Source: an optimization exercise on an open RTL-to-GDS flow (aim: small area). Production flows keep margins and buffers that such runs may drop. RTL that was checked went through simulation tests only; none was proved equivalent to the original. The series may have gaps, and a smaller design here may also do less where the tests do not look. No functional check of the RTL was part of run 12. Power is estimated from default activity; no workload was simulated.

==> design.v <==
module Freqdiv(
    input Clk,
    input Clear,
    output Tick
    );
    localparam [13:0] INV = 14'h2AAA;
    localparam [13:0] RST = 14'h0001 ^ INV;
    reg [13:0] p;
    wire [13:0] s = p ^ INV;
    wire z = ~|s[12:0];
    wire f = s[13] ^ s[12] ^ s[11] ^ s[1] ^ z;
    always @(posedge Clk)
        if (Clear) p <= RST;
        else       p <= {s[12:0], f} ^ INV;
    assign Tick = z & ~s[13];
endmodule
module PBdeb(
    input Clk,
    input Clear,
    input Tick,
    input reset_pb,
    output reset_deb
    );
    reg FF1, FF2, FF3;
    always @(posedge Clk)
        if (Clear) begin
            FF1 <= 1'b0; FF2 <= 1'b0; FF3 <= 1'b0;
        end else if (Tick) begin
            FF1 <= reset_pb; FF2 <= FF1; FF3 <= FF2;
        end
    assign reset_deb = FF1 & FF2 & ~FF3;
endmodule
module VGA_CTRL(
    input CLK_65MHz,
    input Clear,
    output HSync,
    output VSync,
    output VideoOn,
    output reg [7:0] HCount,
    output reg [6:0] VCount
    );
    function [7:0] inc8;
        input [7:0] a;
        integer i;
        reg c;
        begin
            c = 1'b1;
            for (i = 0; i < 8; i = i + 1) begin
                inc8[i] = a[i] ^ c;
                c = a[i] & c;
            end
        end
    endfunction
    wire hend = HCount[7] & HCount[5] & HCount[2] & HCount[1] & HCount[0];    
    wire vend = VCount[6] & VCount[5] & VCount[2];                             
    wire [7:0] hinc = inc8(HCount);
    wire [7:0] vinc = inc8({1'b0, VCount});
    always @(posedge CLK_65MHz)
        if (Clear | hend) HCount <= 8'd0;
        else              HCount <= hinc;
    always @(posedge CLK_65MHz)
        if (Clear | (hend & vend)) VCount <= 7'd0;
        else if (hend)             VCount <= vinc[6:0];
    assign HSync = HCount[7] | HCount[6] | HCount[5] | (HCount[4] & (|HCount[3:0]));   
    assign VSync = |VCount;
    wire h_ge38  = HCount[7] | HCount[6] | (HCount[5] & (HCount[4] | HCount[3] | (HCount[2] & HCount[1])));
    wire h_ge165 = HCount[7] & HCount[5] & HCount[2] & (HCount[1] | HCount[0]);
    wire v_ge5   = VCount[6] | VCount[5] | VCount[4] | VCount[3] | (VCount[2] & (VCount[1] | VCount[0]));
    assign VideoOn = h_ge38 & ~h_ge165 & v_ge5 & ~vend;
endmodule
module VGA_Graphic(
    input CLK_65MHz,
    input Clear,
    input GameOn,
    input VideoOn,
    input GameStartdb,
    input Bar_up,
    input Bar_down,
    input [7:0] HCount,
    input [6:0] VCount,
    output [3:0] Red,
    output [3:0] Green,
    output [3:0] Blue
    );
    function [17:0] addf;
        input [16:0] a, b;
        input ci;
        integer i;
        reg c;
        begin
            c = ci;
            for (i = 0; i < 17; i = i + 1) begin
                addf[i] = a[i] ^ b[i] ^ c;
                c = (a[i] & b[i]) | (c & (a[i] | b[i]));
            end
            addf[17] = c;
        end
    endfunction
    function ge;
        input [16:0] a, b;
        integer i;
        reg c;
        begin
            c = 1'b1;
            for (i = 0; i < 17; i = i + 1)
                c = (a[i] & ~b[i]) | (c & (a[i] | ~b[i]));
            ge = c;
        end
    endfunction
    reg        game_stop;
    reg [6:0]  bv;
    reg [15:0] bs;
    reg [7:0]  bh;
    reg [16:0] bvp;
    reg        hneg, vneg;
    reg [2:0]  hmag, vel;
    reg [1:0]  hit;
    wire refresh = ~|HCount & ~|VCount;
    wire atwall  = bh[7] | (&bh[6:1]);                                    
    wire atbar   = ~bh[7] & ~bh[6] & (~bh[5] | (~bh[4] & (~bh[3] | ~|bh[2:0])));   
    wire hit2 = hit[0] & atwall & refresh;
    reg [1:0] hit_ns;
    always @(*)
        if (hit[1])                         hit_ns = 2'd0;
        else if (atwall && refresh)         hit_ns = {hit[0], ~hit[0]};
        else if (game_stop || GameStartdb)  hit_ns = 2'd0;
        else                                hit_ns = hit;
    wire G = GameStartdb | game_stop;
    wire [15:0] bs_eff = (G & ~hit2) ? 16'd12 : bs;
    wire [17:0] sh_w = addf({10'd0, bv}, {1'b0, bs_eff}, 1'b0);
    wire [15:0] sh = sh_w[15:0];                     
    wire sh_hi0 = ~|sh[15:6];
    wire sh_le49 = ~sh[5] | ~sh[4] | (~sh[3] & ~sh[2] & (~sh[1] | ~sh[0]));    
    wire sh_le52 = ~sh[5] | ~sh[4] | (~sh[3] & (~sh[2] | ~|sh[1:0]));          
    wire sh_ge3  = |sh[5:2] | (sh[1] & sh[0]);
    wire down_ok = sh_hi0 & (hit2 ? (sh_ge3 & sh_le52) : sh_le49);
    wire up_mv = Bar_up & refresh & (|bv[6:2] | (bv[1] & bv[0]));          
    wire dn_mv = Bar_down & refresh & down_ok;
    wire [17:0] bv_a = addf({10'd0, bv}, {10'd0, {5{up_mv}}, ~up_mv, 1'b1}, 1'b0);    
    wire [6:0] bv_ns = (game_stop | ~GameOn) ? 7'd6 : (up_mv | dn_mv) ? bv_a[6:0] : bv;
    wire below = ~ge({1'b0, sh}, {1'b0, bvp[16:1]});
    wire [17:0] ab = addf({10'd0, bv}, {10'd0, ~bvp[7:1]}, 1'b0);
    wire above = ~|bvp[16:8] & ab[7] & |ab[6:1];
    wire miss = below | above;
    wire [17:0] bh_a = addf({9'd0, bh}, {9'd0, {4{hneg}}, hmag ^ {3{hneg}}, 1'b1}, 1'b0);
    wire [17:0] bvp_a = addf(bvp, {{14{vneg}}, ~vneg, vneg, 1'b1}, 1'b0);
    always @(posedge CLK_65MHz) begin
        if (Clear | game_stop) begin
            bh <= 8'd56; bvp <= 17'd25;
        end else if (refresh) begin
            bh  <= bh_a[7:0];
            bvp <= bvp_a[16:0];
        end
    end
    always @(posedge CLK_65MHz) begin
        if (Clear) begin
            hneg <= 1'b0; hmag <= 3'd2; vneg <= 1'b0;
        end else if (atwall) begin
            hneg <= 1'b1; hmag <= vel;
        end else if (atbar && !miss) begin
            hneg <= 1'b0; hmag <= vel;
        end else if (~|bvp[16:3] & ~(bvp[2] & (bvp[1] | bvp[0])))    
            vneg <= 1'b0;
        else if (|bvp[16:7] | (bvp[6] & bvp[5]))                      
            vneg <= 1'b1;
    end
    always @(posedge CLK_65MHz) begin
        if (Clear) vel <= 3'd2;
        else if (hit[1]) vel <= {vel[2] ^ (vel[1] & vel[0]), vel[1] ^ vel[0], ~vel[0]};
        else if (G) vel <= 3'd2;
    end
    wire [17:0] bs_d = addf({1'b0, bs}, 17'h1FFFD, 1'b0);    
    always @(posedge CLK_65MHz) begin
        if (Clear) begin
            hit <= 2'd0; bs <= 16'd12; bv <= 7'd6;
        end else begin
            hit <= hit_ns;
            bs  <= hit2 ? bs_d[15:0] : G ? 16'd12 : bs;
            bv  <= bv_ns;
        end
    end
    always @(posedge CLK_65MHz)
        if (Clear)                 game_stop <= 1'b1;
        else if (atbar && miss)    game_stop <= 1'b1;
        else if (GameStartdb)      game_stop <= 1'b0;
        else if (!GameOn)          game_stop <= 1'b1;
    wire [17:0] hd = addf({9'd0, HCount}, {9'd0, ~bh}, 1'b0);          
    wire ball_h_on = hd[8] & ~|hd[7:2] & ~(hd[1] & hd[0]);
    wire [17:0] vd = addf({10'd0, VCount}, {10'd0, ~bvp[6:0]}, 1'b0);  
    wire ball_v_on = ~|bvp[16:7] & vd[7] & ~|vd[6:2] & ~(vd[1] & vd[0]);
    wire BallOn = ball_h_on & ball_v_on;
    wire bar_v_on = ~ge({9'd0, bv, 1'b0}, {10'd0, VCount}) & (~sh_hi0 | ge({10'd0, sh[5:0], 1'b0}, {10'd0, VCount}));
    wire BarOn  = ~HCount[7] & ~HCount[6] & ~(HCount[5] & (HCount[4] | HCount[3])) & bar_v_on;    
    wire WallOn = HCount[7] & ~|HCount[6:3] & ((HCount[2] & ~(HCount[1] & HCount[0])) | (~HCount[2] & HCount[1] & HCount[0]));
    wire R = VideoOn & (~GameOn | BallOn | ~(BarOn | WallOn));
    wire Gr = VideoOn & (~GameOn | ~(BallOn | BarOn | WallOn));
    wire B = VideoOn & (~GameOn | (~BallOn & (BarOn | WallOn)));
    assign Red = {4{R}};
    assign Green = {4{Gr}};
    assign Blue = {4{B}};
endmodule
module TopVGAGame(
    input CLK_65MHz,
    input Clear,
    input GameOn,
    input GameStart,
    input Bar_up,
    input Bar_down,
    output HSync,
    output VSync,
    output [3:0] Red,
    output [3:0] Green,
    output [3:0] Blue
    );
    wire [7:0] HCount;
    wire [6:0] VCount;
    wire Tick, GameStartdb, VideoOn;
    Freqdiv F1(.Clk(CLK_65MHz), .Clear(Clear), .Tick(Tick));
    PBdeb P1(.Clk(CLK_65MHz), .Clear(Clear), .Tick(Tick), .reset_pb(GameStart), .reset_deb(GameStartdb));
    VGA_CTRL V1(.CLK_65MHz(CLK_65MHz), .Clear(Clear), .HSync(HSync), .VSync(VSync),
                .VideoOn(VideoOn), .HCount(HCount), .VCount(VCount));
    VGA_Graphic V2(.CLK_65MHz(CLK_65MHz), .Clear(Clear), .GameOn(GameOn), .VideoOn(VideoOn),
                   .GameStartdb(GameStartdb), .Bar_up(Bar_up), .Bar_down(Bar_down),
                   .HCount(HCount), .VCount(VCount), .Red(Red), .Green(Green), .Blue(Blue));
endmodule
==> run.sh <==
#!/bin/bash
# synth_recipe.tcl (not shown) runs the flow's synth.tcl, then flattens the netlist and writes it again
# the make line also repeats each setting of config.mk as NAME=value (left out here)
make -C /OpenROAD-flow-scripts/flow DESIGN_CONFIG=/design/flow/config.mk WORK_HOME=/design/flow/orfs CLKGATE_MAP_FILE= SYNTH_SCRIPT=/design/flow/synth_recipe.tcl finish
==> config.mk <==
export PLATFORM = sky130hd
export DESIGN_NAME = TopVGAGame
export DESIGN_NICKNAME = TopVGAGame
export VERILOG_FILES = /design/flow/design.v
export SDC_FILE = /design/flow/constraint.sdc
export NUM_CORES = 4
export LEC_CHECK = 0
export ABC_AREA = 1
export CAP_MARGIN = 20
export CORE_MARGIN = 2
export CORE_UTILIZATION = 40
export SLEW_MARGIN = 20
==> constraint.sdc <==
create_clock -name core_clock -period 15.4 [get_ports {CLK_65MHz}]
set_input_delay 3.0800 -clock core_clock [delete_from_list [all_inputs] [get_ports {CLK_65MHz}]]
set_output_delay 3.0800 -clock core_clock [all_outputs]
set_load 0.01 [all_outputs]
==> summary.md, run 1 <==
| Metric | Value |
|---|---|
| Vias in the first global route | `between 4000 and 5000` |
| Synth area leaders | `dfxtp_1 30%, fa_1 17%, ha_1 8.3%, nand2_1 7.1%, inv_1 6.7%` |
| Setup TNS | `0 ps` |
| Clock sinks | `91` |
| # port buffers | `19` |
| Initial antenna violation count | `0` |
| Worst Path Max Fanout | `31` |
| Status | `finished clean` |
| Setup crit start | `V1.HCount[1]` |
| Reg2reg setup slack | `approximately 7400 ps` |
| Final hold viol count | `0` |
| CP endpoint kind | `output pin` |
| Post-CTS sizing | `0` |
| Worst-path clk slew | `about 70 ps` |
| Pin slew with the least headroom to its limit | `1005 ps` |
| DRT iter0 DRCs | `approximately 270` |
| Die ar. | `between 15000 and 20000 µm²` |
| Sequential fraction of the synthesis area | `a little under a third` |
| Total Wirelength | `~13 mm` |
| Seq cells post-synth | `a little over 90` |
| Layout fillers | `between 1000 and 1500` |
| # hold bufs at CTS | `0` |
| Crit share post-route | `roughly three quarters` |
| Skew-Pair Late Insertion Delay | `350 ps` |
| CTS buffer count | `9` |
| Chip width | `between 100 and 150 µm` |
| Post-Syn Area | `between 6000 and 7000 µm²` |
| Critical Path Slowest Stage Cell | `clkdlybuf4s50_1` |
| First-pass GRT wire length | `approximately 23 mm` |
| Critical Path AT | `8190 ps` |
| CP max stage delay | `approximately 600 ps` |
| Count of pins over their slew limit | `0` |
| GR Overflow Total | `0` |
| Clk_skew | `a little under 9 ps` |
| Avg Inst Size Synth | `between 8 and 9 µm²` |
| Most used cell along the critical path | `ha_1` |
| Share of cells above drive strength 1 | `just under 9%` |
| Setup-failing EPs final | `0` |
==> run 1: layout by cell type, fill, tap and decap left out, drive strengths merged, types with 3 or more instances in the layout <==
master / instances
xnor2: 8
dfxtp: 91
nor3: 11
clkbuf: 10
nor2: 77
ha: 40
or2: 13
a211oi: 7
inv: 121
a21oi: 44
o221ai: 3
o211ai: 5
buf: 5
o22ai: 8
nand3: 20
o21ai: 52
a22oi: 4
nand2: 123
nand4: 10
fa: 51
nor4: 5
clkdlybuf4s50: 19
==> run 1: layout make-up <==
type	instances	area share (%)
sequential	91	27.43
inverter	120	6.839
clock buffer	10	3.598
tap	184	3.466
clock inverter	6	1.074
timing repair buffer	24	3.429
multi-input combinational	497	54.16
==> run 1: cell families (layout without fill, tap and decap cells) <==
logic type	Yosys count	count (layout)	synth area share (%)
adders and majority gates	91	91	25.24
AOI/OAI and AO/OA	130	130	12.12
xor gates and xnor gates	10	10	1.764
and+or+nand+nor	266	266	20.55
DFF	91	91	30.22
buffers and inverters	149	160	10.11
==> run 1: per-layer routing <==
| layer | GRT usage [%] | routed length [µm] |
|---|---|---|
| met1 | 22.72 | 6103 |
| met3 | 3.501 | 549 |
| met2 | 28.71 | 6311 |
| met5 | 0 | 0 |
| met4 | 7.886 | 362 |
==> run 1: worst paths after layout <==
kind                 to  depth (start not counted)
max reg2reg  V2.bvp[16]                         21
min reg2reg     F1.p[9]                          1
max              Red[2]                         35
min             F1.p[9]                          1
==> run 1: Yosys cell counts, types with 11 or more instances <==
library cell  number
ha_1              40
a21oi_1           44
inv_1            107
inv_2             11
nor3_1            11
nand2_1          114
dfxtp_1           91
buf_4             12
clkbuf_1          15
fa_1              51
or2_2             13
nor2_1            73
o21ai_0           49
nand3_1           18
==> run 1: worst max-delay path: cells and delay by family (launching register included) <==
family          cells  cell delay [ps]
buf+inv             6             1280
flops               1              410
simple gates       11             1590
compound gates      2              420
fa+ha+maj          16             4120
==> run 1: metrics by stage <==
step	instance area (µm²)	total power, mW	std cells	hold WS [ps]
floorplan	6028	0.2735	737	361.3
global placement	6331	0.2822	916	373.2
finish	6641	0.5098	932	388.0
detailed placement	6331	0.2833	916	378.6
global route	6641	0.5312	932	406.2
CTS	6641	0.5173	932	387.7
==> run 1: power breakdown <==
part,switching (mW),internal (mW)
sequential,0.00274,0.238
combinational,0.0247,0.0122
clock,0.100,0.132
total,0.128,0.382
==> run 1: flip-flops by register name, indices dropped and copies added, names as in the netlist <==
name and count:
V2.bvp 17, V2.bs 16, F1.p 14, V1.HCount 8, V2.bh 8, V1.VCount 7
V2.bv 7, V2.hmag 3, V2.vel 3, V2.hit 2, P1.FF1 1, P1.FF2 1
P1.FF3 1, V2.game_stop 1, V2.hneg 1, V2.vneg 1
Fig. 1: run 1, where the registers sit
Drawn at 4 px/µm. Other sequential cells in the stronger grey, the rest of the logic in the fainter grey.
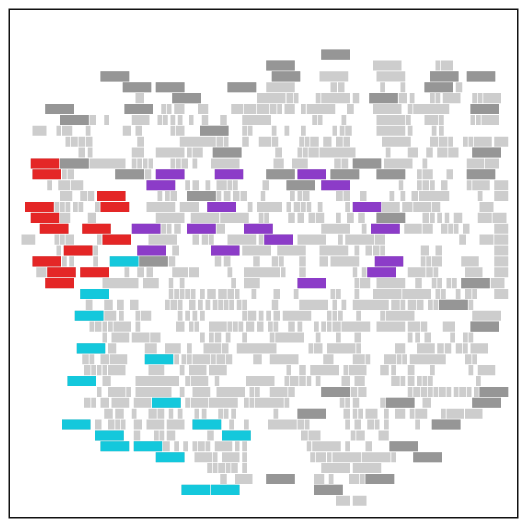
colour	netlist name	flops	where
red	F1.p	14	west
purple	V2.bvp	17	centre
cyan	V2.bs	16	south-west

Fig. 2: run 1, placement density heat map
Drawn at 3 px/µm. The die is cut into 13 by 13 equal tiles; dark purple is low, yellow is high, 0 to 100% covered.
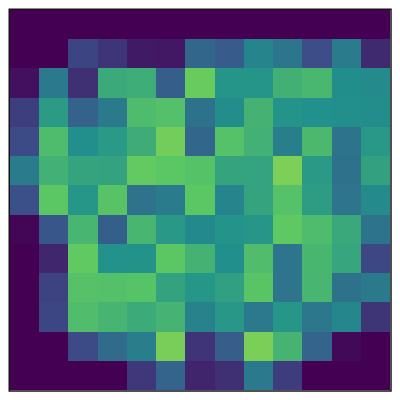
emptiest ninth of the die	north-west
nearly empty tiles	17%
tiles over 75% full	4.7%
mean over tiles	40%
fullest tile	80%

Fig. 3: run 1, layout detail
Region (22, 85) to (42, 105) µm. Cells in grey, sequential cells in the stronger grey; small squares are vias.
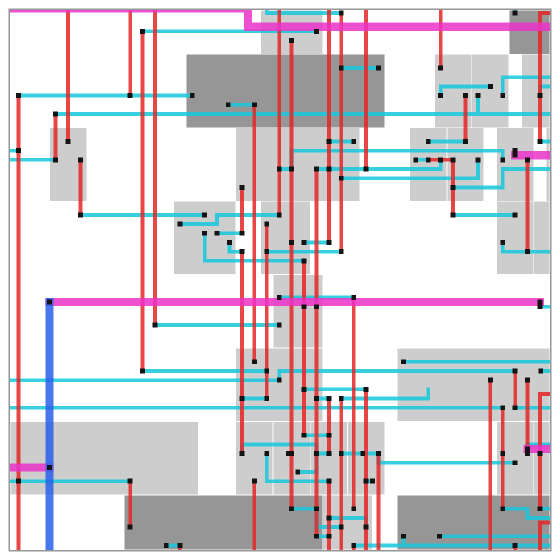
colour	layer
magenta	M3
red	M2
blue	M4
cyan	M1
cells with their middle in the window	24
sequential cells in the window	3
most frequent	nand2_1 (5), nor2_1 (4), dfxtp_1 (3)

Fig. 4: run 1, critical path on the layout
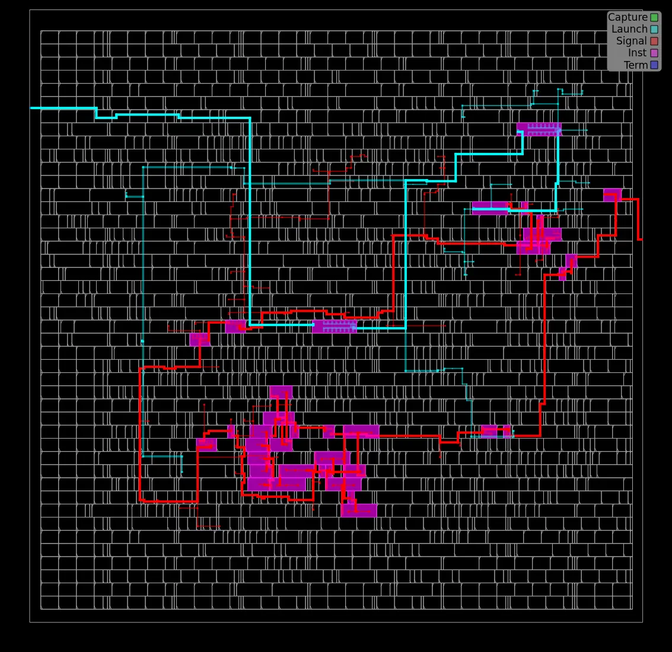

--- run 2 (changed files replaced; the others as in run 1) ---
==> design.v <==
module Freqdiv(
    input Clk,
    input Clear,
    output Tick
    );
    localparam [13:0] INV = 14'h2AAA;
    localparam [13:0] RST = 14'h0001 ^ INV;
    reg [13:0] p;
    wire [13:0] s = p ^ INV;
    wire z = ~|s[12:0];
    wire f = s[13] ^ s[12] ^ s[11] ^ s[1] ^ z;
    always @(posedge Clk)
        if (Clear) p <= RST;
        else       p <= {s[12:0], f} ^ INV;
    assign Tick = z & ~s[13];
endmodule
module PBdeb(
    input Clk,
    input Clear,
    input Tick,
    input reset_pb,
    output reset_deb
    );
    reg FF1, FF2, FF3;
    always @(posedge Clk)
        if (Clear) begin
            FF1 <= 1'b0; FF2 <= 1'b0; FF3 <= 1'b0;
        end else if (Tick) begin
            FF1 <= reset_pb; FF2 <= FF1; FF3 <= FF2;
        end
    assign reset_deb = FF1 & FF2 & ~FF3;
endmodule
module VGA_CTRL(
    input CLK_65MHz,
    input Clear,
    output HSync,
    output VSync,
    output VideoOn,
    output reg [7:0] HCount,
    output reg [6:0] VCount
    );
    function [7:0] inc8;
        input [7:0] a;
        input ci;
        integer i;
        reg c;
        begin
            c = ci;
            for (i = 0; i < 8; i = i + 1) begin
                inc8[i] = a[i] ^ c;
                c = a[i] & c;
            end
        end
    endfunction
    wire hend = HCount[7] & HCount[5] & HCount[2] & HCount[1] & HCount[0];    
    wire vend = VCount[6] & VCount[5] & VCount[2];                             
    wire [7:0] hinc = inc8(HCount, 1'b1);
    wire [7:0] vinc = inc8({1'b0, VCount}, hend);
    always @(posedge CLK_65MHz)
        if (Clear | hend) HCount <= 8'd0;
        else              HCount <= hinc;
    always @(posedge CLK_65MHz)
        if (Clear | (hend & vend)) VCount <= 7'd0;
        else                       VCount <= vinc[6:0];
    assign HSync = HCount[7] | HCount[6] | HCount[5] | (HCount[4] & (|HCount[3:0]));   
    assign VSync = |VCount;
    wire h_ge38  = HCount[7] | HCount[6] | (HCount[5] & (HCount[4] | HCount[3] | (HCount[2] & HCount[1])));
    wire h_ge165 = HCount[7] & HCount[5] & HCount[2] & (HCount[1] | HCount[0]);
    wire v_ge5   = VCount[6] | VCount[5] | VCount[4] | VCount[3] | (VCount[2] & (VCount[1] | VCount[0]));
    assign VideoOn = h_ge38 & ~h_ge165 & v_ge5 & ~vend;
endmodule
module VGA_Graphic(
    input CLK_65MHz,
    input Clear,
    input GameOn,
    input VideoOn,
    input GameStartdb,
    input Bar_up,
    input Bar_down,
    input [7:0] HCount,
    input [6:0] VCount,
    output [3:0] Red,
    output [3:0] Green,
    output [3:0] Blue
    );
    function [17:0] addf;
        input [16:0] a, b;
        input ci;
        integer i;
        reg c;
        begin
            c = ci;
            for (i = 0; i < 17; i = i + 1) begin
                addf[i] = a[i] ^ b[i] ^ c;
                c = (a[i] & b[i]) | (c & (a[i] | b[i]));
            end
            addf[17] = c;
        end
    endfunction
    function carry;
        input [16:0] a, b;
        input ci;
        integer i;
        reg c;
        begin
            c = ci;
            for (i = 0; i < 17; i = i + 1)
                c = (a[i] & b[i]) | (c & (a[i] | b[i]));
            carry = c;
        end
    endfunction
    reg        game_stop;
    reg [6:0]  bv;
    reg [15:0] bs;
    reg [7:0]  nbh;
    reg [16:0] nbvp;
    reg        hneg, vneg;
    reg [2:0]  hmag, vel;
    reg [1:0]  hit;
    wire refresh = ~|HCount & ~|VCount;
    wire atwall = ~nbh[7] | (~nbh[6] & ~nbh[5] & ~nbh[4] & ~nbh[3] & ~nbh[2] & ~nbh[1]);
    wire atbar  = nbh[7] & nbh[6] & (nbh[5] | (nbh[4] & (nbh[3] | (&nbh[2:0]))));
    wire hit2 = hit[0] & atwall & refresh;
    reg [1:0] hit_ns;
    always @(*)
        if (hit[1])                         hit_ns = 2'd0;
        else if (atwall && refresh)         hit_ns = {hit[0], ~hit[0]};
        else if (game_stop || GameStartdb)  hit_ns = 2'd0;
        else                                hit_ns = hit;
    wire G = GameStartdb | game_stop;
    wire [15:0] bs_eff = (G & ~hit2) ? 16'd12 : bs;
    wire [17:0] sh_w = addf({10'd0, bv}, {1'b0, bs_eff}, 1'b0);
    wire [15:0] sh = sh_w[15:0];                     
    wire sh_hi0 = ~|sh[15:6];
    wire sh_le49 = ~sh[5] | ~sh[4] | (~sh[3] & ~sh[2] & (~sh[1] | ~sh[0]));    
    wire sh_le52 = ~sh[5] | ~sh[4] | (~sh[3] & (~sh[2] | ~|sh[1:0]));          
    wire sh_ge3  = |sh[5:2] | (sh[1] & sh[0]);
    wire down_ok = sh_hi0 & (hit2 ? (sh_ge3 & sh_le52) : sh_le49);
    wire up_mv = Bar_up & refresh & (|bv[6:2] | (bv[1] & bv[0]));          
    wire dn_mv = Bar_down & refresh & down_ok & ~up_mv;
    wire [17:0] bv_a = addf({10'd0, bv}, {10'd0, {5{up_mv}}, dn_mv, up_mv | dn_mv}, 1'b0);
    wire [6:0] bv_ns = (game_stop | ~GameOn) ? 7'd6 : bv_a[6:0];
    wire below = ~carry({1'b0, sh}, {1'b1, nbvp[16:1]}, 1'b1);
    wire [17:0] ab = addf({10'd0, bv}, {10'd0, nbvp[7:1]}, 1'b0);
    wire above = &nbvp[16:8] & ab[7] & |ab[6:1];
    wire miss = below | above;
    wire [17:0] bh_a = addf({9'd0, nbh}, {9'd0, {4{refresh & ~hneg}}, {3{refresh}} & (hmag ^ {3{~hneg}}), refresh}, 1'b0);
    wire [17:0] bvp_a = addf(nbvp, {{14{refresh & ~vneg}}, refresh & vneg, refresh & ~vneg, refresh}, 1'b0);
    always @(posedge CLK_65MHz) begin
        if (Clear | game_stop) begin
            nbh <= ~8'd56; nbvp <= ~17'd25;
        end else begin
            nbh  <= bh_a[7:0];
            nbvp <= bvp_a[16:0];
        end
    end
    always @(posedge CLK_65MHz) begin
        if (Clear) begin
            hneg <= 1'b0; hmag <= 3'd2; vneg <= 1'b0;
        end else if (atwall) begin
            hneg <= 1'b1; hmag <= vel;
        end else if (atbar && !miss) begin
            hneg <= 1'b0; hmag <= vel;
        end else if (&nbvp[16:3] & ~(~nbvp[2] & (~nbvp[1] | ~nbvp[0])))    
            vneg <= 1'b0;
        else if (~&nbvp[16:7] | (~nbvp[6] & ~nbvp[5]))                      
            vneg <= 1'b1;
    end
    always @(posedge CLK_65MHz) begin
        if (Clear) vel <= 3'd2;
        else if (hit[1]) vel <= {vel[2] ^ (vel[1] & vel[0]), vel[1] ^ vel[0], ~vel[0]};
        else if (G) vel <= 3'd2;
    end
    wire [17:0] bs_d = addf({1'b0, bs}, {1'b0, {14{hit2}}, 1'b0, hit2}, 1'b0);
    always @(posedge CLK_65MHz) begin
        if (Clear) begin
            hit <= 2'd0; bs <= 16'd12; bv <= 7'd6;
        end else begin
            hit <= hit_ns;
            bs  <= (G & ~hit2) ? 16'd12 : bs_d[15:0];
            bv  <= bv_ns;
        end
    end
    always @(posedge CLK_65MHz)
        if (Clear)                 game_stop <= 1'b1;
        else if (atbar && miss)    game_stop <= 1'b1;
        else if (GameStartdb)      game_stop <= 1'b0;
        else if (!GameOn)          game_stop <= 1'b1;
    wire [17:0] hd = addf({9'd0, HCount}, {9'd0, nbh}, 1'b0);           
    wire ball_h_on = hd[8] & ~|hd[7:2] & ~(hd[1] & hd[0]);
    wire [17:0] vd = addf({10'd0, VCount}, {10'd0, nbvp[6:0]}, 1'b0);   
    wire ball_v_on = &nbvp[16:7] & vd[7] & ~|vd[6:2] & ~(vd[1] & vd[0]);
    wire BallOn = ball_h_on & ball_v_on;
    wire bar_top = carry({10'd0, VCount}, {9'h1FF, ~bv, 1'b1}, 1'b0);
    wire bar_bot = ~sh_hi0 | carry({10'd0, sh[5:0], 1'b0}, {10'h3FF, ~VCount}, 1'b1);
    wire BarOn  = ~HCount[7] & ~HCount[6] & ~(HCount[5] & (HCount[4] | HCount[3])) & bar_top & bar_bot;    
    wire WallOn = HCount[7] & ~|HCount[6:3] & ((HCount[2] & ~(HCount[1] & HCount[0])) | (~HCount[2] & HCount[1] & HCount[0]));
    wire R = VideoOn & (~GameOn | BallOn | ~(BarOn | WallOn));
    wire Gr = VideoOn & (~GameOn | ~(BallOn | BarOn | WallOn));
    wire B = VideoOn & (~GameOn | (~BallOn & (BarOn | WallOn)));
    assign Red = {4{R}};
    assign Green = {4{Gr}};
    assign Blue = {4{B}};
endmodule
module TopVGAGame(
    input CLK_65MHz,
    input Clear,
    input GameOn,
    input GameStart,
    input Bar_up,
    input Bar_down,
    output HSync,
    output VSync,
    output [3:0] Red,
    output [3:0] Green,
    output [3:0] Blue
    );
    wire [7:0] HCount;
    wire [6:0] VCount;
    wire Tick, GameStartdb, VideoOn;
    Freqdiv F1(.Clk(CLK_65MHz), .Clear(Clear), .Tick(Tick));
    PBdeb P1(.Clk(CLK_65MHz), .Clear(Clear), .Tick(Tick), .reset_pb(GameStart), .reset_deb(GameStartdb));
    VGA_CTRL V1(.CLK_65MHz(CLK_65MHz), .Clear(Clear), .HSync(HSync), .VSync(VSync),
                .VideoOn(VideoOn), .HCount(HCount), .VCount(VCount));
    VGA_Graphic V2(.CLK_65MHz(CLK_65MHz), .Clear(Clear), .GameOn(GameOn), .VideoOn(VideoOn),
                   .GameStartdb(GameStartdb), .Bar_up(Bar_up), .Bar_down(Bar_down),
                   .HCount(HCount), .VCount(VCount), .Red(Red), .Green(Green), .Blue(Blue));
endmodule
==> config.mk <==
export PLATFORM = sky130hd
export DESIGN_NAME = TopVGAGame
export DESIGN_NICKNAME = TopVGAGame
export VERILOG_FILES = /design/flow/design.v
export SDC_FILE = /design/flow/constraint.sdc
export NUM_CORES = 4
export LEC_CHECK = 0
export ABC_AREA = 1
export CAP_MARGIN = 20
export CORE_MARGIN = 2
export CORE_UTILIZATION = 80
export SLEW_MARGIN = 20
Fig. 5: run 2, critical path on the layout
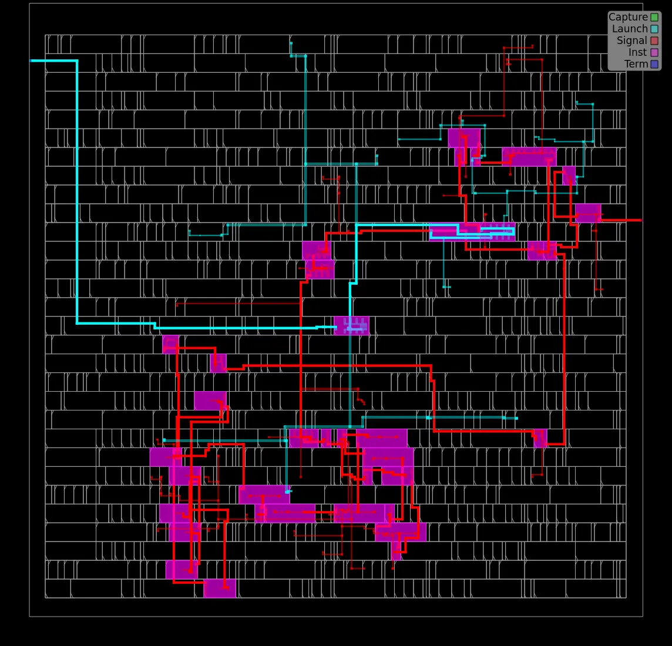
Util after Layout: 89.89%
Final min period: 10990 ps
Setup WS post-layout: 4405 ps
Finished Layout Cells: 774
setup TNS: 0 ps

Fig. 6: run 2, routing congestion
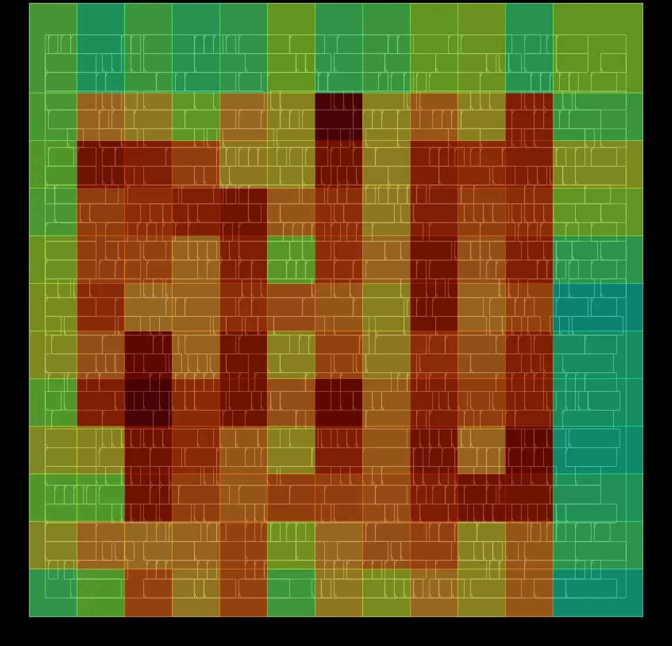
met1 Use GR: 44.40%
met2 Usage GRT: 66.96%

==> summary.md, run 2 <==
| Metric | Value |
|---|---|
| Post-CTS sizing | `0 (unchanged)` |
| DRT iter0 DRCs | `383 (was 269)` |
| Net load switching power | `135.7 µW (was 127.9 µW)` |
| # port buffers | `19 (unchanged)` |
| Clock sinks | `91 (unchanged)` |
| Dpl cells | `758 (was 916)` |
| Sequential power share | `50.9% (was 47.2%)` |
| Clk_skew | `13.10 ps (was 8.755 ps)` |
| Startpoint types | `flip-flop (unchanged)` |
| Commonest cells in the netlist | `128 x inv_1, 91 x dfxtp_1, 91 x nor2_1, 79 x nand2_1, 64 x fa_1 (was 114 x nand2_1, 107 x inv_1, 91 x dfxtp_1, 73 x nor2_1, 51 x fa_1)` |
| Skew-Pair Late Insertion Delay | `380 ps (was 350 ps)` |
| ANT nets after route | `0 (unchanged)` |
| Most used cell along the critical path | `ha_1 (unchanged)` |
| Status | `finished clean (unchanged)` |
| Pin slew with the least headroom to its limit | `725.0 ps (was 1005 ps)` |
| Worst-path clk slew | `100 ps (was 70 ps)` |
| CP endpoint kind | `output pin (unchanged)` |
| Seq cells post-synth | `91 (unchanged)` |
| Chip width | `88.90 µm (was 126.8 µm)` |
| Multiplexer share of the synthesized area | `0% (unchanged)` |
| Top-count cell post-synth | `inv_1 (was nand2_1)` |
| # hold bufs at CTS | `0 (unchanged)` |
| Initial antenna violation count | `0 (unchanged)` |
| Setup-failing EPs final | `0 (unchanged)` |
| CP max stage delay | `600 ps (was 610 ps)` |
| Combinational fraction of design power | `12.1% (was 7.2%)` |
| Final hold viol count | `0 (unchanged)` |
| Crit share post-route | `71.39% (was 73.15%)` |
| Post-Syn Area | `5767 µm² (was 6028 µm²)` |
| Synth Area in Compound Gates | `6.227% (was 12.12%)` |
| Critical Path Slowest Stage Cell | `clkdlybuf4s50_1 (unchanged)` |
| Synth area leaders | `dfxtp_1 32%, fa_1 22%, inv_1 8.3%, ha_1 6.7%, nor2_1 5.9% (was dfxtp_1 30%, fa_1 17%, ha_1 8.3%, nand2_1 7.1%, inv_1 6.7%)` |
| Max reg flops | `17 (unchanged)` |
| Worst Path Max Fanout | `12 (was 31)` |
| Most common cell after layout, fill and taps aside | `inv_1 (was nand2_1)` |
| Hold slack | `409.3 ps (was 388.0 ps)` |
| Share of cells above drive strength 1 | `8.555% (was 8.824%)` |
| Largest Register | `V2.nbvp (was V2.bvp)` |
| Top_reg_cell synth | `dfxtp_1 (unchanged)` |
| CTS buffer count | `9 (unchanged)` |
| GR Overflow Total | `0 (unchanged)` |
| Largest registers | `V2.nbvp: 17 flops, V2.bs: 16 flops, F1.p: 14 flops (was V2.bvp: 17 flops, V2.bs: 16 flops, F1.p: 14 flops)` |
| Commonest cells after routing, fill and taps aside | `128 x inv_1, 91 x dfxtp_1, 90 x nor2_1, 79 x nand2_1, 64 x fa_1 (was 114 x nand2_1, 107 x inv_1, 91 x dfxtp_1, 73 x nor2_1, 51 x fa_1)` |
| First-pass GRT wire length | `22.66 mm (was 22.56 mm)` |
| Total Wirelength | `14.00 mm (was 13.33 mm)` |
| Max_cap viols | `0 (unchanged)` |
| CP bufs+invs | `8 (was 6)` |
| Crit path max-delay family | `adder cells (unchanged)` |
| Int Pwr | `338.4 µW (was 381.9 µW)` |
| Setup crit start | `V1.HCount[1] (unchanged)` |
| Starting density of the core | `83.95% (was 41.17%)` |
| Main combinational cell family by area after synthesis | `adder cells (unchanged)` |
| Clock power frac | `36.9% (was 45.5%)` |
| Post-Synth Adder-Cell Area | `28.94% (was 25.24%)` |
## run 2: changes by cell type after synthesis, moves of 10 or more
cell      change
a21oi_1      -27
clkbuf_1     -10
fa_1         +13
inv_1        +21
nand2_1      -35
nor2_1       +18
o21ai_0      -32
## run 2: path summary, 6_finish.rpt
| check | end | slack [ps] | cells past startpoint |
|---|---|---|---|
| worst min register to register | F1.p[11] | 410 | 1 |
| worst max-delay path | Green[0] | 4410 | 34 |
| worst max register to register | V2.bv[6] | 6480 | 43 |
| worst min-delay path | F1.p[11] | 410 | 1 |
## run 2: cells by family after synthesis
group / after synthesis
DFF: 91
xor gates and xnor gates: 16
and+or+nand+nor: 246
AOI/OAI and AO/OA: 59
buffers and inverters: 154
adders and majority gates: 95
## run 2: cell type report
type	count	area, µm²
Clock inverter	6	77.57
Multi-Input combinational cell	416	3323
Sequential cell	91	1822
Inverter	135	506.7
Timing Repair Buffer	20	197.7
Fill cell	320	694.4
Tap cell	96	120.1
Clock buffer	10	127.6
## run 2: metrics by stage
| stage | total power, mW | instance area [µm²] |
|---|---|---|
| after CTS | 0.4715 | 6175 |
| after floorplan | 0.2857 | 5767 |
| final | 0.4741 | 6175 |
| after detailed placement | 0.3003 | 5969 |
| after global placement | 0.2953 | 5969 |
| after global routing | 0.4891 | 6175 |
## run 2: routing by layer
metal	part of all wire, %	vias to the layer above	wire [µm]	track usage, %
li1	-	2052	-	-
met2	51	274	7104	66.96
met5	0	-	0	0
met4	4.7	0	651	20.52
met3	8.0	79	1115	10.16
met1	37	2142	5128	44.40
## run 2: power by group through the flow
stage / registers (mW) / clock network (mW) / logic (mW)
after floorplan: 0.246 / 0 / 0.0399
after global placement: 0.246 / 0 / 0.0491
after detailed placement: 0.247 / 0 / 0.0537
after CTS: 0.242 / 0.174 / 0.0565
after global routing: 0.242 / 0.181 / 0.0659
final: 0.242 / 0.175 / 0.0576
Fig. 7: run 2, layout detail
Region (12, 57) to (32, 77) µm. Cells in grey, sequential cells in the stronger grey; small squares are vias.
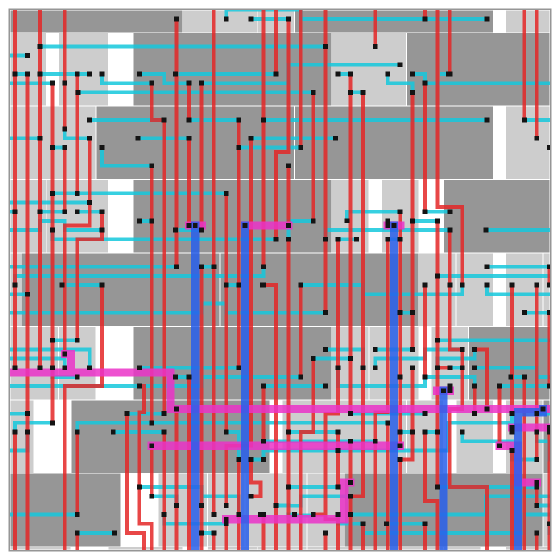

## Run 3: what changed since run 2
--- a/config.mk
+++ b/config.mk
@@ -9,4 +9,5 @@
 export CAP_MARGIN = 20
 export CORE_MARGIN = 2
 export CORE_UTILIZATION = 80
+export CTS_BUF_LIST = sky130_fd_sc_hd__clkbuf_8
 export SLEW_MARGIN = 20
Fig. 8: run 3, layout detail
Region (12, 57) to (32, 77) µm. Cells in grey, sequential cells in the stronger grey; small squares are vias.
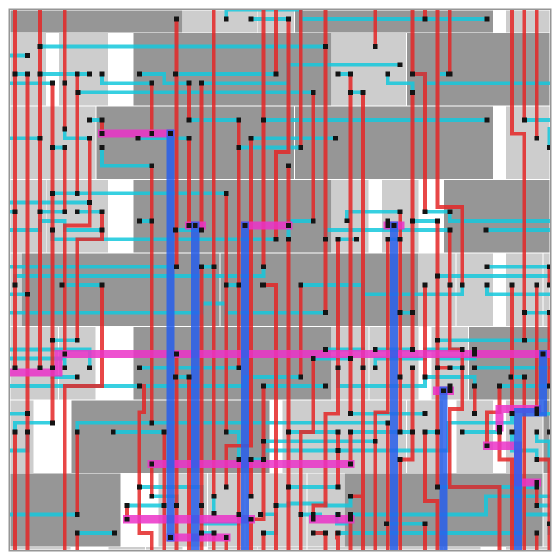
colour	layer
red	M2
blue	M4
magenta	M3
cyan	M1
cells with their middle in the window	36
most frequent	dfxtp_1 (12), nand2_1 (7), nor2_1 (5)
sequential cells in the window	12
netlist names of flops here include	V2.vel (3), F1.p (2), V2.nbvp (2)

Fig. 9: run 3, placement density heat map
Drawn at 4 px/µm. The die is cut into 9 by 9 equal tiles; dark purple is low, yellow is high, 0 to 100% covered.
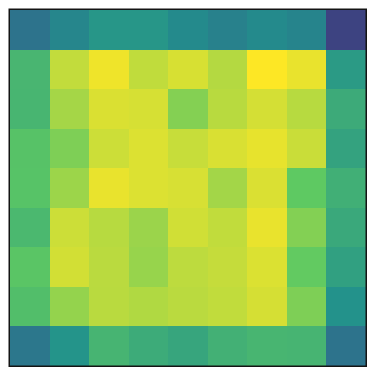
fullest tile	100%
mean over tiles	77%
densest ninth of the die	centre
tiles over 75% full	59%

==> summary.md, run 3 <==
| Metric | Value |
|---|---|
| Die ar. | `7903 µm² (unchanged)` |
| CTS buffer count | `9 (unchanged)` |
| Final min period | `10980 ps (was 10990 ps)` |
| Most used cell along the critical path | `ha_1 (unchanged)` |
| Pin slew with the least headroom to its limit | `717.9 ps (was 725.0 ps)` |
| Post-CTS sizing | `0 (unchanged)` |
| Starting density of the core | `83.95% (unchanged)` |
| Status | `finished clean (unchanged)` |
| Reg-to-reg critical path endpoint | `V2.bv[6] (unchanged)` |
| WL met3 | `1.085 mm (was 1.115 mm)` |
| Layout fillers | `320 (unchanged)` |
| Max_cap viols | `0 (unchanged)` |
| Clock sinks | `91 (unchanged)` |
| Avg Inst Size Synth | `8.724 µm² (unchanged)` |
| Footprint of the multi-input gates | `3323 µm² (unchanged)` |
| Reg2reg setup slack | `6490 ps (was 6480 ps)` |
| Top Metal Used | `met4 (unchanged)` |
| Chip width | `88.90 µm (unchanged)` |
| Setup TNS | `0 ps (unchanged)` |
| Sequential power share | `51.0% (was 50.9%)` |
| Hold endpoint | `F1.p[11] (unchanged)` |
| Sequential cell area | `1822 µm² (unchanged)` |
| # port buffers | `19 (unchanged)` |
| Largest Register | `V2.nbvp (unchanged)` |
| GR Overflow Total | `0 (unchanged)` |
| Commonest cells in the netlist | `128 x inv_1, 91 x dfxtp_1, 91 x nor2_1, 79 x nand2_1, 64 x fa_1 (unchanged)` |
| Total Wirelength | `14.01 mm (was 14.00 mm)` |
| Top-count cell post-synth | `inv_1 (unchanged)` |
| Worst Reg-to-Reg Cells | `43 (unchanged)` |
run 3: cell counts after synthesis:
No cell type changed its count.
run 3: through the flow:
stage	setup WS, ps	power, mW	area, µm²	util [%]	hold slack, ps
after floorplan	6222	0.2857	5767	-	360.4
after global placement	5449	0.2953	5969	86.90	369.0
after detailed placement	5023	0.3003	5969	86.90	379.2
after CTS	4491	0.4709	6175	89.89	410.6
after global routing	3939	0.4885	6175	89.89	420.4
final	4416	0.4734	6175	89.89	409.2
run 3: how the worst max path moves through the flow:
stage	to	slack (ps)	cells after the start
floorplan	Red[0]	6220	35
global placement	Red[3]	5450	34
detailed placement	Green[3]	5020	34
CTS	Green[3]	4490	34
global route	Green[1]	3940	34
finish	Green[0]	4420	34
run 3: per-layer routing:
metal  up-vias  GRT usage (%)
met3        82          10.16
li1       2048              -
met2       253          66.96
met4         0          20.52
met1      2149          44.40
met5         -              0
run 3: cell type report:
cell class              count  share of cell area [%]
multi-input cells         416                   53.82
flip-flops and latches     91                   29.50
inverters                 135                   8.207
repair buffers             20                   3.202
clock buffers               9                   2.006
well taps                  96                   1.945
clock inverters             7                   1.317
run 3: critical path: cells and delay by family, from the launching register on:
kind	cells	cell delay [ps]
AND/OR/NAND/NOR	9	1720
adder cells (fa/ha/maj)	15	3550
flip-flops	1	360
AO/OA/AOI/OAI	2	650
buffers and inverters	8	1250
run 3: logic make-up after synthesis:
group | Yosys count | synth area share (%)
DFF | 91 | 31.59
buffers and inverters | 154 | 10.83
and+or+nand+nor | 246 | 19.85
adders and majority gates | 95 | 28.94
xor gates and xnor gates | 16 | 2.560
AOI/OAI and AO/OA | 59 | 6.227
run 3: power groups by stage:
stage               logic (mW)  clock network [mW]  registers (mW)
global placement        0.0491                   0           0.246
finish                  0.0575               0.174           0.242
global route            0.0659               0.181           0.242
CTS                     0.0565               0.173           0.242
floorplan               0.0399                   0           0.246
detailed placement      0.0537                   0           0.247
Fig. 10: run 3, hierarchy map of the flops
Drawn at 4 px/µm. Other sequential cells in the stronger grey, the rest of the logic in the fainter grey.
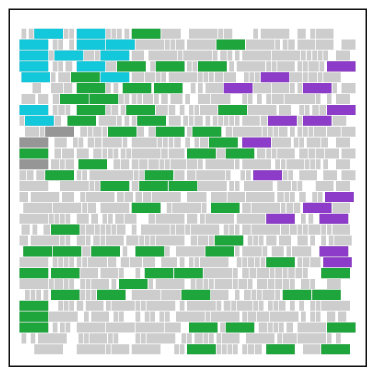

## Run 4: what changed since run 3
--- a/config.mk
+++ b/config.mk
@@ -8,6 +8,7 @@
 export ABC_AREA = 1
 export CAP_MARGIN = 20
 export CORE_MARGIN = 2
-export CORE_UTILIZATION = 80
-export CTS_BUF_LIST = sky130_fd_sc_hd__clkbuf_8
+export CORE_UTILIZATION = 85
+export CTS_CLUSTER_DIAMETER = 100
+export CTS_CLUSTER_SIZE = 50
 export SLEW_MARGIN = 20
Fig. 11: run 4, hierarchy map of the flops
Drawn at 4 px/µm. Other sequential cells in the stronger grey, the rest of the logic in the fainter grey.
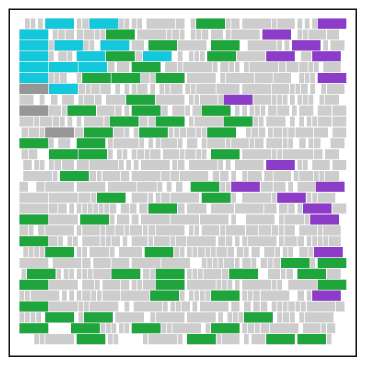
colour	scope	flops
green	V2	59
purple	V1	15
cyan	F1	14
not coloured	3

==> summary.md, run 4 <==
| Metric | Value |
|---|---|
| Dpl cells | `742 (was 758)` |
| First-pass GRT wire length | `24.72 mm (was 22.66 mm)` |
| Worst Path Max Fanout | `12 (unchanged)` |
| Critical Path AT | `8200 ps (was 7900 ps)` |
| CP bufs+invs | `7 (was 8)` |
| Net load switching power | `145.5 µW (was 135.6 µW)` |
| Util after Layout | `92.10% (was 89.89%)` |
| Combinational fraction of design power | `12.6% (was 12.2%)` |
| CP endpoint kind | `output pin (unchanged)` |
| Seq cells post-synth | `91 (unchanged)` |
| Top-count cell post-synth | `inv_1 (unchanged)` |
| ANT nets after route | `0 (unchanged)` |
| DRT iter0 DRCs | `604 (was 379)` |
| Startpoint types | `flip-flop (unchanged)` |
| CP max stage delay | `600 ps (about the same)` |
| Largest registers | `V2.nbvp: 17 flops, V2.bs: 16 flops, F1.p: 14 flops (unchanged)` |
| Vias in the first global route | `5066 (was 4849)` |
| Max reg flops | `17 (unchanged)` |
| Clock sinks | `91 (unchanged)` |
| Setup TNS | `0 ps (unchanged)` |
| Total track usage | `44.02% (was 38.84%)` |
| Commonest cells after routing, fill and taps aside | `128 x inv_1, 91 x dfxtp_1, 90 x nor2_1, 79 x nand2_1, 64 x fa_1 (was 129 x inv_1, 91 x dfxtp_1, 90 x nor2_1, 79 x nand2_1, 64 x fa_1)` |
| Commonest cells in the netlist | `128 x inv_1, 91 x dfxtp_1, 91 x nor2_1, 79 x nand2_1, 64 x fa_1 (unchanged)` |
| Sequential fraction of the synthesis area | `31.59% (unchanged)` |
| Total Wirelength | `15.23 mm (was 14.01 mm)` |
| Initial antenna violation count | `0 (unchanged)` |
| Post-place setup slack | `4943 ps (was 5023 ps)` |
| Max_cap viols | `0 (unchanged)` |
| CTS buffer count | `9 (unchanged)` |
| Clk_skew | `18.77 ps (was 12.13 ps)` |
| Worst-path clk slew | `110 ps (was 90 ps)` |
| Most used cell along the critical path | `ha_1 (unchanged)` |
| Status | `finished clean (unchanged)` |
| Setup-failing EPs final | `0 (unchanged)` |
| Chip width | `86.37 µm (was 88.90 µm)` |
| Area post-placement | `5949 µm² (was 5969 µm²)` |
| Share of cells above drive strength 1 | `8.702% (was 8.555%)` |
| Most common cell after layout, fill and taps aside | `inv_1 (unchanged)` |
| Final instance area | `6153 µm² (was 6175 µm²)` |
| Final min period | `11280 ps (was 10980 ps)` |
| GR Overflow Total | `0 (unchanged)` |
| Count of pins over their slew limit | `0 (unchanged)` |
| Final hold viol count | `0 (unchanged)` |
| Setup crit start | `V1.VCount[0] (was V1.HCount[1])` |
| Sequential power share | `51.3% (was 51.0%)` |
| Post-CTS sizing | `0 (unchanged)` |
| # hold bufs at CTS | `0 (unchanged)` |
| Pin slew with the least headroom to its limit | `808.0 ps (was 717.9 ps)` |
| Sw Ratio | `30.94% (was 28.65%)` |
| Largest Register | `V2.nbvp (unchanged)` |
| Int Pwr | `324.8 µW (was 337.8 µW)` |
| Crit share post-route | `73.23% (was 71.33%)` |
| Die ar. | `7459 µm² (was 7903 µm²)` |
| Largest net degree at the start of global routing | `23 (unchanged)` |
| Clock power frac | `36.1% (was 36.8%)` |
Fig. 12: run 4, critical path on the layout
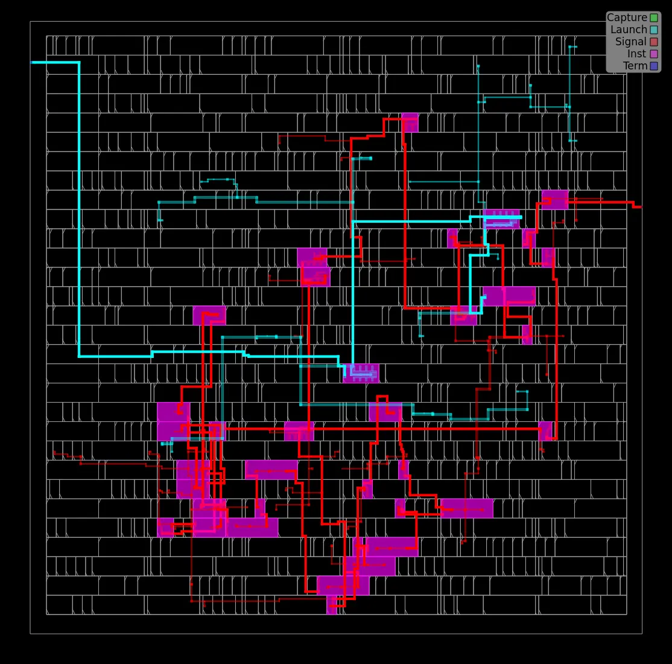
Setup WS post-layout: 4123 ps
Finished Layout Cells: 758

==> run 4: metal layers <==
metal / part of all wire [%] / vias to the layer above / global-route usage, %
met1: 33 / 2295 / 50.26
met3: 10 / 166 / 13.33
met4: 7.6 / 0 / 28.13
li1: - / 2048 / -
met2: 49 / 428 / 72.03
met5: 0 / - / 0
==> run 4: cell families (layout without fill, tap and decap cells) <==
family	after synthesis	after routing	synth area share, %
AO/OA/AOI/OAI	59	59	6.227
XOR/XNOR	16	16	2.560
adder cells (fa/ha/maj)	95	95	28.94
buffers and inverters	154	171	10.83
flip-flops	91	91	31.59
AND/OR/NAND/NOR	246	246	19.85
==> run 4: per-stage QoR <==
step                hold slack (ps)  power (mW)
floorplan                     360.4      0.2857
global placement              368.3      0.2952
detailed placement            373.0      0.2999
CTS                           411.1      0.4648
global route                  431.4      0.4827
finish                        411.3      0.4704
==> run 4: worst paths after layout <==
kind	endpoint	slack, ps	cells after the start
max	Green[3]	4120	33
min	F1.p[9]	410	1
max reg2reg	V2.bv[6]	6230	42
min reg2reg	F1.p[9]	410	1
==> run 4: power by group through the flow <==
| stage | Combinational [mW] | Clock, mW | Sequential [mW] |
|---|---|---|---|
| 6_report | 0.0591 | 0.170 | 0.242 |
| 4_1_cts | 0.0574 | 0.166 | 0.241 |
| 5_1_grt | 0.0649 | 0.176 | 0.242 |
| 3_5_place_dp | 0.0533 | 0 | 0.247 |
| 3_3_place_gp | 0.0490 | 0 | 0.246 |
| 2_1_floorplan | 0.0399 | 0 | 0.246 |
==> run 4: layout make-up <==
type                       instances  area (µm²)  share of cell area, %
inverter                         135       506.7                  8.235
sequential                        91        1822                  29.61
clock inverter                     7       80.08                  1.301
clock buffer                       9       123.9                  2.013
timing repair buffer              20       197.7                  3.213
multi-input combinational        416        3323                  54.01
tap                               80       100.1                  1.627
Fig. 13: run 4, routing congestion
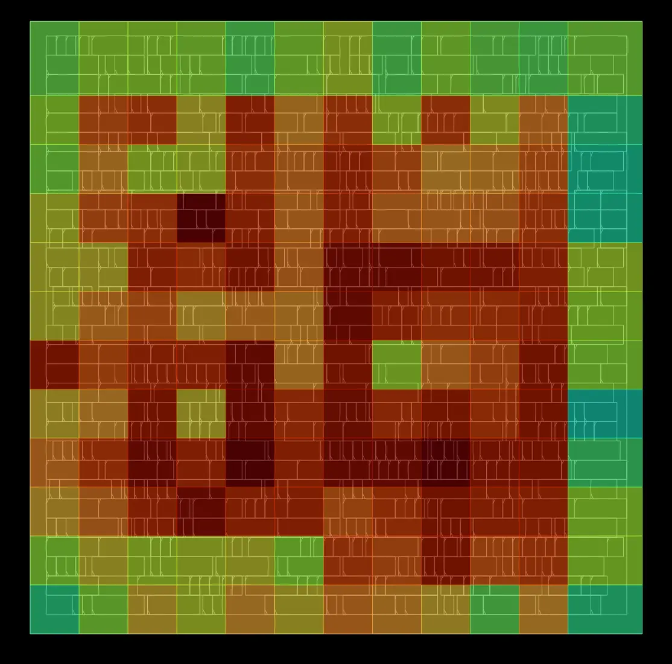

## Run 5: what changed since run 4
==> flow/run.sh (new file) <==
#!/bin/bash
# Own flow: the standard layout and standard synthesis, except that
#  - yosys's extract_fa step is skipped, so adders stay plain logic for abc, and
#  - the final abc technology mapping runs flow/abc.script (an area-oriented
#    script) in place of ORFS's abc_area.script.
# Registers are mapped before either step, so they are the standard ones.
# Port buffers use the smallest buffer cell.
# make's output goes to standard.log; ORFS keeps each step's log under orfs/logs.
set -euo pipefail
D=$(pwd)
{
  echo "proc extract_fa {args} { }"
  echo "proc abc {args} {"
  echo "  set i [lsearch -exact \$args -script]"
  echo "  if { \$i >= 0 } { set args [lreplace \$args [expr {\$i + 1}] [expr {\$i + 1}] $D/flow/abc.script] }"
  echo "  yosys abc {*}\$args"
  echo "}"
  cat synth_recipe.tcl
} > synth_abc.tcl
bash standard.sh SYNTH_SCRIPT="$D/synth_abc.tcl" BUFFER_PORTS_ARGS="-buffer_cell sky130_fd_sc_hd__buf_1" finish > standard.log 2>&1
==> flow/abc.script (new file) <==
strash
&get -n
&deepsyn -T 60
&put
strash
&get -n
&st
&dch -f
&nf -R 1000
&put
topo
dnsize -c
==> standard.sh (new file) <==
#!/bin/bash
# synth_recipe.tcl (not shown) runs the flow's synth.tcl, then flattens the netlist and writes it again
# the make line also repeats each setting of config.mk as NAME=value (left out here)
make -C /OpenROAD-flow-scripts/flow DESIGN_CONFIG=/design/flow/config.mk WORK_HOME=/design/flow/orfs CLKGATE_MAP_FILE= SYNTH_SCRIPT=/design/flow/synth_recipe.tcl "${@:-finish}"
--- a/config.mk
+++ b/config.mk
@@ -8,7 +8,5 @@
 export ABC_AREA = 1
 export CAP_MARGIN = 20
 export CORE_MARGIN = 2
-export CORE_UTILIZATION = 85
-export CTS_CLUSTER_DIAMETER = 100
-export CTS_CLUSTER_SIZE = 50
+export CORE_UTILIZATION = 80
 export SLEW_MARGIN = 20
removed: run.sh
Fig. 14: run 5, routing congestion
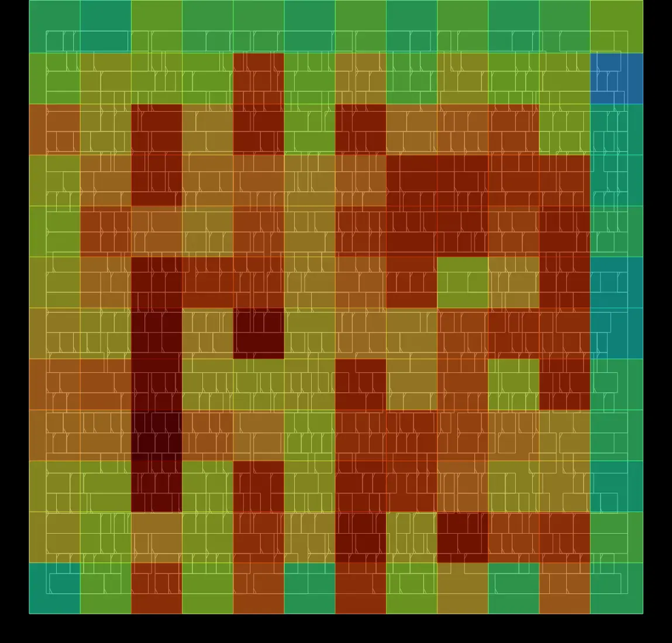
met3 Usage GRT: 5.467%
Util after Layout: 88.03%
met1 Use GR: 45.93%

Fig. 15: run 5, critical path on the layout
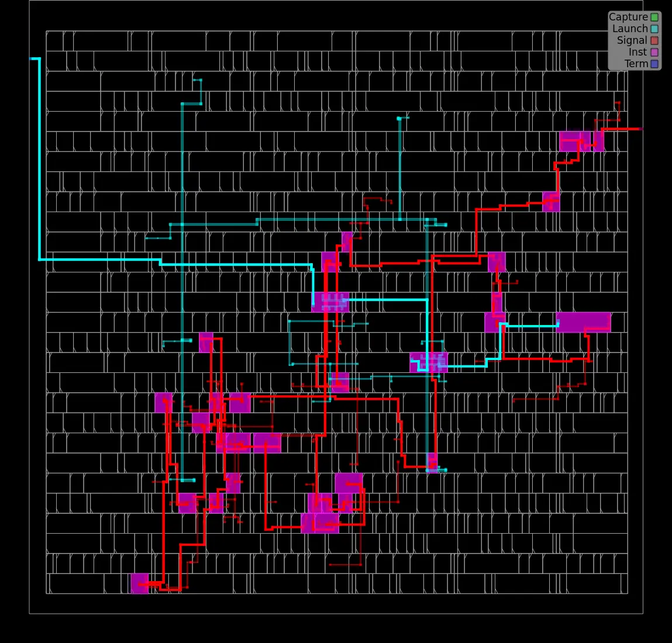
Finished Layout Cells: 751
Setup WS post-layout: 4086 ps
Final min period: 11310 ps

==> summary.md, run 5 <==
| Metric | Value |
|---|---|
| Status | `finished clean (unchanged)` |
| Sequential cell area | `1822 µm² (unchanged)` |
| Max_cap viols | `0 (unchanged)` |
| Critical Path AT | `8230 ps (was 8200 ps)` |
| Int Pwr | `308.4 µW (was 324.8 µW)` |
| Setup-failing EPs final | `0 (unchanged)` |
| Worst-path clk slew | `110 ps (about the same)` |
| Footprint of the multi-input gates | `3014 µm² (was 3323 µm²)` |
| Largest registers | `V2.nbvp: 17 flops, V2.bs: 16 flops, F1.p: 14 flops (unchanged)` |
| Skew-Pair Late Insertion Delay | `380 ps (was 390 ps)` |
| Reg-to-reg critical path endpoint | `V2.bv[6] (unchanged)` |
| Reg2reg setup slack | `6640 ps (was 6230 ps)` |
| Top-count cell post-synth | `dfxtp_1 (was inv_1)` |
| DRT iter0 DRCs | `827 (was 604)` |
| Total track usage | `37.58% (was 44.02%)` |
| Die ar. | `6895 µm² (was 7459 µm²)` |
| Top_reg_cell synth | `dfxtp_1 (unchanged)` |
| Count of pins over their slew limit | `0 (unchanged)` |
| Clock power frac | `37.7% (was 36.1%)` |
| Sw Ratio | `27.23% (was 30.94%)` |
| Area post-placement | `5080 µm² (was 5949 µm²)` |
| Largest Register | `V2.nbvp (unchanged)` |
| Commonest cells after routing, fill and taps aside | `91 x dfxtp_1, 78 x nor2_1, 74 x a21oi_1, 64 x nand2_1, 61 x o21ai_0 (was 128 x inv_1, 91 x dfxtp_1, 90 x nor2_1, 79 x nand2_1, 64 x fa_1)` |
| Worst hold path cell count | `1 (unchanged)` |
| Synth area leaders | `dfxtp_1 36%, a21oi_1 7.4%, o21ai_0 6.1%, nor2_1 5.9%, xnor2_1 5.4% (was dfxtp_1 32%, fa_1 22%, inv_1 8.3%, ha_1 6.7%, nor2_1 5.9%)` |
| Total Wirelength | `13.21 mm (was 15.23 mm)` |
| Max reg flops | `17 (unchanged)` |
| # hold bufs at CTS | `0 (unchanged)` |
| Crit share post-route | `73.47% (was 73.23%)` |
| Share of cells above drive strength 1 | `2.515% (was 8.702%)` |
| Critical Path Slowest Stage Cell | `or2_0 (was clkdlybuf4s50_1)` |
| Starting density of the core | `83.42% (was 86.31%)` |
| Clk_skew | `15.72 ps (was 18.77 ps)` |
| Chip width | `83.04 µm (was 86.37 µm)` |
| CP endpoint kind | `output pin (unchanged)` |
| Hold endpoint | `F1.p[5] (was F1.p[9])` |
| Initial antenna violation count | `0 (unchanged)` |
| # port buffers | `19 (unchanged)` |
| Worst Path Max Fanout | `13 (was 12)` |
| CTS buffer count | `9 (unchanged)` |
| Layout fillers | `311 (was 261)` |
| ANT nets after route | `0 (unchanged)` |
| Seq cells post-synth | `91 (unchanged)` |
| Worst Reg-to-Reg Cells | `32 (was 42)` |
| GR Overflow Total | `0 (unchanged)` |
| Sequential power share | `56.6% (was 51.3%)` |
| Most used cell along the critical path | `nor2_1 (was ha_1)` |
| Setup TNS | `0 ps (unchanged)` |
| First-pass GRT wire length | `21.60 mm (was 24.72 mm)` |
| Final instance area | `5274 µm² (was 6153 µm²)` |
| Post-Syn Area | `4997 µm² (was 5767 µm²)` |
| Largest net degree at the start of global routing | `33 (was 23)` |
| Startpoint types | `flip-flop (unchanged)` |
run 5: kinds of logic after synthesis:
| logic type | Yosys count | synth area share [%] |
|---|---|---|
| AO/OA/AOI/OAI | 193 | 22.41 |
| AND/OR/NAND/NOR | 275 | 26.79 |
| flip-flops | 91 | 36.45 |
| XOR/XNOR | 52 | 9.114 |
| adder cells (fa/ha/maj) | 8 | 1.602 |
| multiplexers | 2 | 0.4006 |
| buffers and inverters | 31 | 3.230 |
run 5: cell type report:
class,instances,share of cell area [%]
multi-input cells,530,57.15
flip-flops and latches,91,34.54
clock buffers,9,2.349
well taps,75,1.779
repair buffers,20,1.495
inverters,19,1.352
clock inverters,7,1.329
run 5: worst max path at each step:
| stage | start | to | slack (ps) | cells past startpoint |
|---|---|---|---|---|
| after floorplan | V1.VCount[4] | Green[0] | 5860 | 29 |
| after global placement | V1.VCount[3] | Green[0] | 5190 | 29 |
| after detailed placement | V1.VCount[3] | Green[2] | 4830 | 29 |
| after CTS | V1.VCount[3] | Green[2] | 4220 | 29 |
| after global routing | V1.VCount[3] | Green[0] | 3390 | 29 |
| final | V1.VCount[3] | Green[2] | 4090 | 29 |
run 5: worst max-delay path, delay by kind of cell (launching register included):
kind                       cells  cell delay, ps
buffers and inverters          1             180
adders and majority gates      2             780
xor gates and xnor gates       2             450
and+or+nand+nor               17            5030
DFF                            1             400
AOI/OAI and AO/OA              7             990
run 5: routing by layer:
metal | track usage [%] | part of all wire, %
met5 | 0 | 0
met4 | 17.73 | 3.8
met3 | 5.467 | 8.5
met2 | 65.03 | 49
met1 | 45.93 | 39
run 5: power by group through the flow:
stage | Combinational (mW) | Sequential, mW | Clock, mW
after floorplan | 0.0166 | 0.245 | 0
after global placement | 0.0210 | 0.245 | 0
after detailed placement | 0.0227 | 0.245 | 0
after CTS | 0.0230 | 0.240 | 0.157
after global routing | 0.0259 | 0.240 | 0.167
final | 0.0240 | 0.240 | 0.160
run 5: metrics by stage:
| stage | hold slack [ps] | worst slack, ps | total power [mW] |
|---|---|---|---|
| after floorplan | 369.3 | 5863 | 0.2612 |
| after global placement | 374.0 | 5193 | 0.2659 |
| after detailed placement | 389.7 | 4830 | 0.2679 |
| after CTS | 412.8 | 4222 | 0.4202 |
| after global routing | 431.0 | 3385 | 0.4333 |
| final | 414.6 | 4086 | 0.4239 |
Fig. 16: run 5, hierarchy map of the flops
Drawn at 4 px/µm. Other sequential cells in the stronger grey, the rest of the logic in the fainter grey.
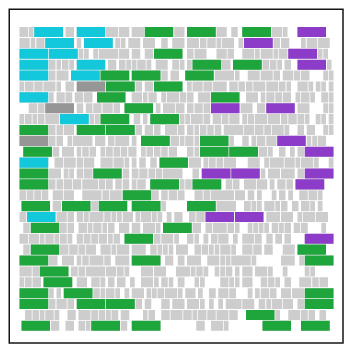

## Run 6: what changed since run 5
==> flow/abc.script (replaced) <==
strash
&get -n
&deepsyn -T 60
&put
strash
&get -n
&st
&dch -f
&nf -R 1000 -F 16 -A 8 -C 32
&put
topo
dnsize -c
Fig. 17: run 6, hierarchy map of the flops
Drawn at 4 px/µm. Other sequential cells in the stronger grey, the rest of the logic in the fainter grey.
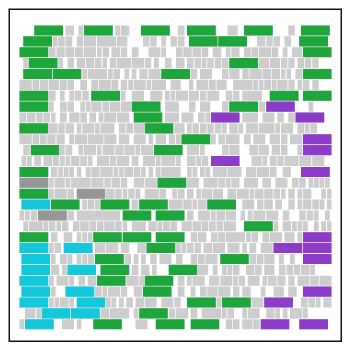
colour	scope	flops
green	V2	59
purple	V1	15
cyan	F1	14
not coloured	3

Fig. 18: run 6, placement density heat map
Drawn at 4 px/µm. The die is cut into 8 by 8 equal tiles; dark purple is low, yellow is high, 0 to 100% covered.
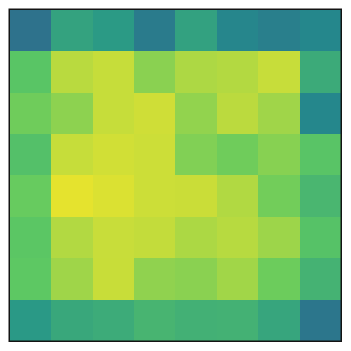
mean over tiles	75%
tiles over 75% full	59%
fullest tile	96%

==> summary.md, run 6 <==
| Metric | Value |
|---|---|
| Critical Path Slowest Stage Cell | `or4_1 (was or2_0)` |
| Finished Layout Cells | `738 (was 751)` |
| Status | `finished clean (unchanged)` |
| ANT nets after route | `0 (unchanged)` |
| Setup-failing EPs final | `0 (unchanged)` |
| Max reg flops | `17 (unchanged)` |
| Initial antenna violation count | `0 (unchanged)` |
| Footprint of the multi-input gates | `2990 µm² (was 3014 µm²)` |
| CTS buffer count | `9 (unchanged)` |
| Max_cap viols | `0 (unchanged)` |
| Avg Inst Size Synth | `7.754 µm² (was 7.665 µm²)` |
| Clock sinks | `91 (unchanged)` |
| Share of cells above drive strength 1 | `2.715% (was 2.515%)` |
| Die ar. | `6829 µm² (was 6895 µm²)` |
| Reg2reg setup slack | `6640 ps (about the same)` |
| First-pass GRT wire length | `21.15 mm (was 21.60 mm)` |
| Most common cell after layout, fill and taps aside | `dfxtp_1 (unchanged)` |
| CP endpoint kind | `output pin (unchanged)` |
| Reg-to-reg critical path endpoint | `V2.bv[6] (unchanged)` |
| Skew-Pair Late Insertion Delay | `380 ps (about the same)` |
| Largest Register | `V2.nbvp (unchanged)` |
| Hold endpoint | `F1.p[9] (was F1.p[5])` |
| Clk_skew | `6.652 ps (was 15.72 ps)` |
| Largest net degree at the start of global routing | `19 (was 33)` |
| Crit share post-route | `73.75% (was 73.47%)` |
| Critical Path AT | `8280 ps (was 8230 ps)` |
| Chip width | `82.64 µm (was 83.04 µm)` |
-- run 6: cell count changes after synthesis, sizes merged, moves of 3 or more --
cell and change:
o21ai +6, clkinv -7, nor2 -12, xnor2 +13, and2 -5, maj3 +3, nand2b -11, nand2 +9
xor2 -6
-- run 6: power by group --
group	internal, mW	switching [mW]
sequential	0.237	0.00243
clock	0.0781	0.0951
combinational	0.00823	0.0151
-- run 6: worst max path at each step --
stage	end	slack [ps]	cells after the start
floorplan	Green[0]	5480	30
global placement	Green[0]	5280	31
detailed placement	Green[1]	4860	31
CTS	Green[1]	4330	31
global route	Green[0]	3350	31
finish	Green[1]	4040	31
-- run 6: logic make-up after synthesis --
family,after synthesis,share of synthesized area [%]
AND/OR/NAND/NOR,254,24.38
AO/OA/AOI/OAI,196,22.76
flip-flops,91,36.82
multiplexers,3,0.6323
adder cells (fa/ha/maj),11,2.226
buffers and inverters,24,2.731
XOR/XNOR,59,10.45
-- run 6: layout make-up --
class | instances | area share [%]
Inverter | 12 | 0.8586
Sequential cell | 91 | 34.72
Clock inverter | 7 | 1.622
Timing Repair Buffer | 21 | 1.646
Multi-Input combinational cell | 523 | 57.00
Clock buffer | 9 | 2.361
Tap cell | 75 | 1.789
-- run 6: worst reg2reg max path: cells and delay by family, from the launching register on --
| kind | cells | cell delay [ps] |
|---|---|---|
| and+or+nand+nor | 18 | 5300 |
| xor gates and xnor gates | 4 | 860 |
| adders and majority gates | 1 | 390 |
| AOI/OAI and AO/OA | 10 | 1490 |
| DFF | 1 | 440 |
| buffers and inverters | 1 | 210 |
-- run 6: routing by layer --
metal  wire length (µm)  GRT usage, %  up-vias
met5                  0             0        -
met3               1366         9.239       83
met1               5241         52.24     2353
met4                650         20.00        0
met2               5983         64.11      366
li1                   -             -     2364
-- run 6: metrics by stage --
stage | util [%] | hold WS (ps) | worst slack (ps) | cell area, µm²
finish | 88.09 | 390.6 | 4042 | 5246
global route | 88.09 | 407.3 | 3351 | 5246
CTS | 88.09 | 392.8 | 4334 | 5246
detailed placement | 84.58 | 364.1 | 4857 | 5037
global placement | 84.58 | 362.8 | 5279 | 5037
floorplan | - | 357.6 | 5478 | 4947
## Run 7: what changed since run 6
--- a/flow/run.sh
+++ b/flow/run.sh
@@ -17,4 +17,4 @@
   echo "}"
   cat synth_recipe.tcl
 } > synth_abc.tcl
-bash standard.sh SYNTH_SCRIPT="$D/synth_abc.tcl" BUFFER_PORTS_ARGS="-buffer_cell sky130_fd_sc_hd__buf_1" finish > standard.log 2>&1
+bash standard.sh SYNTH_SCRIPT="$D/synth_abc.tcl" BUFFER_PORTS_ARGS="-buffer_cell sky130_fd_sc_hd__buf_1" CTS_ARGS="-sink_clustering_enable -buf_list {sky130_fd_sc_hd__clkbuf_4 sky130_fd_sc_hd__clkbuf_8} -root_buf sky130_fd_sc_hd__clkbuf_8 -repair_clock_nets" finish > standard.log 2>&1
Fig. 19: run 7, routing congestion
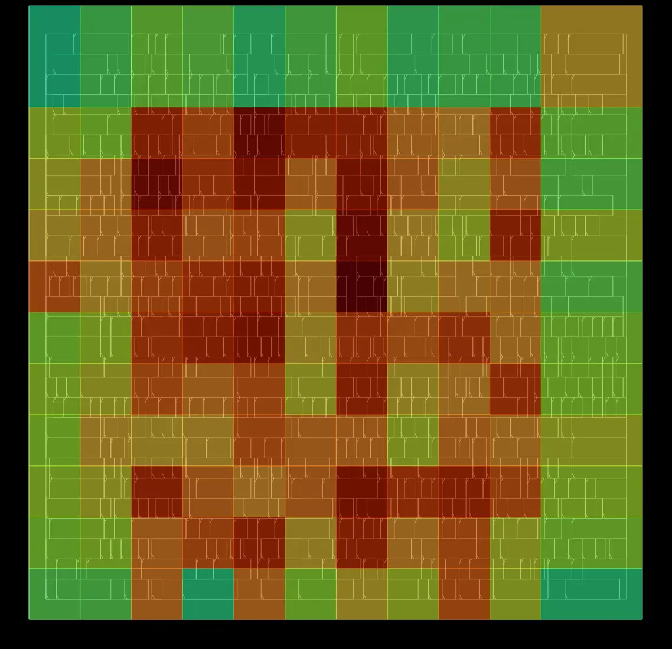
met2 Usage GRT: 64.11%
total track usage: 40.60%

==> summary.md, run 7 <==
| Metric | Value |
|---|---|
| Clock power frac | `39.7% (about the same)` |
| Final hold viol count | `0 (unchanged)` |
| Final min period | `11360 ps (unchanged)` |
| Commonest cells in the netlist | `91 x dfxtp_1, 74 x a21oi_1, 73 x nand2_1, 67 x o21ai_0, 66 x nor2_1 (unchanged)` |
| Reg-to-reg critical path endpoint | `V2.bv[6] (unchanged)` |
| Worst Path Max Fanout | `15 (unchanged)` |
| Skew-Pair Late Insertion Delay | `380 ps (about the same)` |
| Post-place setup slack | `4857 ps (unchanged)` |
| Reg2reg setup slack | `6640 ps (about the same)` |
| Worst hold path cell count | `1 (unchanged)` |
| GR Overflow Total | `0 (unchanged)` |
| Largest net degree at the start of global routing | `19 (unchanged)` |
| Synth area leaders | `dfxtp_1 37%, xnor2_1 7.8%, a21oi_1 7.5%, o21ai_0 6.8%, nand2_1 5.5% (unchanged)` |
| Share of cells above drive strength 1 | `2.715% (unchanged)` |
| Largest registers | `V2.nbvp: 17 flops, V2.bs: 16 flops, F1.p: 14 flops (unchanged)` |
| Hold endpoint | `F1.p[9] (unchanged)` |
| Vias in the first global route | `4508 (unchanged)` |
| Most common cell after layout, fill and taps aside | `dfxtp_1 (unchanged)` |
| Max_cap viols | `0 (unchanged)` |
| ANT nets after route | `0 (unchanged)` |
| CP bufs+invs | `2 (unchanged)` |
| Top-count cell post-synth | `dfxtp_1 (unchanged)` |
| Status | `finished clean (unchanged)` |
| Area post-placement | `5037 µm² (unchanged)` |
| Setup WS post-layout | `4042 ps (unchanged)` |
| Critical Path AT | `8280 ps (about the same)` |
| Final instance area | `5246 µm² (unchanged)` |
| Crit path max-delay family | `simple AND/OR/NAND/NOR gates (unchanged)` |
| Setup TNS | `0 ps (unchanged)` |
| CTS buffer count | `9 (unchanged)` |
| Clk_skew | `6.652 ps (unchanged)` |
| Initial antenna violation count | `0 (unchanged)` |
| Largest Register | `V2.nbvp (unchanged)` |
| Total Wirelength | `13.24 mm (unchanged)` |
| Post-CTS sizing | `0 (unchanged)` |
| Starting density of the core | `83.07% (unchanged)` |
| First-pass GRT wire length | `21.15 mm (unchanged)` |
| Commonest cells after routing, fill and taps aside | `91 x dfxtp_1, 74 x a21oi_1, 73 x nand2_1, 67 x o21ai_0, 66 x nor2_1 (unchanged)` |
| Chip width | `82.64 µm (unchanged)` |
| # port buffers | `19 (unchanged)` |
| DRT iter0 DRCs | `872 (unchanged)` |
| Finished Layout Cells | `738 (unchanged)` |
| # hold bufs at CTS | `0 (unchanged)` |
| Seq cells post-synth | `91 (unchanged)` |
| Count of pins over their slew limit | `0 (unchanged)` |
| Sequential power share | `55.0% (about the same)` |
| Combinational fraction of design power | `5.3% (about the same)` |
| Setup-failing EPs final | `0 (unchanged)` |
| CP max stage delay | `650 ps (about the same)` |
| Max reg flops | `17 (unchanged)` |
| Worst-path clk slew | `100 ps (about the same)` |
| Avg Inst Size Synth | `7.754 µm² (unchanged)` |
| Sequential fraction of the synthesis area | `36.82% (unchanged)` |
| Sw Ratio | `25.82% (unchanged)` |
| Post-Syn Area | `4947 µm² (unchanged)` |
| Net load switching power | `112.7 µW (unchanged)` |
Fig. 20: run 7, where the registers sit
Drawn at 6 px/µm. Other sequential cells in the stronger grey, the rest of the logic in the fainter grey.
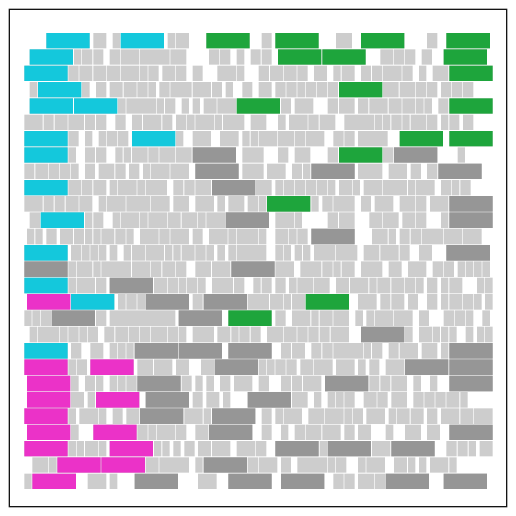
colour	netlist name	flops
cyan	V2.bs	16
green	V2.nbvp	17
magenta	F1.p	14
not coloured	44

-- run 7: cell counts after synthesis --
Identical to the previous run, type by type.
-- run 7: per-layer routing --
layer | global-route usage (%) | vias up | routed length [µm]
met5 | 0 | - | 0
met4 | 20.00 | 0 | 650
met3 | 9.239 | 83 | 1366
met2 | 64.11 | 366 | 5983
met1 | 52.24 | 2353 | 5241
li1 | - | 2364 | -
-- run 7: area by class of cell --
cell class	instances	area, µm²
clock buffers	9	123.9
fillers	312	709.4
clock inverters	7	85.08
multi-input cells	523	2990
inverters	12	45.04
flip-flops and latches	91	1822
well taps	75	93.84
repair buffers	21	86.33
-- run 7: worst max path at each step --
stage	from	to	slack, ps
CTS	V1.VCount[4]	Green[1]	4330
finish	V1.VCount[4]	Green[1]	4040
global placement	V1.VCount[4]	Green[0]	5280
global route	V1.VCount[4]	Green[0]	3350
detailed placement	V1.VCount[4]	Green[1]	4860
floorplan	V1.VCount[4]	Green[0]	5480
-- run 7: cell families (layout without fill, tap and decap cells) --
kind of cell             Yosys count  in the layout  synth area share (%)
buffers and inverters             24             49                 2.731
flip-flops                        91             91                 36.82
multiplexers                       3              3                0.6323
adder cells (fa/ha/maj)           11             11                 2.226
XOR/XNOR                          59             59                 10.45
AND/OR/NAND/NOR                  254            254                 24.38
AO/OA/AOI/OAI                    196            196                 22.76
-- run 7: stage by stage --
step	power (mW)	util [%]	hold WS (ps)
detailed placement	0.2669	84.58	364.1
CTS	0.4332	88.09	392.8
finish	0.4363	88.09	390.6
global placement	0.2659	84.58	362.8
floorplan	0.2605	-	357.6
global route	0.4459	88.09	407.3
-- run 7: power groups by stage --
stage	registers, mW	clock network [mW]	logic, mW
global placement	0.245	0	0.0208
detailed placement	0.245	0	0.0217
CTS	0.240	0.171	0.0223
floorplan	0.245	0	0.0160
global route	0.240	0.180	0.0255
finish	0.240	0.173	0.0233
## Run 8: what changed since run 7
--- a/flow/run.sh
+++ b/flow/run.sh
@@ -17,4 +17,4 @@
   echo "}"
   cat synth_recipe.tcl
 } > synth_abc.tcl
-bash standard.sh SYNTH_SCRIPT="$D/synth_abc.tcl" BUFFER_PORTS_ARGS="-buffer_cell sky130_fd_sc_hd__buf_1" CTS_ARGS="-sink_clustering_enable -buf_list {sky130_fd_sc_hd__clkbuf_4 sky130_fd_sc_hd__clkbuf_8} -root_buf sky130_fd_sc_hd__clkbuf_8 -repair_clock_nets" finish > standard.log 2>&1
+bash standard.sh SYNTH_SCRIPT="$D/synth_abc.tcl" BUFFER_PORTS_ARGS="-buffer_cell sky130_fd_sc_hd__buf_1" CTS_ARGS="-sink_clustering_enable -buf_list {sky130_fd_sc_hd__clkbuf_2 sky130_fd_sc_hd__clkbuf_4 sky130_fd_sc_hd__clkbuf_8} -root_buf sky130_fd_sc_hd__clkbuf_8 -tree_buf sky130_fd_sc_hd__clkbuf_8 -repair_clock_nets" finish > standard.log 2>&1
Fig. 21: run 8, layout detail
Region (11, 52) to (31, 72) µm. Cells in grey, sequential cells in the stronger grey; small squares are vias.
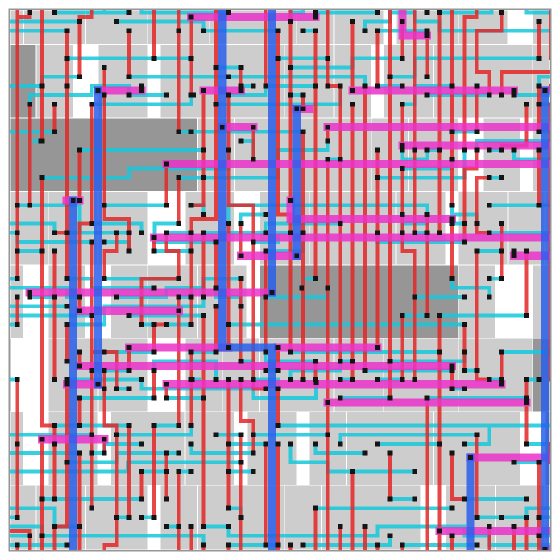
colour	layer
red	M2
magenta	M3
blue	M4
cyan	M1
most frequent	a21oi_1 (11), nor2_1 (8)
cells with their middle in the window	52
sequential cells in the window	2
netlist names of flops here include	V2.bs (2)

==> summary.md, run 8 <==
| Metric | Value |
|---|---|
| Setup TNS | `0 ps (unchanged)` |
| Dpl cells | `722 (unchanged)` |
| CTS buffer count | `9 (unchanged)` |
| Total track usage | `40.60% (unchanged)` |
| # hold bufs at CTS | `0 (unchanged)` |
| Status | `finished clean (unchanged)` |
| Share of cells above drive strength 1 | `2.715% (unchanged)` |
| Top_reg_cell synth | `dfxtp_1 (unchanged)` |
| First-pass GRT wire length | `21.15 mm (unchanged)` |
| Synth area leaders | `dfxtp_1 37%, xnor2_1 7.8%, a21oi_1 7.5%, o21ai_0 6.8%, nand2_1 5.5% (unchanged)` |
| Largest net degree at the start of global routing | `19 (unchanged)` |
| Crit share post-route | `73.75% (unchanged)` |
| Chip width | `82.64 µm (unchanged)` |
| Post-CTS sizing | `0 (unchanged)` |
| Initial antenna violation count | `0 (unchanged)` |
| Crit path max-delay family | `simple AND/OR/NAND/NOR gates (unchanged)` |
| Max_cap viols | `0 (unchanged)` |
| Clk_skew | `6.652 ps (unchanged)` |
| Final hold viol count | `0 (unchanged)` |
| Avg Inst Size Synth | `7.754 µm² (unchanged)` |
| DRT iter0 DRCs | `872 (unchanged)` |
| Die ar. | `6829 µm² (unchanged)` |
| Sequential cell area | `1822 µm² (unchanged)` |
| CP max stage delay | `650 ps (about the same)` |
| Layout fillers | `312 (unchanged)` |
| Commonest cells in the netlist | `91 x dfxtp_1, 74 x a21oi_1, 73 x nand2_1, 67 x o21ai_0, 66 x nor2_1 (unchanged)` |
| Worst-path clk slew | `100 ps (about the same)` |
| ANT nets after route | `0 (unchanged)` |
| Count of pins over their slew limit | `0 (unchanged)` |
| CP endpoint kind | `output pin (unchanged)` |
| Total Wirelength | `13.24 mm (unchanged)` |
| Clock sinks | `91 (unchanged)` |
| CP bufs+invs | `2 (unchanged)` |
| Largest registers | `V2.nbvp: 17 flops, V2.bs: 16 flops, F1.p: 14 flops (unchanged)` |
| Worst Path Max Fanout | `15 (unchanged)` |
| Vias in the first global route | `4508 (unchanged)` |
| Pin slew with the least headroom to its limit | `1100 ps (unchanged)` |
| Critical Path Slowest Stage Cell | `or4_1 (unchanged)` |
| Top-count cell post-synth | `dfxtp_1 (unchanged)` |
Fig. 22: run 8, critical path on the layout
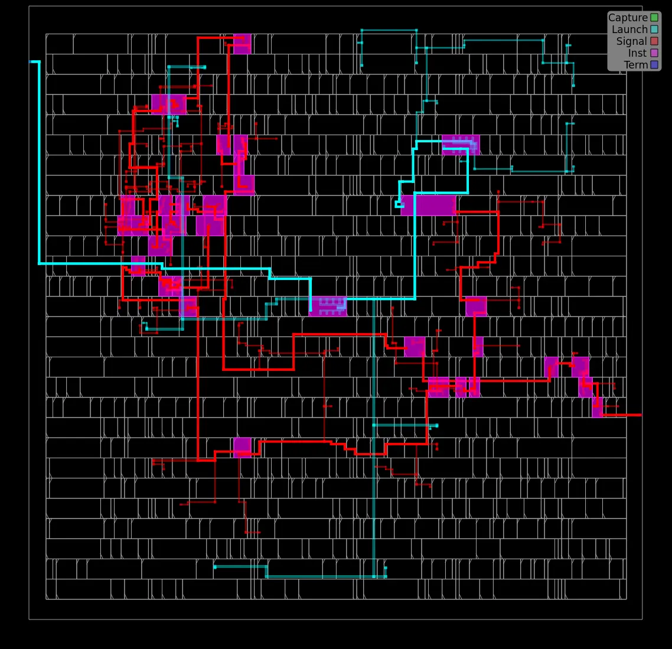
Final min period: 11360 ps
Util after Layout: 88.09%

[run 8: cell counts in the layout (fill, tap and decap cells not counted)]
No cell type changed its count.
[run 8: metal layers]
layer	up-vias	track usage, %	routed length (µm)	share of wire [%]
li1	2364	-	-	-
met1	2353	52.24	5241	40
met2	366	64.11	5983	45
met3	83	9.239	1366	10
met4	0	20.00	650	4.9
met5	-	0	0	0
[run 8: final timing paths]
check,end,slack (ps),cells past startpoint
hold reg to reg,F1.p[9],390,1
setup reg to reg,V2.bv[6],6640,34
setup / recovery,Green[1],4040,31
hold / removal,F1.p[9],390,1
[run 8: layout make-up]
class,count,share of cell area [%]
multi-input combinational,523,57.00
sequential,91,34.72
clock buffer,9,2.361
tap,75,1.789
timing repair buffer,21,1.646
clock inverter,7,1.622
inverter,12,0.8586
[run 8: stage by stage]
stage / utilization (%) / hold WS (ps) / total power [mW] / cell area [µm²]
after global placement: 84.58 / 362.8 / 0.2659 / 5037
after global routing: 88.09 / 407.3 / 0.4459 / 5246
after detailed placement: 84.58 / 364.1 / 0.2669 / 5037
after CTS: 88.09 / 392.8 / 0.4332 / 5246
after floorplan: - / 357.6 / 0.2605 / 4947
final: 88.09 / 390.6 / 0.4363 / 5246
[run 8: power breakdown]
group	leakage (nW)	internal, mW	switching (mW)
Combinational	0.956	0.00823	0.0151
Clock	0.0999	0.0781	0.0951
Sequential	0.736	0.237	0.00243
Total	1.79	0.324	0.113
[run 8: worst register-to-register path, delay by kind of cell, from the launching register on]
| family | cells | cell delay, ps |
|---|---|---|
| AND/OR/NAND/NOR | 18 | 5300 |
| AO/OA/AOI/OAI | 10 | 1490 |
| XOR/XNOR | 4 | 860 |
| flip-flops | 1 | 440 |
| adder cells (fa/ha/maj) | 1 | 390 |
| buffers and inverters | 1 | 210 |
[run 8: kinds of logic after synthesis]
logic type	count (synthesis)	synth area share, %
simple gates	254	24.38
compound gates	196	22.76
buf+inv	24	2.731
flops	91	36.82
fa+ha+maj	11	2.226
mux	3	0.6323
xor+xnor	59	10.45
## Run 9: what changed since run 8
--- a/design.v
+++ b/design.v
@@ -36,9 +36,15 @@
     output HSync,
     output VSync,
     output VideoOn,
-    output reg [7:0] HCount,
-    output reg [6:0] VCount
-    );
+    output [7:0] HCount,
+    output [6:0] VCount
+    );
+    localparam [7:0] M_H = 8'h00;
+    localparam [6:0] M_V = 7'h00;
+    reg [7:0] h_q;
+    reg [6:0] v_q;
+    assign HCount = h_q ^ M_H;
+    assign VCount = v_q ^ M_V;
     function [7:0] inc8;
         input [7:0] a;
         input ci;
@@ -57,11 +63,11 @@
     wire [7:0] hinc = inc8(HCount, 1'b1);
     wire [7:0] vinc = inc8({1'b0, VCount}, hend);
     always @(posedge CLK_65MHz)
-        if (Clear | hend) HCount <= 8'd0;
-        else              HCount <= hinc;
+        if (Clear | hend) h_q <= M_H;
+        else              h_q <= hinc ^ M_H;
     always @(posedge CLK_65MHz)
-        if (Clear | (hend & vend)) VCount <= 7'd0;
-        else                       VCount <= vinc[6:0];
+        if (Clear | (hend & vend)) v_q <= M_V;
+        else                       v_q <= vinc[6:0] ^ M_V;
     assign HSync = HCount[7] | HCount[6] | HCount[5] | (HCount[4] & (|HCount[3:0]));   
     assign VSync = |VCount;
     wire h_ge38  = HCount[7] | HCount[6] | (HCount[5] & (HCount[4] | HCount[3] | (HCount[2] & HCount[1])));
@@ -109,14 +115,31 @@
             carry = c;
         end
     endfunction
-    reg        game_stop;
-    reg [6:0]  bv;
-    reg [15:0] bs;
-    reg [7:0]  nbh;
-    reg [16:0] nbvp;
-    reg        hneg, vneg;
-    reg [2:0]  hmag, vel;
-    reg [1:0]  hit;
+    localparam [6:0]  M_BV   = 7'h7f;
+    localparam [15:0] M_BS   = 16'hffff;
+    localparam [7:0]  M_BH   = 8'h00;
+    localparam [16:0] M_BVP  = 17'h1ffff;
+    localparam [2:0]  M_HMAG = 3'h0;
+    localparam [2:0]  M_VEL  = 3'h0;
+    localparam [1:0]  M_HIT  = 2'h0;
+    localparam [3:0]  M_MISC = 4'h0;    
+    reg        game_stop_q, hneg_q, vneg_q;
+    reg [6:0]  bv_q;
+    reg [15:0] bs_q;
+    reg [7:0]  nbh_q;
+    reg [16:0] nbvp_q;
+    reg [2:0]  hmag_q, vel_q;
+    reg [1:0]  hit_q;
+    wire       game_stop = game_stop_q ^ M_MISC[0];
+    wire       hneg = hneg_q ^ M_MISC[1];
+    wire       vneg = vneg_q ^ M_MISC[2];
+    wire [6:0]  bv   = bv_q ^ M_BV;
+    wire [15:0] bs   = bs_q ^ M_BS;
+    wire [7:0]  nbh  = nbh_q ^ M_BH;
+    wire [16:0] nbvp = nbvp_q ^ M_BVP;
+    wire [2:0]  hmag = hmag_q ^ M_HMAG;
+    wire [2:0]  vel  = vel_q ^ M_VEL;
+    wire [1:0]  hit  = hit_q ^ M_HIT;
     wire refresh = ~|HCount & ~|VCount;
     wire atwall = ~nbh[7] | (~nbh[6] & ~nbh[5] & ~nbh[4] & ~nbh[3] & ~nbh[2] & ~nbh[1]);
     wire atbar  = nbh[7] & nbh[6] & (nbh[5] | (nbh[4] & (nbh[3] | (&nbh[2:0]))));
@@ -148,44 +171,55 @@
     wire [17:0] bvp_a = addf(nbvp, {{14{refresh & ~vneg}}, refresh & vneg, refresh & ~vneg, refresh}, 1'b0);
     always @(posedge CLK_65MHz) begin
         if (Clear | game_stop) begin
-            nbh <= ~8'd56; nbvp <= ~17'd25;
+            nbh_q <= ~8'd56 ^ M_BH; nbvp_q <= ~17'd25 ^ M_BVP;
         end else begin
-            nbh  <= bh_a[7:0];
-            nbvp <= bvp_a[16:0];
+            nbh_q  <= bh_a[7:0] ^ M_BH;
+            nbvp_q <= bvp_a[16:0] ^ M_BVP;
         end
     end
     always @(posedge CLK_65MHz) begin
         if (Clear) begin
-            hneg <= 1'b0; hmag <= 3'd2; vneg <= 1'b0;
+            hneg_q <= M_MISC[1]; hmag_q <= 3'd2 ^ M_HMAG; vneg_q <= M_MISC[2];
         end else if (atwall) begin
-            hneg <= 1'b1; hmag <= vel;
+            hneg_q <= ~M_MISC[1]; hmag_q <= vel ^ M_HMAG;
         end else if (atbar && !miss) begin
-            hneg <= 1'b0; hmag <= vel;
+            hneg_q <= M_MISC[1]; hmag_q <= vel ^ M_HMAG;
         end else if (&nbvp[16:3] & ~(~nbvp[2] & (~nbvp[1] | ~nbvp[0])))    
-            vneg <= 1'b0;
+            vneg_q <= M_MISC[2];
         else if (~&nbvp[16:7] | (~nbvp[6] & ~nbvp[5]))                      
-            vneg <= 1'b1;
-    end
-    always @(posedge CLK_65MHz) begin
-        if (Clear) vel <= 3'd2;
-        else if (hit[1]) vel <= {vel[2] ^ (vel[1] & vel[0]), vel[1] ^ vel[0], ~vel[0]};
-        else if (G) vel <= 3'd2;
-    end
-    wire [17:0] bs_d = addf({1'b0, bs}, {1'b0, {14{hit2}}, 1'b0, hit2}, 1'b0);
+            vneg_q <= ~M_MISC[2];
+    end
+    always @(posedge CLK_65MHz) begin
+        if (Clear) vel_q <= 3'd2 ^ M_VEL;
+        else if (hit[1]) vel_q <= {vel[2] ^ (vel[1] & vel[0]), vel[1] ^ vel[0], ~vel[0]} ^ M_VEL;
+        else if (G) vel_q <= 3'd2 ^ M_VEL;
+    end
+    reg [15:0] bs_d;
+    reg        br;
+    integer k;
+    always @(*) begin
+        bs_d[0] = bs[0] ^ hit2;
+        bs_d[1] = bs[1] ^ (hit2 & bs[0]);
+        br = hit2 & ~(bs[1] & bs[0]);
+        for (k = 2; k < 16; k = k + 1) begin
+            bs_d[k] = bs[k] ^ br;
+            br = br & ~bs[k];
+        end
+    end
     always @(posedge CLK_65MHz) begin
         if (Clear) begin
-            hit <= 2'd0; bs <= 16'd12; bv <= 7'd6;
+            hit_q <= M_HIT; bs_q <= 16'd12 ^ M_BS; bv_q <= 7'd6 ^ M_BV;
         end else begin
-            hit <= hit_ns;
-            bs  <= (G & ~hit2) ? 16'd12 : bs_d[15:0];
-            bv  <= bv_ns;
+            hit_q <= hit_ns ^ M_HIT;
+            bs_q <= ((G & ~hit2) ? 16'd12 : bs_d[15:0]) ^ M_BS;
+            bv_q <= bv_ns ^ M_BV;
         end
     end
     always @(posedge CLK_65MHz)
-        if (Clear)                 game_stop <= 1'b1;
-        else if (atbar && miss)    game_stop <= 1'b1;
-        else if (GameStartdb)      game_stop <= 1'b0;
-        else if (!GameOn)          game_stop <= 1'b1;
+        if (Clear)                 game_stop_q <= ~M_MISC[0];
+        else if (atbar && miss)    game_stop_q <= ~M_MISC[0];
+        else if (GameStartdb)      game_stop_q <= M_MISC[0];
+        else if (!GameOn)          game_stop_q <= ~M_MISC[0];
     wire [17:0] hd = addf({9'd0, HCount}, {9'd0, nbh}, 1'b0);           
     wire ball_h_on = hd[8] & ~|hd[7:2] & ~(hd[1] & hd[0]);
     wire [17:0] vd = addf({10'd0, VCount}, {10'd0, nbvp[6:0]}, 1'b0);   
==> flow/run.sh (replaced) <==
#!/bin/bash
# Own flow: the standard layout (standard synthesis unchanged), with the
# port buffers made of the smallest buffer cell and larger clock-sink clusters.
# Each tool's output goes to standard.log in this folder.
set -euo pipefail
bash standard.sh BUFFER_PORTS_ARGS="-buffer_cell sky130_fd_sc_hd__buf_1" \
  CTS_ARGS="-sink_clustering_enable -sink_clustering_size 40 -sink_clustering_max_diameter 300 -buf_list sky130_fd_sc_hd__clkbuf_8 -repair_clock_nets" \
  finish > standard.log 2>&1
removed: flow/abc.script
Fig. 23: run 9, layout detail
Region (12, 55) to (32, 75) µm. Cells in grey, sequential cells in the stronger grey; small squares are vias.
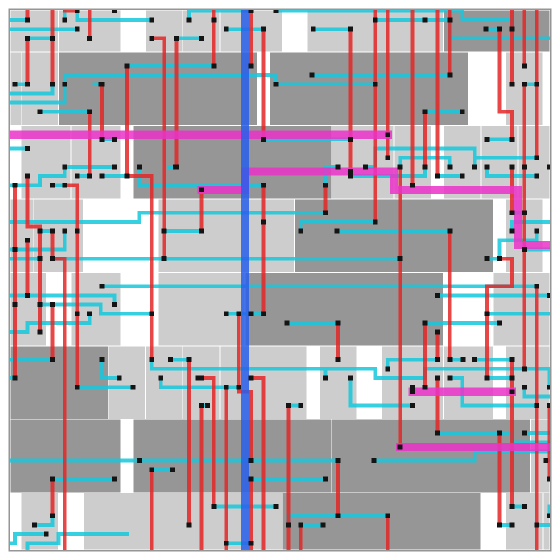
colour	layer
cyan	M1
red	M2
blue	M4
magenta	M3
most frequent	dfxtp_1 (10), nand2_1 (6), inv_1 (5)
netlist names of flops here include	F1.p (3), V2.nbvp_q (3), V2.vel_q (3)
cells with their middle in the window	43
sequential cells in the window	10

Fig. 24: run 9, routing congestion
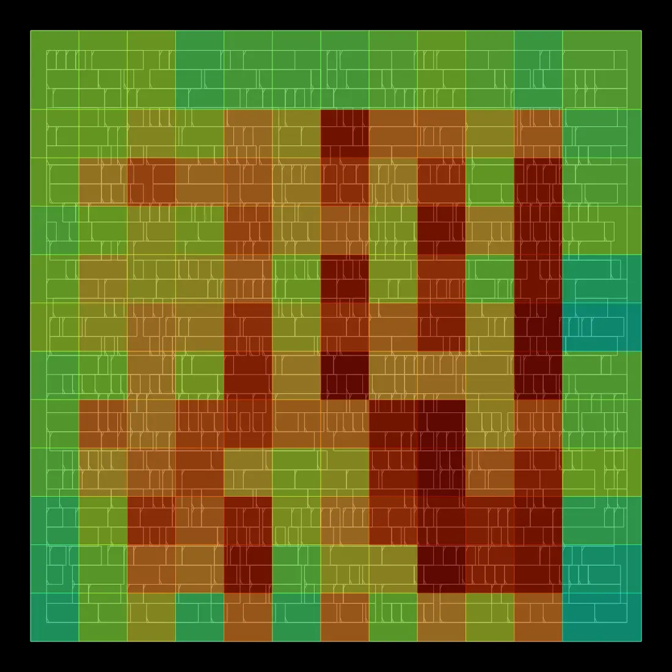
met1 Use GR: 39.02%
gr busiest metal: met2
total track usage: 33.21%
Util after Layout: 85.91%

==> summary.md, run 9 <==
| Metric | Value |
|---|---|
| Pin slew with the least headroom to its limit | `671.1 ps (was 1100 ps)` |
| Max_cap viols | `0 (unchanged)` |
| Most used cell along the critical path | `ha_1 (was a21oi_1)` |
| DRT iter0 DRCs | `285 (was 872)` |
| Simple-gate share of the synthesized area | `20.19% (was 24.38%)` |
| Vias in the first global route | `4306 (was 4508)` |
| Share of cells above drive strength 1 | `8.742% (was 2.715%)` |
| CP max stage delay | `430 ps (was 650 ps)` |
| Skew-Pair Late Insertion Delay | `380 ps (about the same)` |
| Top_reg_cell synth | `dfxtp_1 (unchanged)` |
| Commonest cells in the netlist | `99 x inv_1, 91 x dfxtp_1, 89 x nor2_1, 84 x nand2_1, 51 x fa_1 (was 91 x dfxtp_1, 74 x a21oi_1, 73 x nand2_1, 67 x o21ai_0, 66 x nor2_1)` |
| Die ar. | `7597 µm² (was 6829 µm²)` |
| ANT nets after route | `0 (unchanged)` |
| Commonest cells after routing, fill and taps aside | `99 x inv_1, 91 x dfxtp_1, 88 x nor2_1, 84 x nand2_1, 51 x fa_1 (was 91 x dfxtp_1, 74 x a21oi_1, 73 x nand2_1, 67 x o21ai_0, 66 x nor2_1)` |
| Final hold viol count | `0 (unchanged)` |
| Layout fillers | `393 (was 312)` |
| Status | `finished clean (unchanged)` |
| CTS buffer count | `9 (unchanged)` |
| Initial antenna violation count | `0 (unchanged)` |
| Count of pins over their slew limit | `0 (unchanged)` |
| Footprint of the multi-input gates | `3184 µm² (was 2990 µm²)` |
| Top-count cell post-synth | `inv_1 (was dfxtp_1)` |
| Starting density of the core | `81.89% (was 83.07%)` |
| Max reg flops | `17 (unchanged)` |
| Synth Area in Compound Gates | `6.445% (was 22.76%)` |
| Multiplexer share of the synthesized area | `0% (was 0.6323%)` |
| # hold bufs at CTS | `0 (unchanged)` |
| # port buffers | `19 (unchanged)` |
| Avg Inst Size Synth | `8.713 µm² (was 7.754 µm²)` |
| Sequential cell area | `1822 µm² (unchanged)` |
| Startpoint types | `flip-flop (unchanged)` |
| First-pass GRT wire length | `19.21 mm (was 21.15 mm)` |
| Largest registers | `V2.nbvp_q: 17 flops, V2.bs_q: 16 flops, F1.p: 14 flops (was V2.nbvp: 17 flops, V2.bs: 16 flops, F1.p: 14 flops)` |
| Post-CTS sizing | `0 (unchanged)` |
| Critical Path Slowest Stage Cell | `dfxtp_1 (was or4_1)` |
| Post-Synth Adder-Cell Area | `28.18% (was 2.226%)` |
| Sequential fraction of the synthesis area | `32.93% (was 36.82%)` |
| Largest Register | `V2.nbvp_q (was V2.nbvp)` |
| Setup-failing EPs final | `0 (unchanged)` |
| Most common cell after layout, fill and taps aside | `inv_1 (was dfxtp_1)` |
| Seq cells post-synth | `91 (unchanged)` |
[run 9: path summary, 6_finish.rpt]
kind	startpoint	endpoint
worst max-delay path	V1.h_q[0]	Red[1]
worst min-delay path	F1.p[4]	F1.p[5]
worst max register to register	V1.h_q[0]	V2.bv_q[6]
worst min register to register	F1.p[4]	F1.p[5]
[run 9: final cells by class]
cell class / count / area share [%]
multi-input combinational: 415 / 54.86
sequential: 91 / 31.39
inverter: 109 / 7.049
clock buffer: 9 / 2.134
tap: 80 / 1.725
timing repair buffer: 21 / 1.487
clock inverter: 7 / 1.358
[run 9: kinds of logic after synthesis]
family                     after synthesis
DFF                                     91
adders and majority gates               94
buffers and inverters                  129
AOI/OAI and AO/OA                       58
and+or+nand+nor                        246
xor gates and xnor gates                17
[run 9: power breakdown]
part | total [mW] | internal [mW] | switching, mW
logic | 0.0522 | 0.0198 | 0.0324
registers | 0.240 | 0.238 | 0.00219
clock network | 0.164 | 0.0642 | 0.0997
[run 9: worst max-delay path, delay by kind of cell, from the launching register on]
| family | cells | cell delay (ps) |
|---|---|---|
| fa+ha+maj | 16 | 4250 |
| simple gates | 11 | 1210 |
| buf+inv | 5 | 630 |
| flops | 1 | 430 |
| xor+xnor | 1 | 280 |
| compound gates | 1 | 260 |
[run 9: per-layer routing]
layer  part of all wire, %  global-route usage, %  routed length, µm
met2                    50                  57.88               5744
met5                     0                      0                  0
met1                    40                  39.02               4617
met3                   5.6                  6.825                643
met4                   4.5                  16.22                517
[run 9: stage by stage]
| stage | hold slack (ps) | worst slack, ps | area, µm² | instances | power [mW] |
|---|---|---|---|---|---|
| after floorplan | 366.3 | 5870 | 5533 | 635 | 0.2847 |
| after global placement | 369.4 | 5812 | 5602 | 716 | 0.2932 |
| after detailed placement | 373.9 | 5435 | 5602 | 716 | 0.2977 |
| after CTS | 406.3 | 4927 | 5804 | 732 | 0.4573 |
| after global routing | 422.6 | 4435 | 5804 | 732 | 0.4748 |
| final | 403.2 | 4888 | 5804 | 732 | 0.4562 |
Fig. 25: run 9, hierarchy map of the flops
Drawn at 4 px/µm. Other sequential cells in the stronger grey, the rest of the logic in the fainter grey.
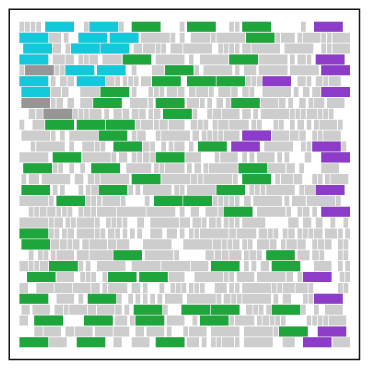

## Run 10: what changed since run 9
==> run.sh (new file) <==
#!/bin/bash
# synth_recipe.tcl (not shown) runs the flow's synth.tcl, then flattens the netlist and writes it again
# the make line also repeats each setting of config.mk as NAME=value (left out here)
make -C /OpenROAD-flow-scripts/flow DESIGN_CONFIG=/design/flow/config.mk WORK_HOME=/design/flow/orfs CLKGATE_MAP_FILE= SYNTH_SCRIPT=/design/flow/synth_recipe.tcl finish
removed: flow/run.sh
removed: standard.sh
Fig. 26: run 10, hierarchy map of the flops
Drawn at 4 px/µm. Other sequential cells in the stronger grey, the rest of the logic in the fainter grey.
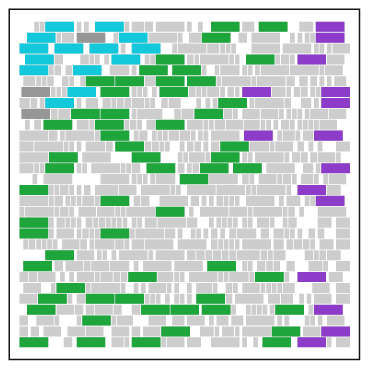
colour	scope	flops
purple	V1	15
cyan	F1	14
green	V2	59
not coloured	3

==> summary.md, run 10 <==
| Metric | Value |
|---|---|
| Final hold viol count | `0 (unchanged)` |
| Commonest cells in the netlist | `99 x inv_1, 91 x dfxtp_1, 89 x nor2_1, 84 x nand2_1, 51 x fa_1 (unchanged)` |
| Total track usage | `36.42% (was 33.21%)` |
| Final Power | `461.4 µW (was 456.2 µW)` |
| Post-Syn Area | `5533 µm² (unchanged)` |
| Status | `finished clean (unchanged)` |
| DRT iter0 DRCs | `337 (was 285)` |
| CP bufs+invs | `5 (unchanged)` |
| CP max stage delay | `600 ps (was 430 ps)` |
| Max reg flops | `17 (unchanged)` |
| # port buffers | `19 (unchanged)` |
| # hold bufs at CTS | `0 (unchanged)` |
| Post-Synth Adder-Cell Area | `28.18% (unchanged)` |
| Main combinational cell family by area after synthesis | `adder cells (unchanged)` |
| Most used cell along the critical path | `ha_1 (unchanged)` |
| Clock sinks | `91 (unchanged)` |
| Largest Register | `V2.nbvp_q (unchanged)` |
| Worst Path Max Fanout | `15 (unchanged)` |
| Avg Inst Size Synth | `8.713 µm² (unchanged)` |
| Clk_skew | `10.03 ps (was 16.69 ps)` |
| Share of cells above drive strength 1 | `8.602% (was 8.742%)` |
| GR Overflow Total | `0 (unchanged)` |
| Top-count cell post-synth | `inv_1 (unchanged)` |
| Hold slack | `399.8 ps (was 403.2 ps)` |
| Skew-Pair Late Insertion Delay | `380 ps (about the same)` |
| Vias in the first global route | `4604 (was 4306)` |
| Largest registers | `V2.nbvp_q: 17 flops, V2.bs_q: 16 flops, F1.p: 14 flops (unchanged)` |
| Initial antenna violation count | `0 (unchanged)` |
Fig. 27: run 10, critical path on the layout
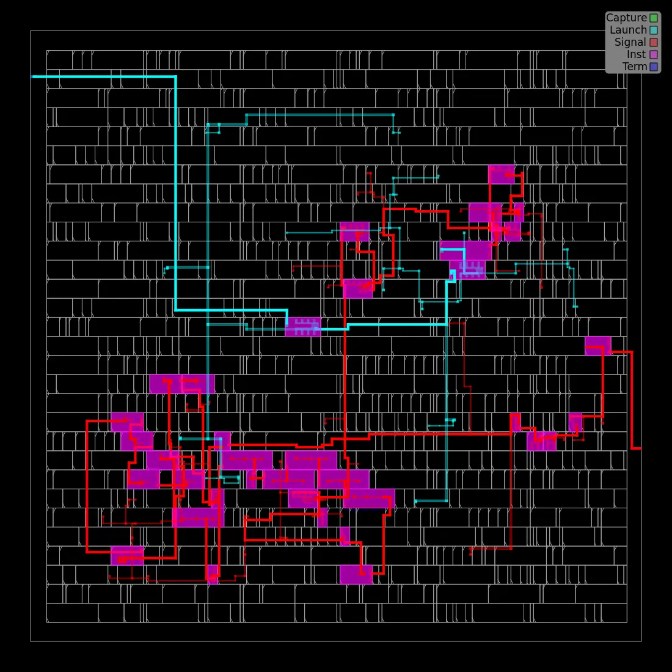
Util after Layout: 87.59%
Finished Layout Cells: 731
Final min period: 10970 ps
Setup WS post-layout: 4434 ps

[run 10: cell counts after synthesis]
No cell type changed its count.
[run 10: cell families (layout without fill, tap and decap cells)]
logic type               count (synthesis)  in the layout
AO/OA/AOI/OAI                           58             58
adder cells (fa/ha/maj)                 94             94
flip-flops                              91             91
XOR/XNOR                                17             17
AND/OR/NAND/NOR                        246            246
buffers and inverters                  129            145
[run 10: path summary, 6_finish.rpt]
path | from | end | slack [ps] | cells after the start
worst max-delay path | V1.h_q[0] | Green[3] | 4430 | 34
worst min-delay path | F1.p[4] | F1.p[5] | 400 | 1
worst max register to register | V1.h_q[0] | V2.bv_q[6] | 6390 | 43
worst min register to register | F1.p[4] | F1.p[5] | 400 | 1
[run 10: worst reg2reg max path, delay by kind of cell, from the launching register on]
family                   cells  cell delay (ps)
buffers and inverters        7              610
XOR/XNOR                     2              340
AND/OR/NAND/NOR             12             1410
flip-flops                   1              420
adder cells (fa/ha/maj)     22             6080
[run 10: layer usage]
| layer | vias up | global-route usage [%] | part of all wire [%] |
|---|---|---|---|
| met1 | 2089 | 43.76 | 38 |
| met3 | 71 | 6.445 | 6.9 |
| li1 | 2015 | - | - |
| met4 | 0 | 16.92 | 4.4 |
| met5 | - | 0 | 0 |
| met2 | 218 | 63.57 | 51 |
[run 10: power by group]
| group | internal (mW) | leakage [nW] | switching (mW) |
|---|---|---|---|
| logic | 0.0207 | 1.85 | 0.0340 |
| clock network | 0.0645 | 0.103 | 0.102 |
| registers | 0.238 | 0.736 | 0.00236 |
| total | 0.323 | 2.69 | 0.138 |
[run 10: per-stage QoR]
| stage | cell area, µm² | std cells |
|---|---|---|
| 6_report | 5918 | 731 |
| 5_1_grt | 5918 | 731 |
| 4_1_cts | 5918 | 731 |
| 3_5_place_dp | 5713 | 715 |
| 3_3_place_gp | 5713 | 715 |
| 2_1_floorplan | 5533 | 635 |
[run 10: area by class of cell]
cell class	count	area (µm²)
fillers	340	838.3
multi-input cells	415	3184
inverters	109	409.1
clock inverters	7	81.33
flip-flops and latches	91	1822
well taps	80	100.1
repair buffers	20	197.7
clock buffers	9	123.9
Fig. 28: run 10, where the registers sit
Drawn at 6 px/µm. Other sequential cells in the stronger grey, the rest of the logic in the fainter grey.
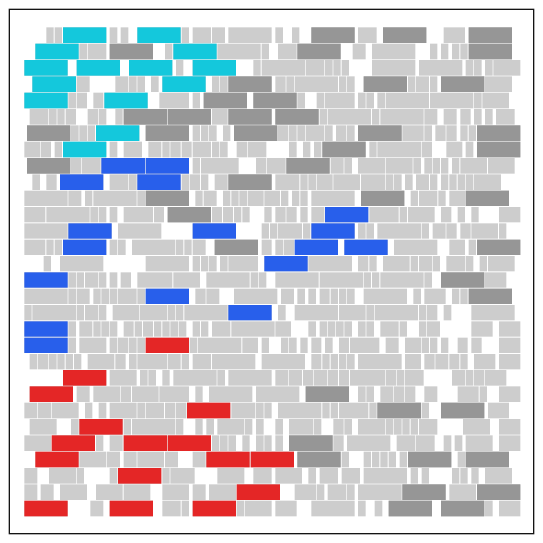

## Run 11: what changed since run 10
==> flow/run.sh (new file) <==
#!/bin/bash
# Own flow: the standard layout (standard synthesis unchanged), with the
# port buffers made of the smallest buffer cell. Each tool's output goes to
# standard.log in this folder.
set -euo pipefail
bash standard.sh BUFFER_PORTS_ARGS="-buffer_cell sky130_fd_sc_hd__buf_1" finish > standard.log 2>&1
==> standard.sh (new file) <==
#!/bin/bash
# synth_recipe.tcl (not shown) runs the flow's synth.tcl, then flattens the netlist and writes it again
# the make line also repeats each setting of config.mk as NAME=value (left out here)
make -C /OpenROAD-flow-scripts/flow DESIGN_CONFIG=/design/flow/config.mk WORK_HOME=/design/flow/orfs CLKGATE_MAP_FILE= SYNTH_SCRIPT=/design/flow/synth_recipe.tcl "${@:-finish}"
removed: run.sh
Fig. 29: run 11, where the registers sit
Drawn at 6 px/µm. Other sequential cells in the stronger grey, the rest of the logic in the fainter grey.
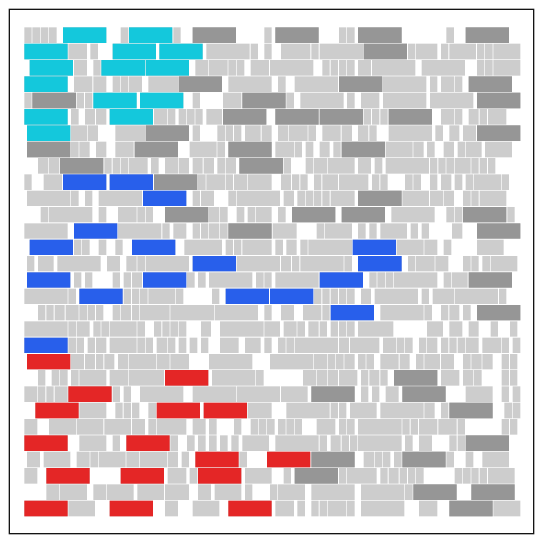
colour	netlist name	flops
blue	V2.nbvp_q	17
red	V2.bs_q	16
cyan	F1.p	14
not coloured	44

Fig. 30: run 11, placement density heat map
Drawn at 4 px/µm. The die is cut into 9 by 9 equal tiles; dark purple is low, yellow is high, 0 to 100% covered.
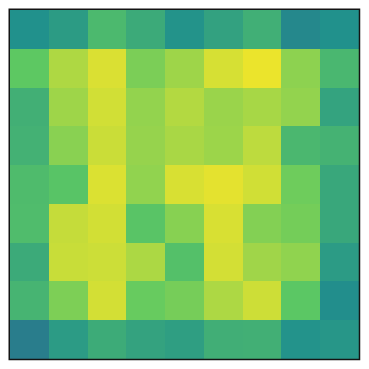
mean over tiles	75%
fullest tile	97%
tiles over 75% full	54%

==> summary.md, run 11 <==
| Metric | Value |
|---|---|
| Starting density of the core | `81.89% (unchanged)` |
| Share of cells above drive strength 1 | `8.742% (was 8.602%)` |
| Top Metal Used | `met4 (unchanged)` |
| Top-count cell post-synth | `inv_1 (unchanged)` |
| Setup WS post-layout | `4888 ps (was 4434 ps)` |
| Die ar. | `7597 µm² (unchanged)` |
| Reg2reg setup slack | `6440 ps (was 6390 ps)` |
| Worst-path clk slew | `110 ps (about the same)` |
| Top_reg_cell synth | `dfxtp_1 (unchanged)` |
| Status | `finished clean (unchanged)` |
| Vias in the first global route | `4306 (was 4604)` |
| Worst setup path endpoint | `Red[1] (was Green[3])` |
| Largest net degree at the start of global routing | `22 (unchanged)` |
| Post-Syn Area | `5533 µm² (unchanged)` |
| GR Overflow Total | `0 (unchanged)` |
| # port buffers | `19 (unchanged)` |
| Setup crit start | `V1.h_q[0] (unchanged)` |
| Setup-failing EPs final | `0 (unchanged)` |
| Layout fillers | `393 (was 340)` |
| Most common cell after layout, fill and taps aside | `inv_1 (unchanged)` |
| Critical Path Slowest Stage Cell | `dfxtp_1 (was clkdlybuf4s50_1)` |
| CP max stage delay | `430 ps (was 600 ps)` |
| Commonest cells after routing, fill and taps aside | `99 x inv_1, 91 x dfxtp_1, 88 x nor2_1, 84 x nand2_1, 51 x fa_1 (unchanged)` |
| Post-CTS sizing | `0 (unchanged)` |
| Most used cell along the critical path | `ha_1 (unchanged)` |
| Total track usage | `33.21% (was 36.42%)` |
| # hold bufs at CTS | `0 (unchanged)` |
| Startpoint types | `flip-flop (unchanged)` |
| Synth area leaders | `dfxtp_1 33%, fa_1 18%, ha_1 9.7%, inv_1 6.7%, nor2_1 6.0% (unchanged)` |
-- run 11: worst min-delay path by stage --
stage | start | end | slack, ps | cells after the start
global route | F1.p[4] | F1.p[5] | 420 | 1
global placement | F1.p[4] | F1.p[5] | 370 | 1
finish | F1.p[4] | F1.p[5] | 400 | 1
CTS | F1.p[4] | F1.p[5] | 410 | 1
floorplan | F1.p[4] | F1.p[5] | 370 | 1
detailed placement | F1.p[6] | F1.p[7] | 370 | 1
-- run 11: cell type report --
| class | count | area share [%] |
|---|---|---|
| Multi-Input combinational cell | 415 | 54.86 |
| Clock buffer | 9 | 2.134 |
| Tap cell | 80 | 1.725 |
| Inverter | 109 | 7.049 |
| Sequential cell | 91 | 31.39 |
| Clock inverter | 7 | 1.358 |
| Timing Repair Buffer | 21 | 1.487 |
-- run 11: through the flow --
step	area (µm²)	total power, mW	cells
3_5_place_dp	5602	0.2977	716
6_report	5804	0.4562	732
4_1_cts	5804	0.4573	732
3_3_place_gp	5602	0.2932	716
2_1_floorplan	5533	0.2847	635
5_1_grt	5804	0.4748	732
-- run 11: where the power goes --
group	internal, mW	switching, mW	total, mW	leakage (nW)
logic	0.0198	0.0324	0.0522	1.81
registers	0.238	0.00219	0.240	0.736
clock network	0.0642	0.0997	0.164	0.102
-- run 11: logic make-up (layout without fill, tap and decap cells) --
kind of cell	Yosys count	after routing	synth area share (%)
compound gates	58	58	6.445
buf+inv	129	146	9.566
xor+xnor	17	17	2.691
simple gates	246	246	20.19
fa+ha+maj	94	94	28.18
flops	91	91	32.93
-- run 11: metal layers --
layer | track usage [%] | vias up
li1 | - | 2012
met1 | 39.02 | 2001
met2 | 57.88 | 144
met3 | 6.825 | 54
met4 | 16.22 | 0
met5 | 0 | -
-- run 11: critical path, delay by kind of cell (launching register included) --
kind                     cells  cell delay [ps]
buffers and inverters        5              630
AO/OA/AOI/OAI                1              260
XOR/XNOR                     1              280
adder cells (fa/ha/maj)     16             4250
flip-flops                   1              430
AND/OR/NAND/NOR             11             1210
Fig. 31: run 11, critical path on the layout
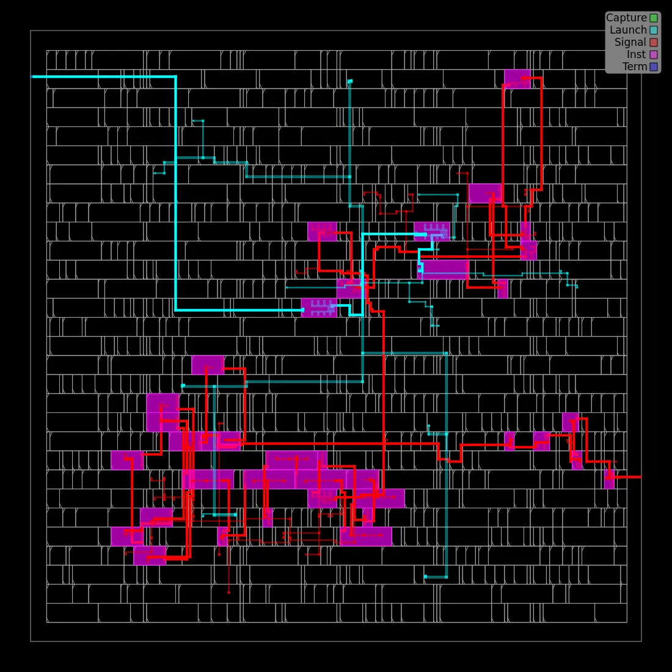

## Run 12: what changed since run 11
--- a/design.v
+++ b/design.v
@@ -115,12 +115,12 @@
             carry = c;
         end
     endfunction
-    localparam [6:0]  M_BV   = 7'h7f;
+    localparam [6:0]  M_BV   = 7'h00;
     localparam [15:0] M_BS   = 16'hffff;
     localparam [7:0]  M_BH   = 8'h00;
     localparam [16:0] M_BVP  = 17'h1ffff;
     localparam [2:0]  M_HMAG = 3'h0;
-    localparam [2:0]  M_VEL  = 3'h0;
+    localparam [2:0]  M_VEL  = 3'h7;
     localparam [1:0]  M_HIT  = 2'h0;
     localparam [3:0]  M_MISC = 4'h0;    
     reg        game_stop_q, hneg_q, vneg_q;
--- a/config.mk
+++ b/config.mk
@@ -8,5 +8,5 @@
 export ABC_AREA = 1
 export CAP_MARGIN = 20
 export CORE_MARGIN = 2
-export CORE_UTILIZATION = 80
+export CORE_UTILIZATION = 85
 export SLEW_MARGIN = 20
Fig. 32: run 12, critical path on the layout
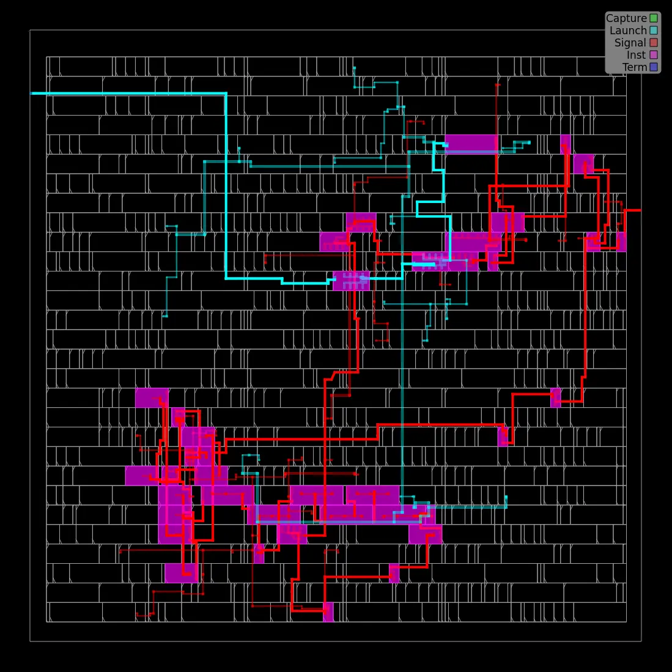
Setup WS post-layout: 4844 ps
Util after Layout: 92.48%
Finished Layout Cells: 747
Final min period: 10560 ps

==> summary.md, run 12 <==
| Metric | Value |
|---|---|
| Status | `finished clean (unchanged)` |
| Number of synthesis warnings | `4 (unchanged)` |
| Largest registers | `V2.nbvp_q: 17 flops, V2.bs_q: 16 flops, F1.p: 14 flops (unchanged)` |
| Crit share post-route | `68.55% (was 68.26%)` |
| Die ar. | `7285 µm² (was 7597 µm²)` |
| Final Power | `472.2 µW (was 456.2 µW)` |
| Critical Path Slowest Stage Cell | `fa_1 (was dfxtp_1)` |
| Share of cells above drive strength 1 | `7.761% (was 8.742%)` |
| Vias in the first global route | `4943 (was 4306)` |
| Commonest cells after routing, fill and taps aside | `109 x inv_1, 100 x nor2_1, 91 x dfxtp_1, 83 x nand2_1, 51 x fa_1 (was 99 x inv_1, 91 x dfxtp_1, 88 x nor2_1, 84 x nand2_1, 51 x fa_1)` |
| Max_cap viols | `0 (unchanged)` |
| Setup TNS | `0 ps (unchanged)` |
| Post-Syn Area | `5625 µm² (was 5533 µm²)` |
| Clk_skew | `21.55 ps (was 16.69 ps)` |
| CTS buffer count | `9 (unchanged)` |
| Post-place setup slack | `5596 ps (was 5435 ps)` |
| CP endpoint kind | `output pin (unchanged)` |
| Placer Congestion | `0.9887 (was 0.9551)` |
| Most used cell along the critical path | `ha_1 (unchanged)` |
| Setup-failing EPs final | `0 (unchanged)` |
| Seq cells post-synth | `91 (unchanged)` |
| ANT nets after route | `0 (unchanged)` |
| First-pass GRT wire length | `23.64 mm (was 19.21 mm)` |
| CP max stage delay | `430 ps (about the same)` |
| Layout fillers | `248 (was 393)` |
| Synth area leaders | `dfxtp_1 32%, fa_1 18%, ha_1 9.6%, inv_1 7.3%, nor2_1 6.7% (was dfxtp_1 33%, fa_1 18%, ha_1 9.7%, inv_1 6.7%, nor2_1 6.0%)` |
| GR Overflow Total | `0 (unchanged)` |
| Dpl cells | `731 (was 716)` |
| Top-area cell type share of the netlist area | `32.38% (was 32.93%)` |
| Routed len/inst | `18.91 µm (was 15.74 µm)` |
| Chip width | `85.35 µm (was 87.16 µm)` |
| Initial antenna violation count | `0 (unchanged)` |
| Post-CTS sizing | `0 (unchanged)` |
| Clock sinks | `91 (unchanged)` |
| Worst Path Max Fanout | `15 (unchanged)` |
| Crit path max-delay family | `adder cells (unchanged)` |
| Pin slew with the least headroom to its limit | `1178 ps (was 671.1 ps)` |
| Top-count cell post-synth | `inv_1 (unchanged)` |
| Largest net degree at the start of global routing | `22 (unchanged)` |
| Sequential cell area | `1822 µm² (unchanged)` |
| DRT iter0 DRCs | `514 (was 285)` |
| Hold slack | `414.2 ps (was 403.2 ps)` |
| CP bufs+invs | `5 (unchanged)` |
| Starting density of the core | `88.09% (was 81.89%)` |
| Commonest cells in the netlist | `109 x inv_1, 101 x nor2_1, 91 x dfxtp_1, 83 x nand2_1, 51 x fa_1 (was 99 x inv_1, 91 x dfxtp_1, 89 x nor2_1, 84 x nand2_1, 51 x fa_1)` |
| Skew-Pair Late Insertion Delay | `390 ps (was 380 ps)` |
| Total track usage | `42.04% (was 33.21%)` |
| Footprint of the multi-input gates | `3224 µm² (was 3184 µm²)` |
| Sequential fraction of the synthesis area | `32.38% (was 32.93%)` |
| Count of pins over their slew limit | `0 (unchanged)` |
| # port buffers | `19 (unchanged)` |
| Startpoint types | `flip-flop (unchanged)` |
| Largest Register | `V2.nbvp_q (unchanged)` |
| # hold bufs at CTS | `0 (unchanged)` |
| Final hold viol count | `0 (unchanged)` |
| Max reg flops | `17 (unchanged)` |
| Critical Path AT | `7480 ps (was 7430 ps)` |
| Avg Inst Size Synth | `8.628 µm² (was 8.713 µm²)` |
Fig. 33: run 12, placement density heat map
Drawn at 4 px/µm. The die is cut into 9 by 9 equal tiles; dark purple is low, yellow is high, 0 to 100% covered.
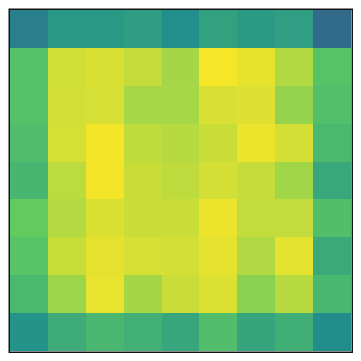
fullest tile	99%
tiles over 75% full	62%
mean over tiles	80%

run 12: changes by cell type in the layout (fill, tap and decap cells not counted), moves of 4 or more:
| cell | change |
|---|---|
| nor2_1 | +12 |
| inv_1 | +10 |
| or2_1 | +6 |
| o21ai_0 | +5 |
| or2_2 | -4 |
run 12: layout make-up:
cell class                 instances  area share, %
clock buffer                       9          2.097
clock inverter                     7          1.504
inverter                         118          7.733
multi-input combinational        423          54.60
sequential                        91          30.85
tap                               77          1.631
timing repair buffer              22          1.589
run 12: per-layer routing:
layer | wire [µm] | track usage (%)
met5 | 0 | 0
met4 | 767 | 22.37
met3 | 1397 | 10.02
met2 | 6822 | 70.95
met1 | 5141 | 49.80
run 12: final timing paths:
check             startpoint         end  slack [ps]  cells past startpoint
setup / recovery   V1.h_q[1]    Green[1]        4840                     36
hold / removal       F1.p[4]     F1.p[5]         410                      1
setup reg to reg   V1.h_q[1]  V2.bv_q[6]        6390                     43
hold reg to reg      F1.p[4]     F1.p[5]         410                      1
run 12: report_power, final:
part           switching (mW)  internal [mW]
Combinational          0.0373         0.0208
Sequential            0.00256          0.238
Clock                   0.107         0.0662
Total                   0.147          0.325
run 12: metrics by stage:
step | cell area [µm²] | utilization (%)
after floorplan | 5625 | -
after detailed placement | 5693 | 89.15
after global routing | 5906 | 92.48
final | 5906 | 92.48
after CTS | 5906 | 92.48
after global placement | 5693 | 89.15
run 12: cells by family (layout without fill, tap and decap cells):
group	count (synthesis)	in the layout	share of synthesized area, %
AOI/OAI and AO/OA	62	62	6.606
xor gates and xnor gates	16	16	2.625
adders and majority gates	94	94	27.71
buffers and inverters	138	156	10.34
DFF	91	91	32.38
and+or+nand+nor	251	251	20.33

==> notes/layouts.md <==
Pictures saved along the way, in no particular order.

Routing congestion.
image #1
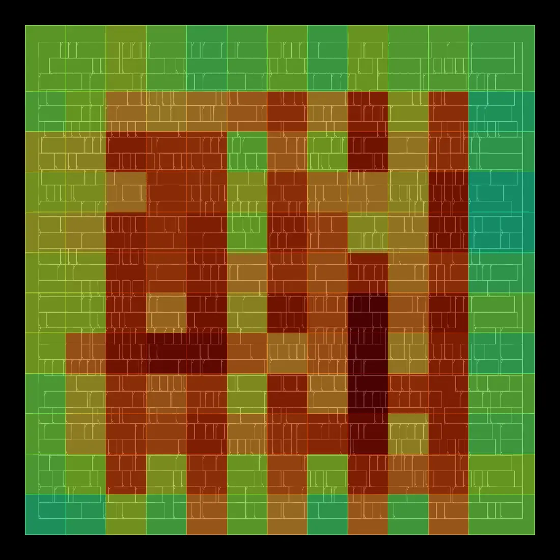
image #2
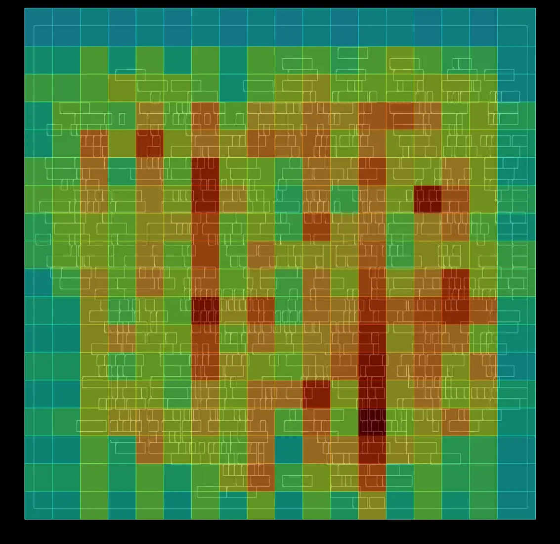
image #3
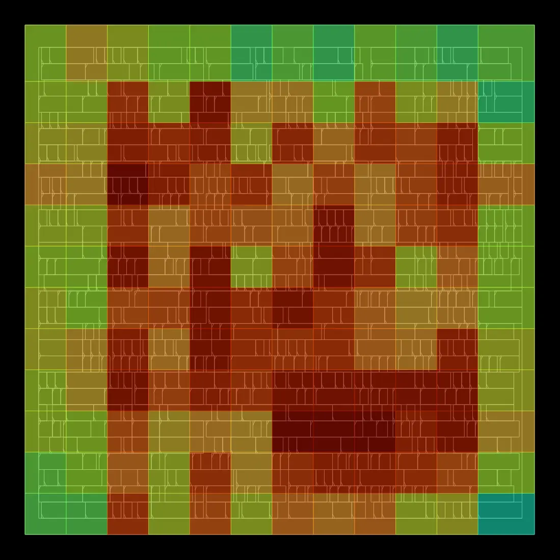
Of these, highest track usage: image #3
Image #1 is run 10.
Image #3 is run 12.
Image #2 is run 1.

[separate check: timing with driven ports]
In the flow no input, the clock included, has a driving cell. The finished layouts below were timed again as built, in two steps. Step 1 assumes that a clkbuf_16 drives the clock port and a buf_2 every other input. Step 2 also shifts input and output timing later by t, the mid clock arrival at the registers, as if the neighbouring blocks saw the same clock. Three values: no drivers, after step 1, after step 2; two values: the first two.
| run | t (ns) | setup slack, ns | worst setup path after step 2 |
|---|---|---|---|
| run 1 | 0.389 | 4.135 / 4.095 / 4.484 | register to output |
| run 2 | 0.409 | 4.405 / 4.371 / 4.780 | register to output |
| run 3 | 0.408 | 4.416 / 4.381 / 4.790 | register to output |
| run 4 | 0.419 | 4.123 / 4.088 / 4.507 | register to output |
| run 5 | 0.402 | 4.086 / 4.055 / 4.457 | register to output |
| run 6 | 0.403 | 4.042 / 4.012 / 4.414 | register to output |
| run 7 | 0.403 | 4.042 / 4.012 / 4.414 | register to output |
| run 8 | 0.403 | 4.042 / 4.012 / 4.414 | register to output |
| run 9 | 0.405 | 4.888 / 4.857 / 5.263 | register to output |
| run 10 | 0.405 | 4.434 / 4.402 / 4.807 | register to output |
| run 11 | 0.405 | 4.888 / 4.857 / 5.263 | register to output |
| run 12 | 0.413 | 4.844 / 4.814 / 5.227 | register to output |
After both steps setup and hold are still met in every run listed.
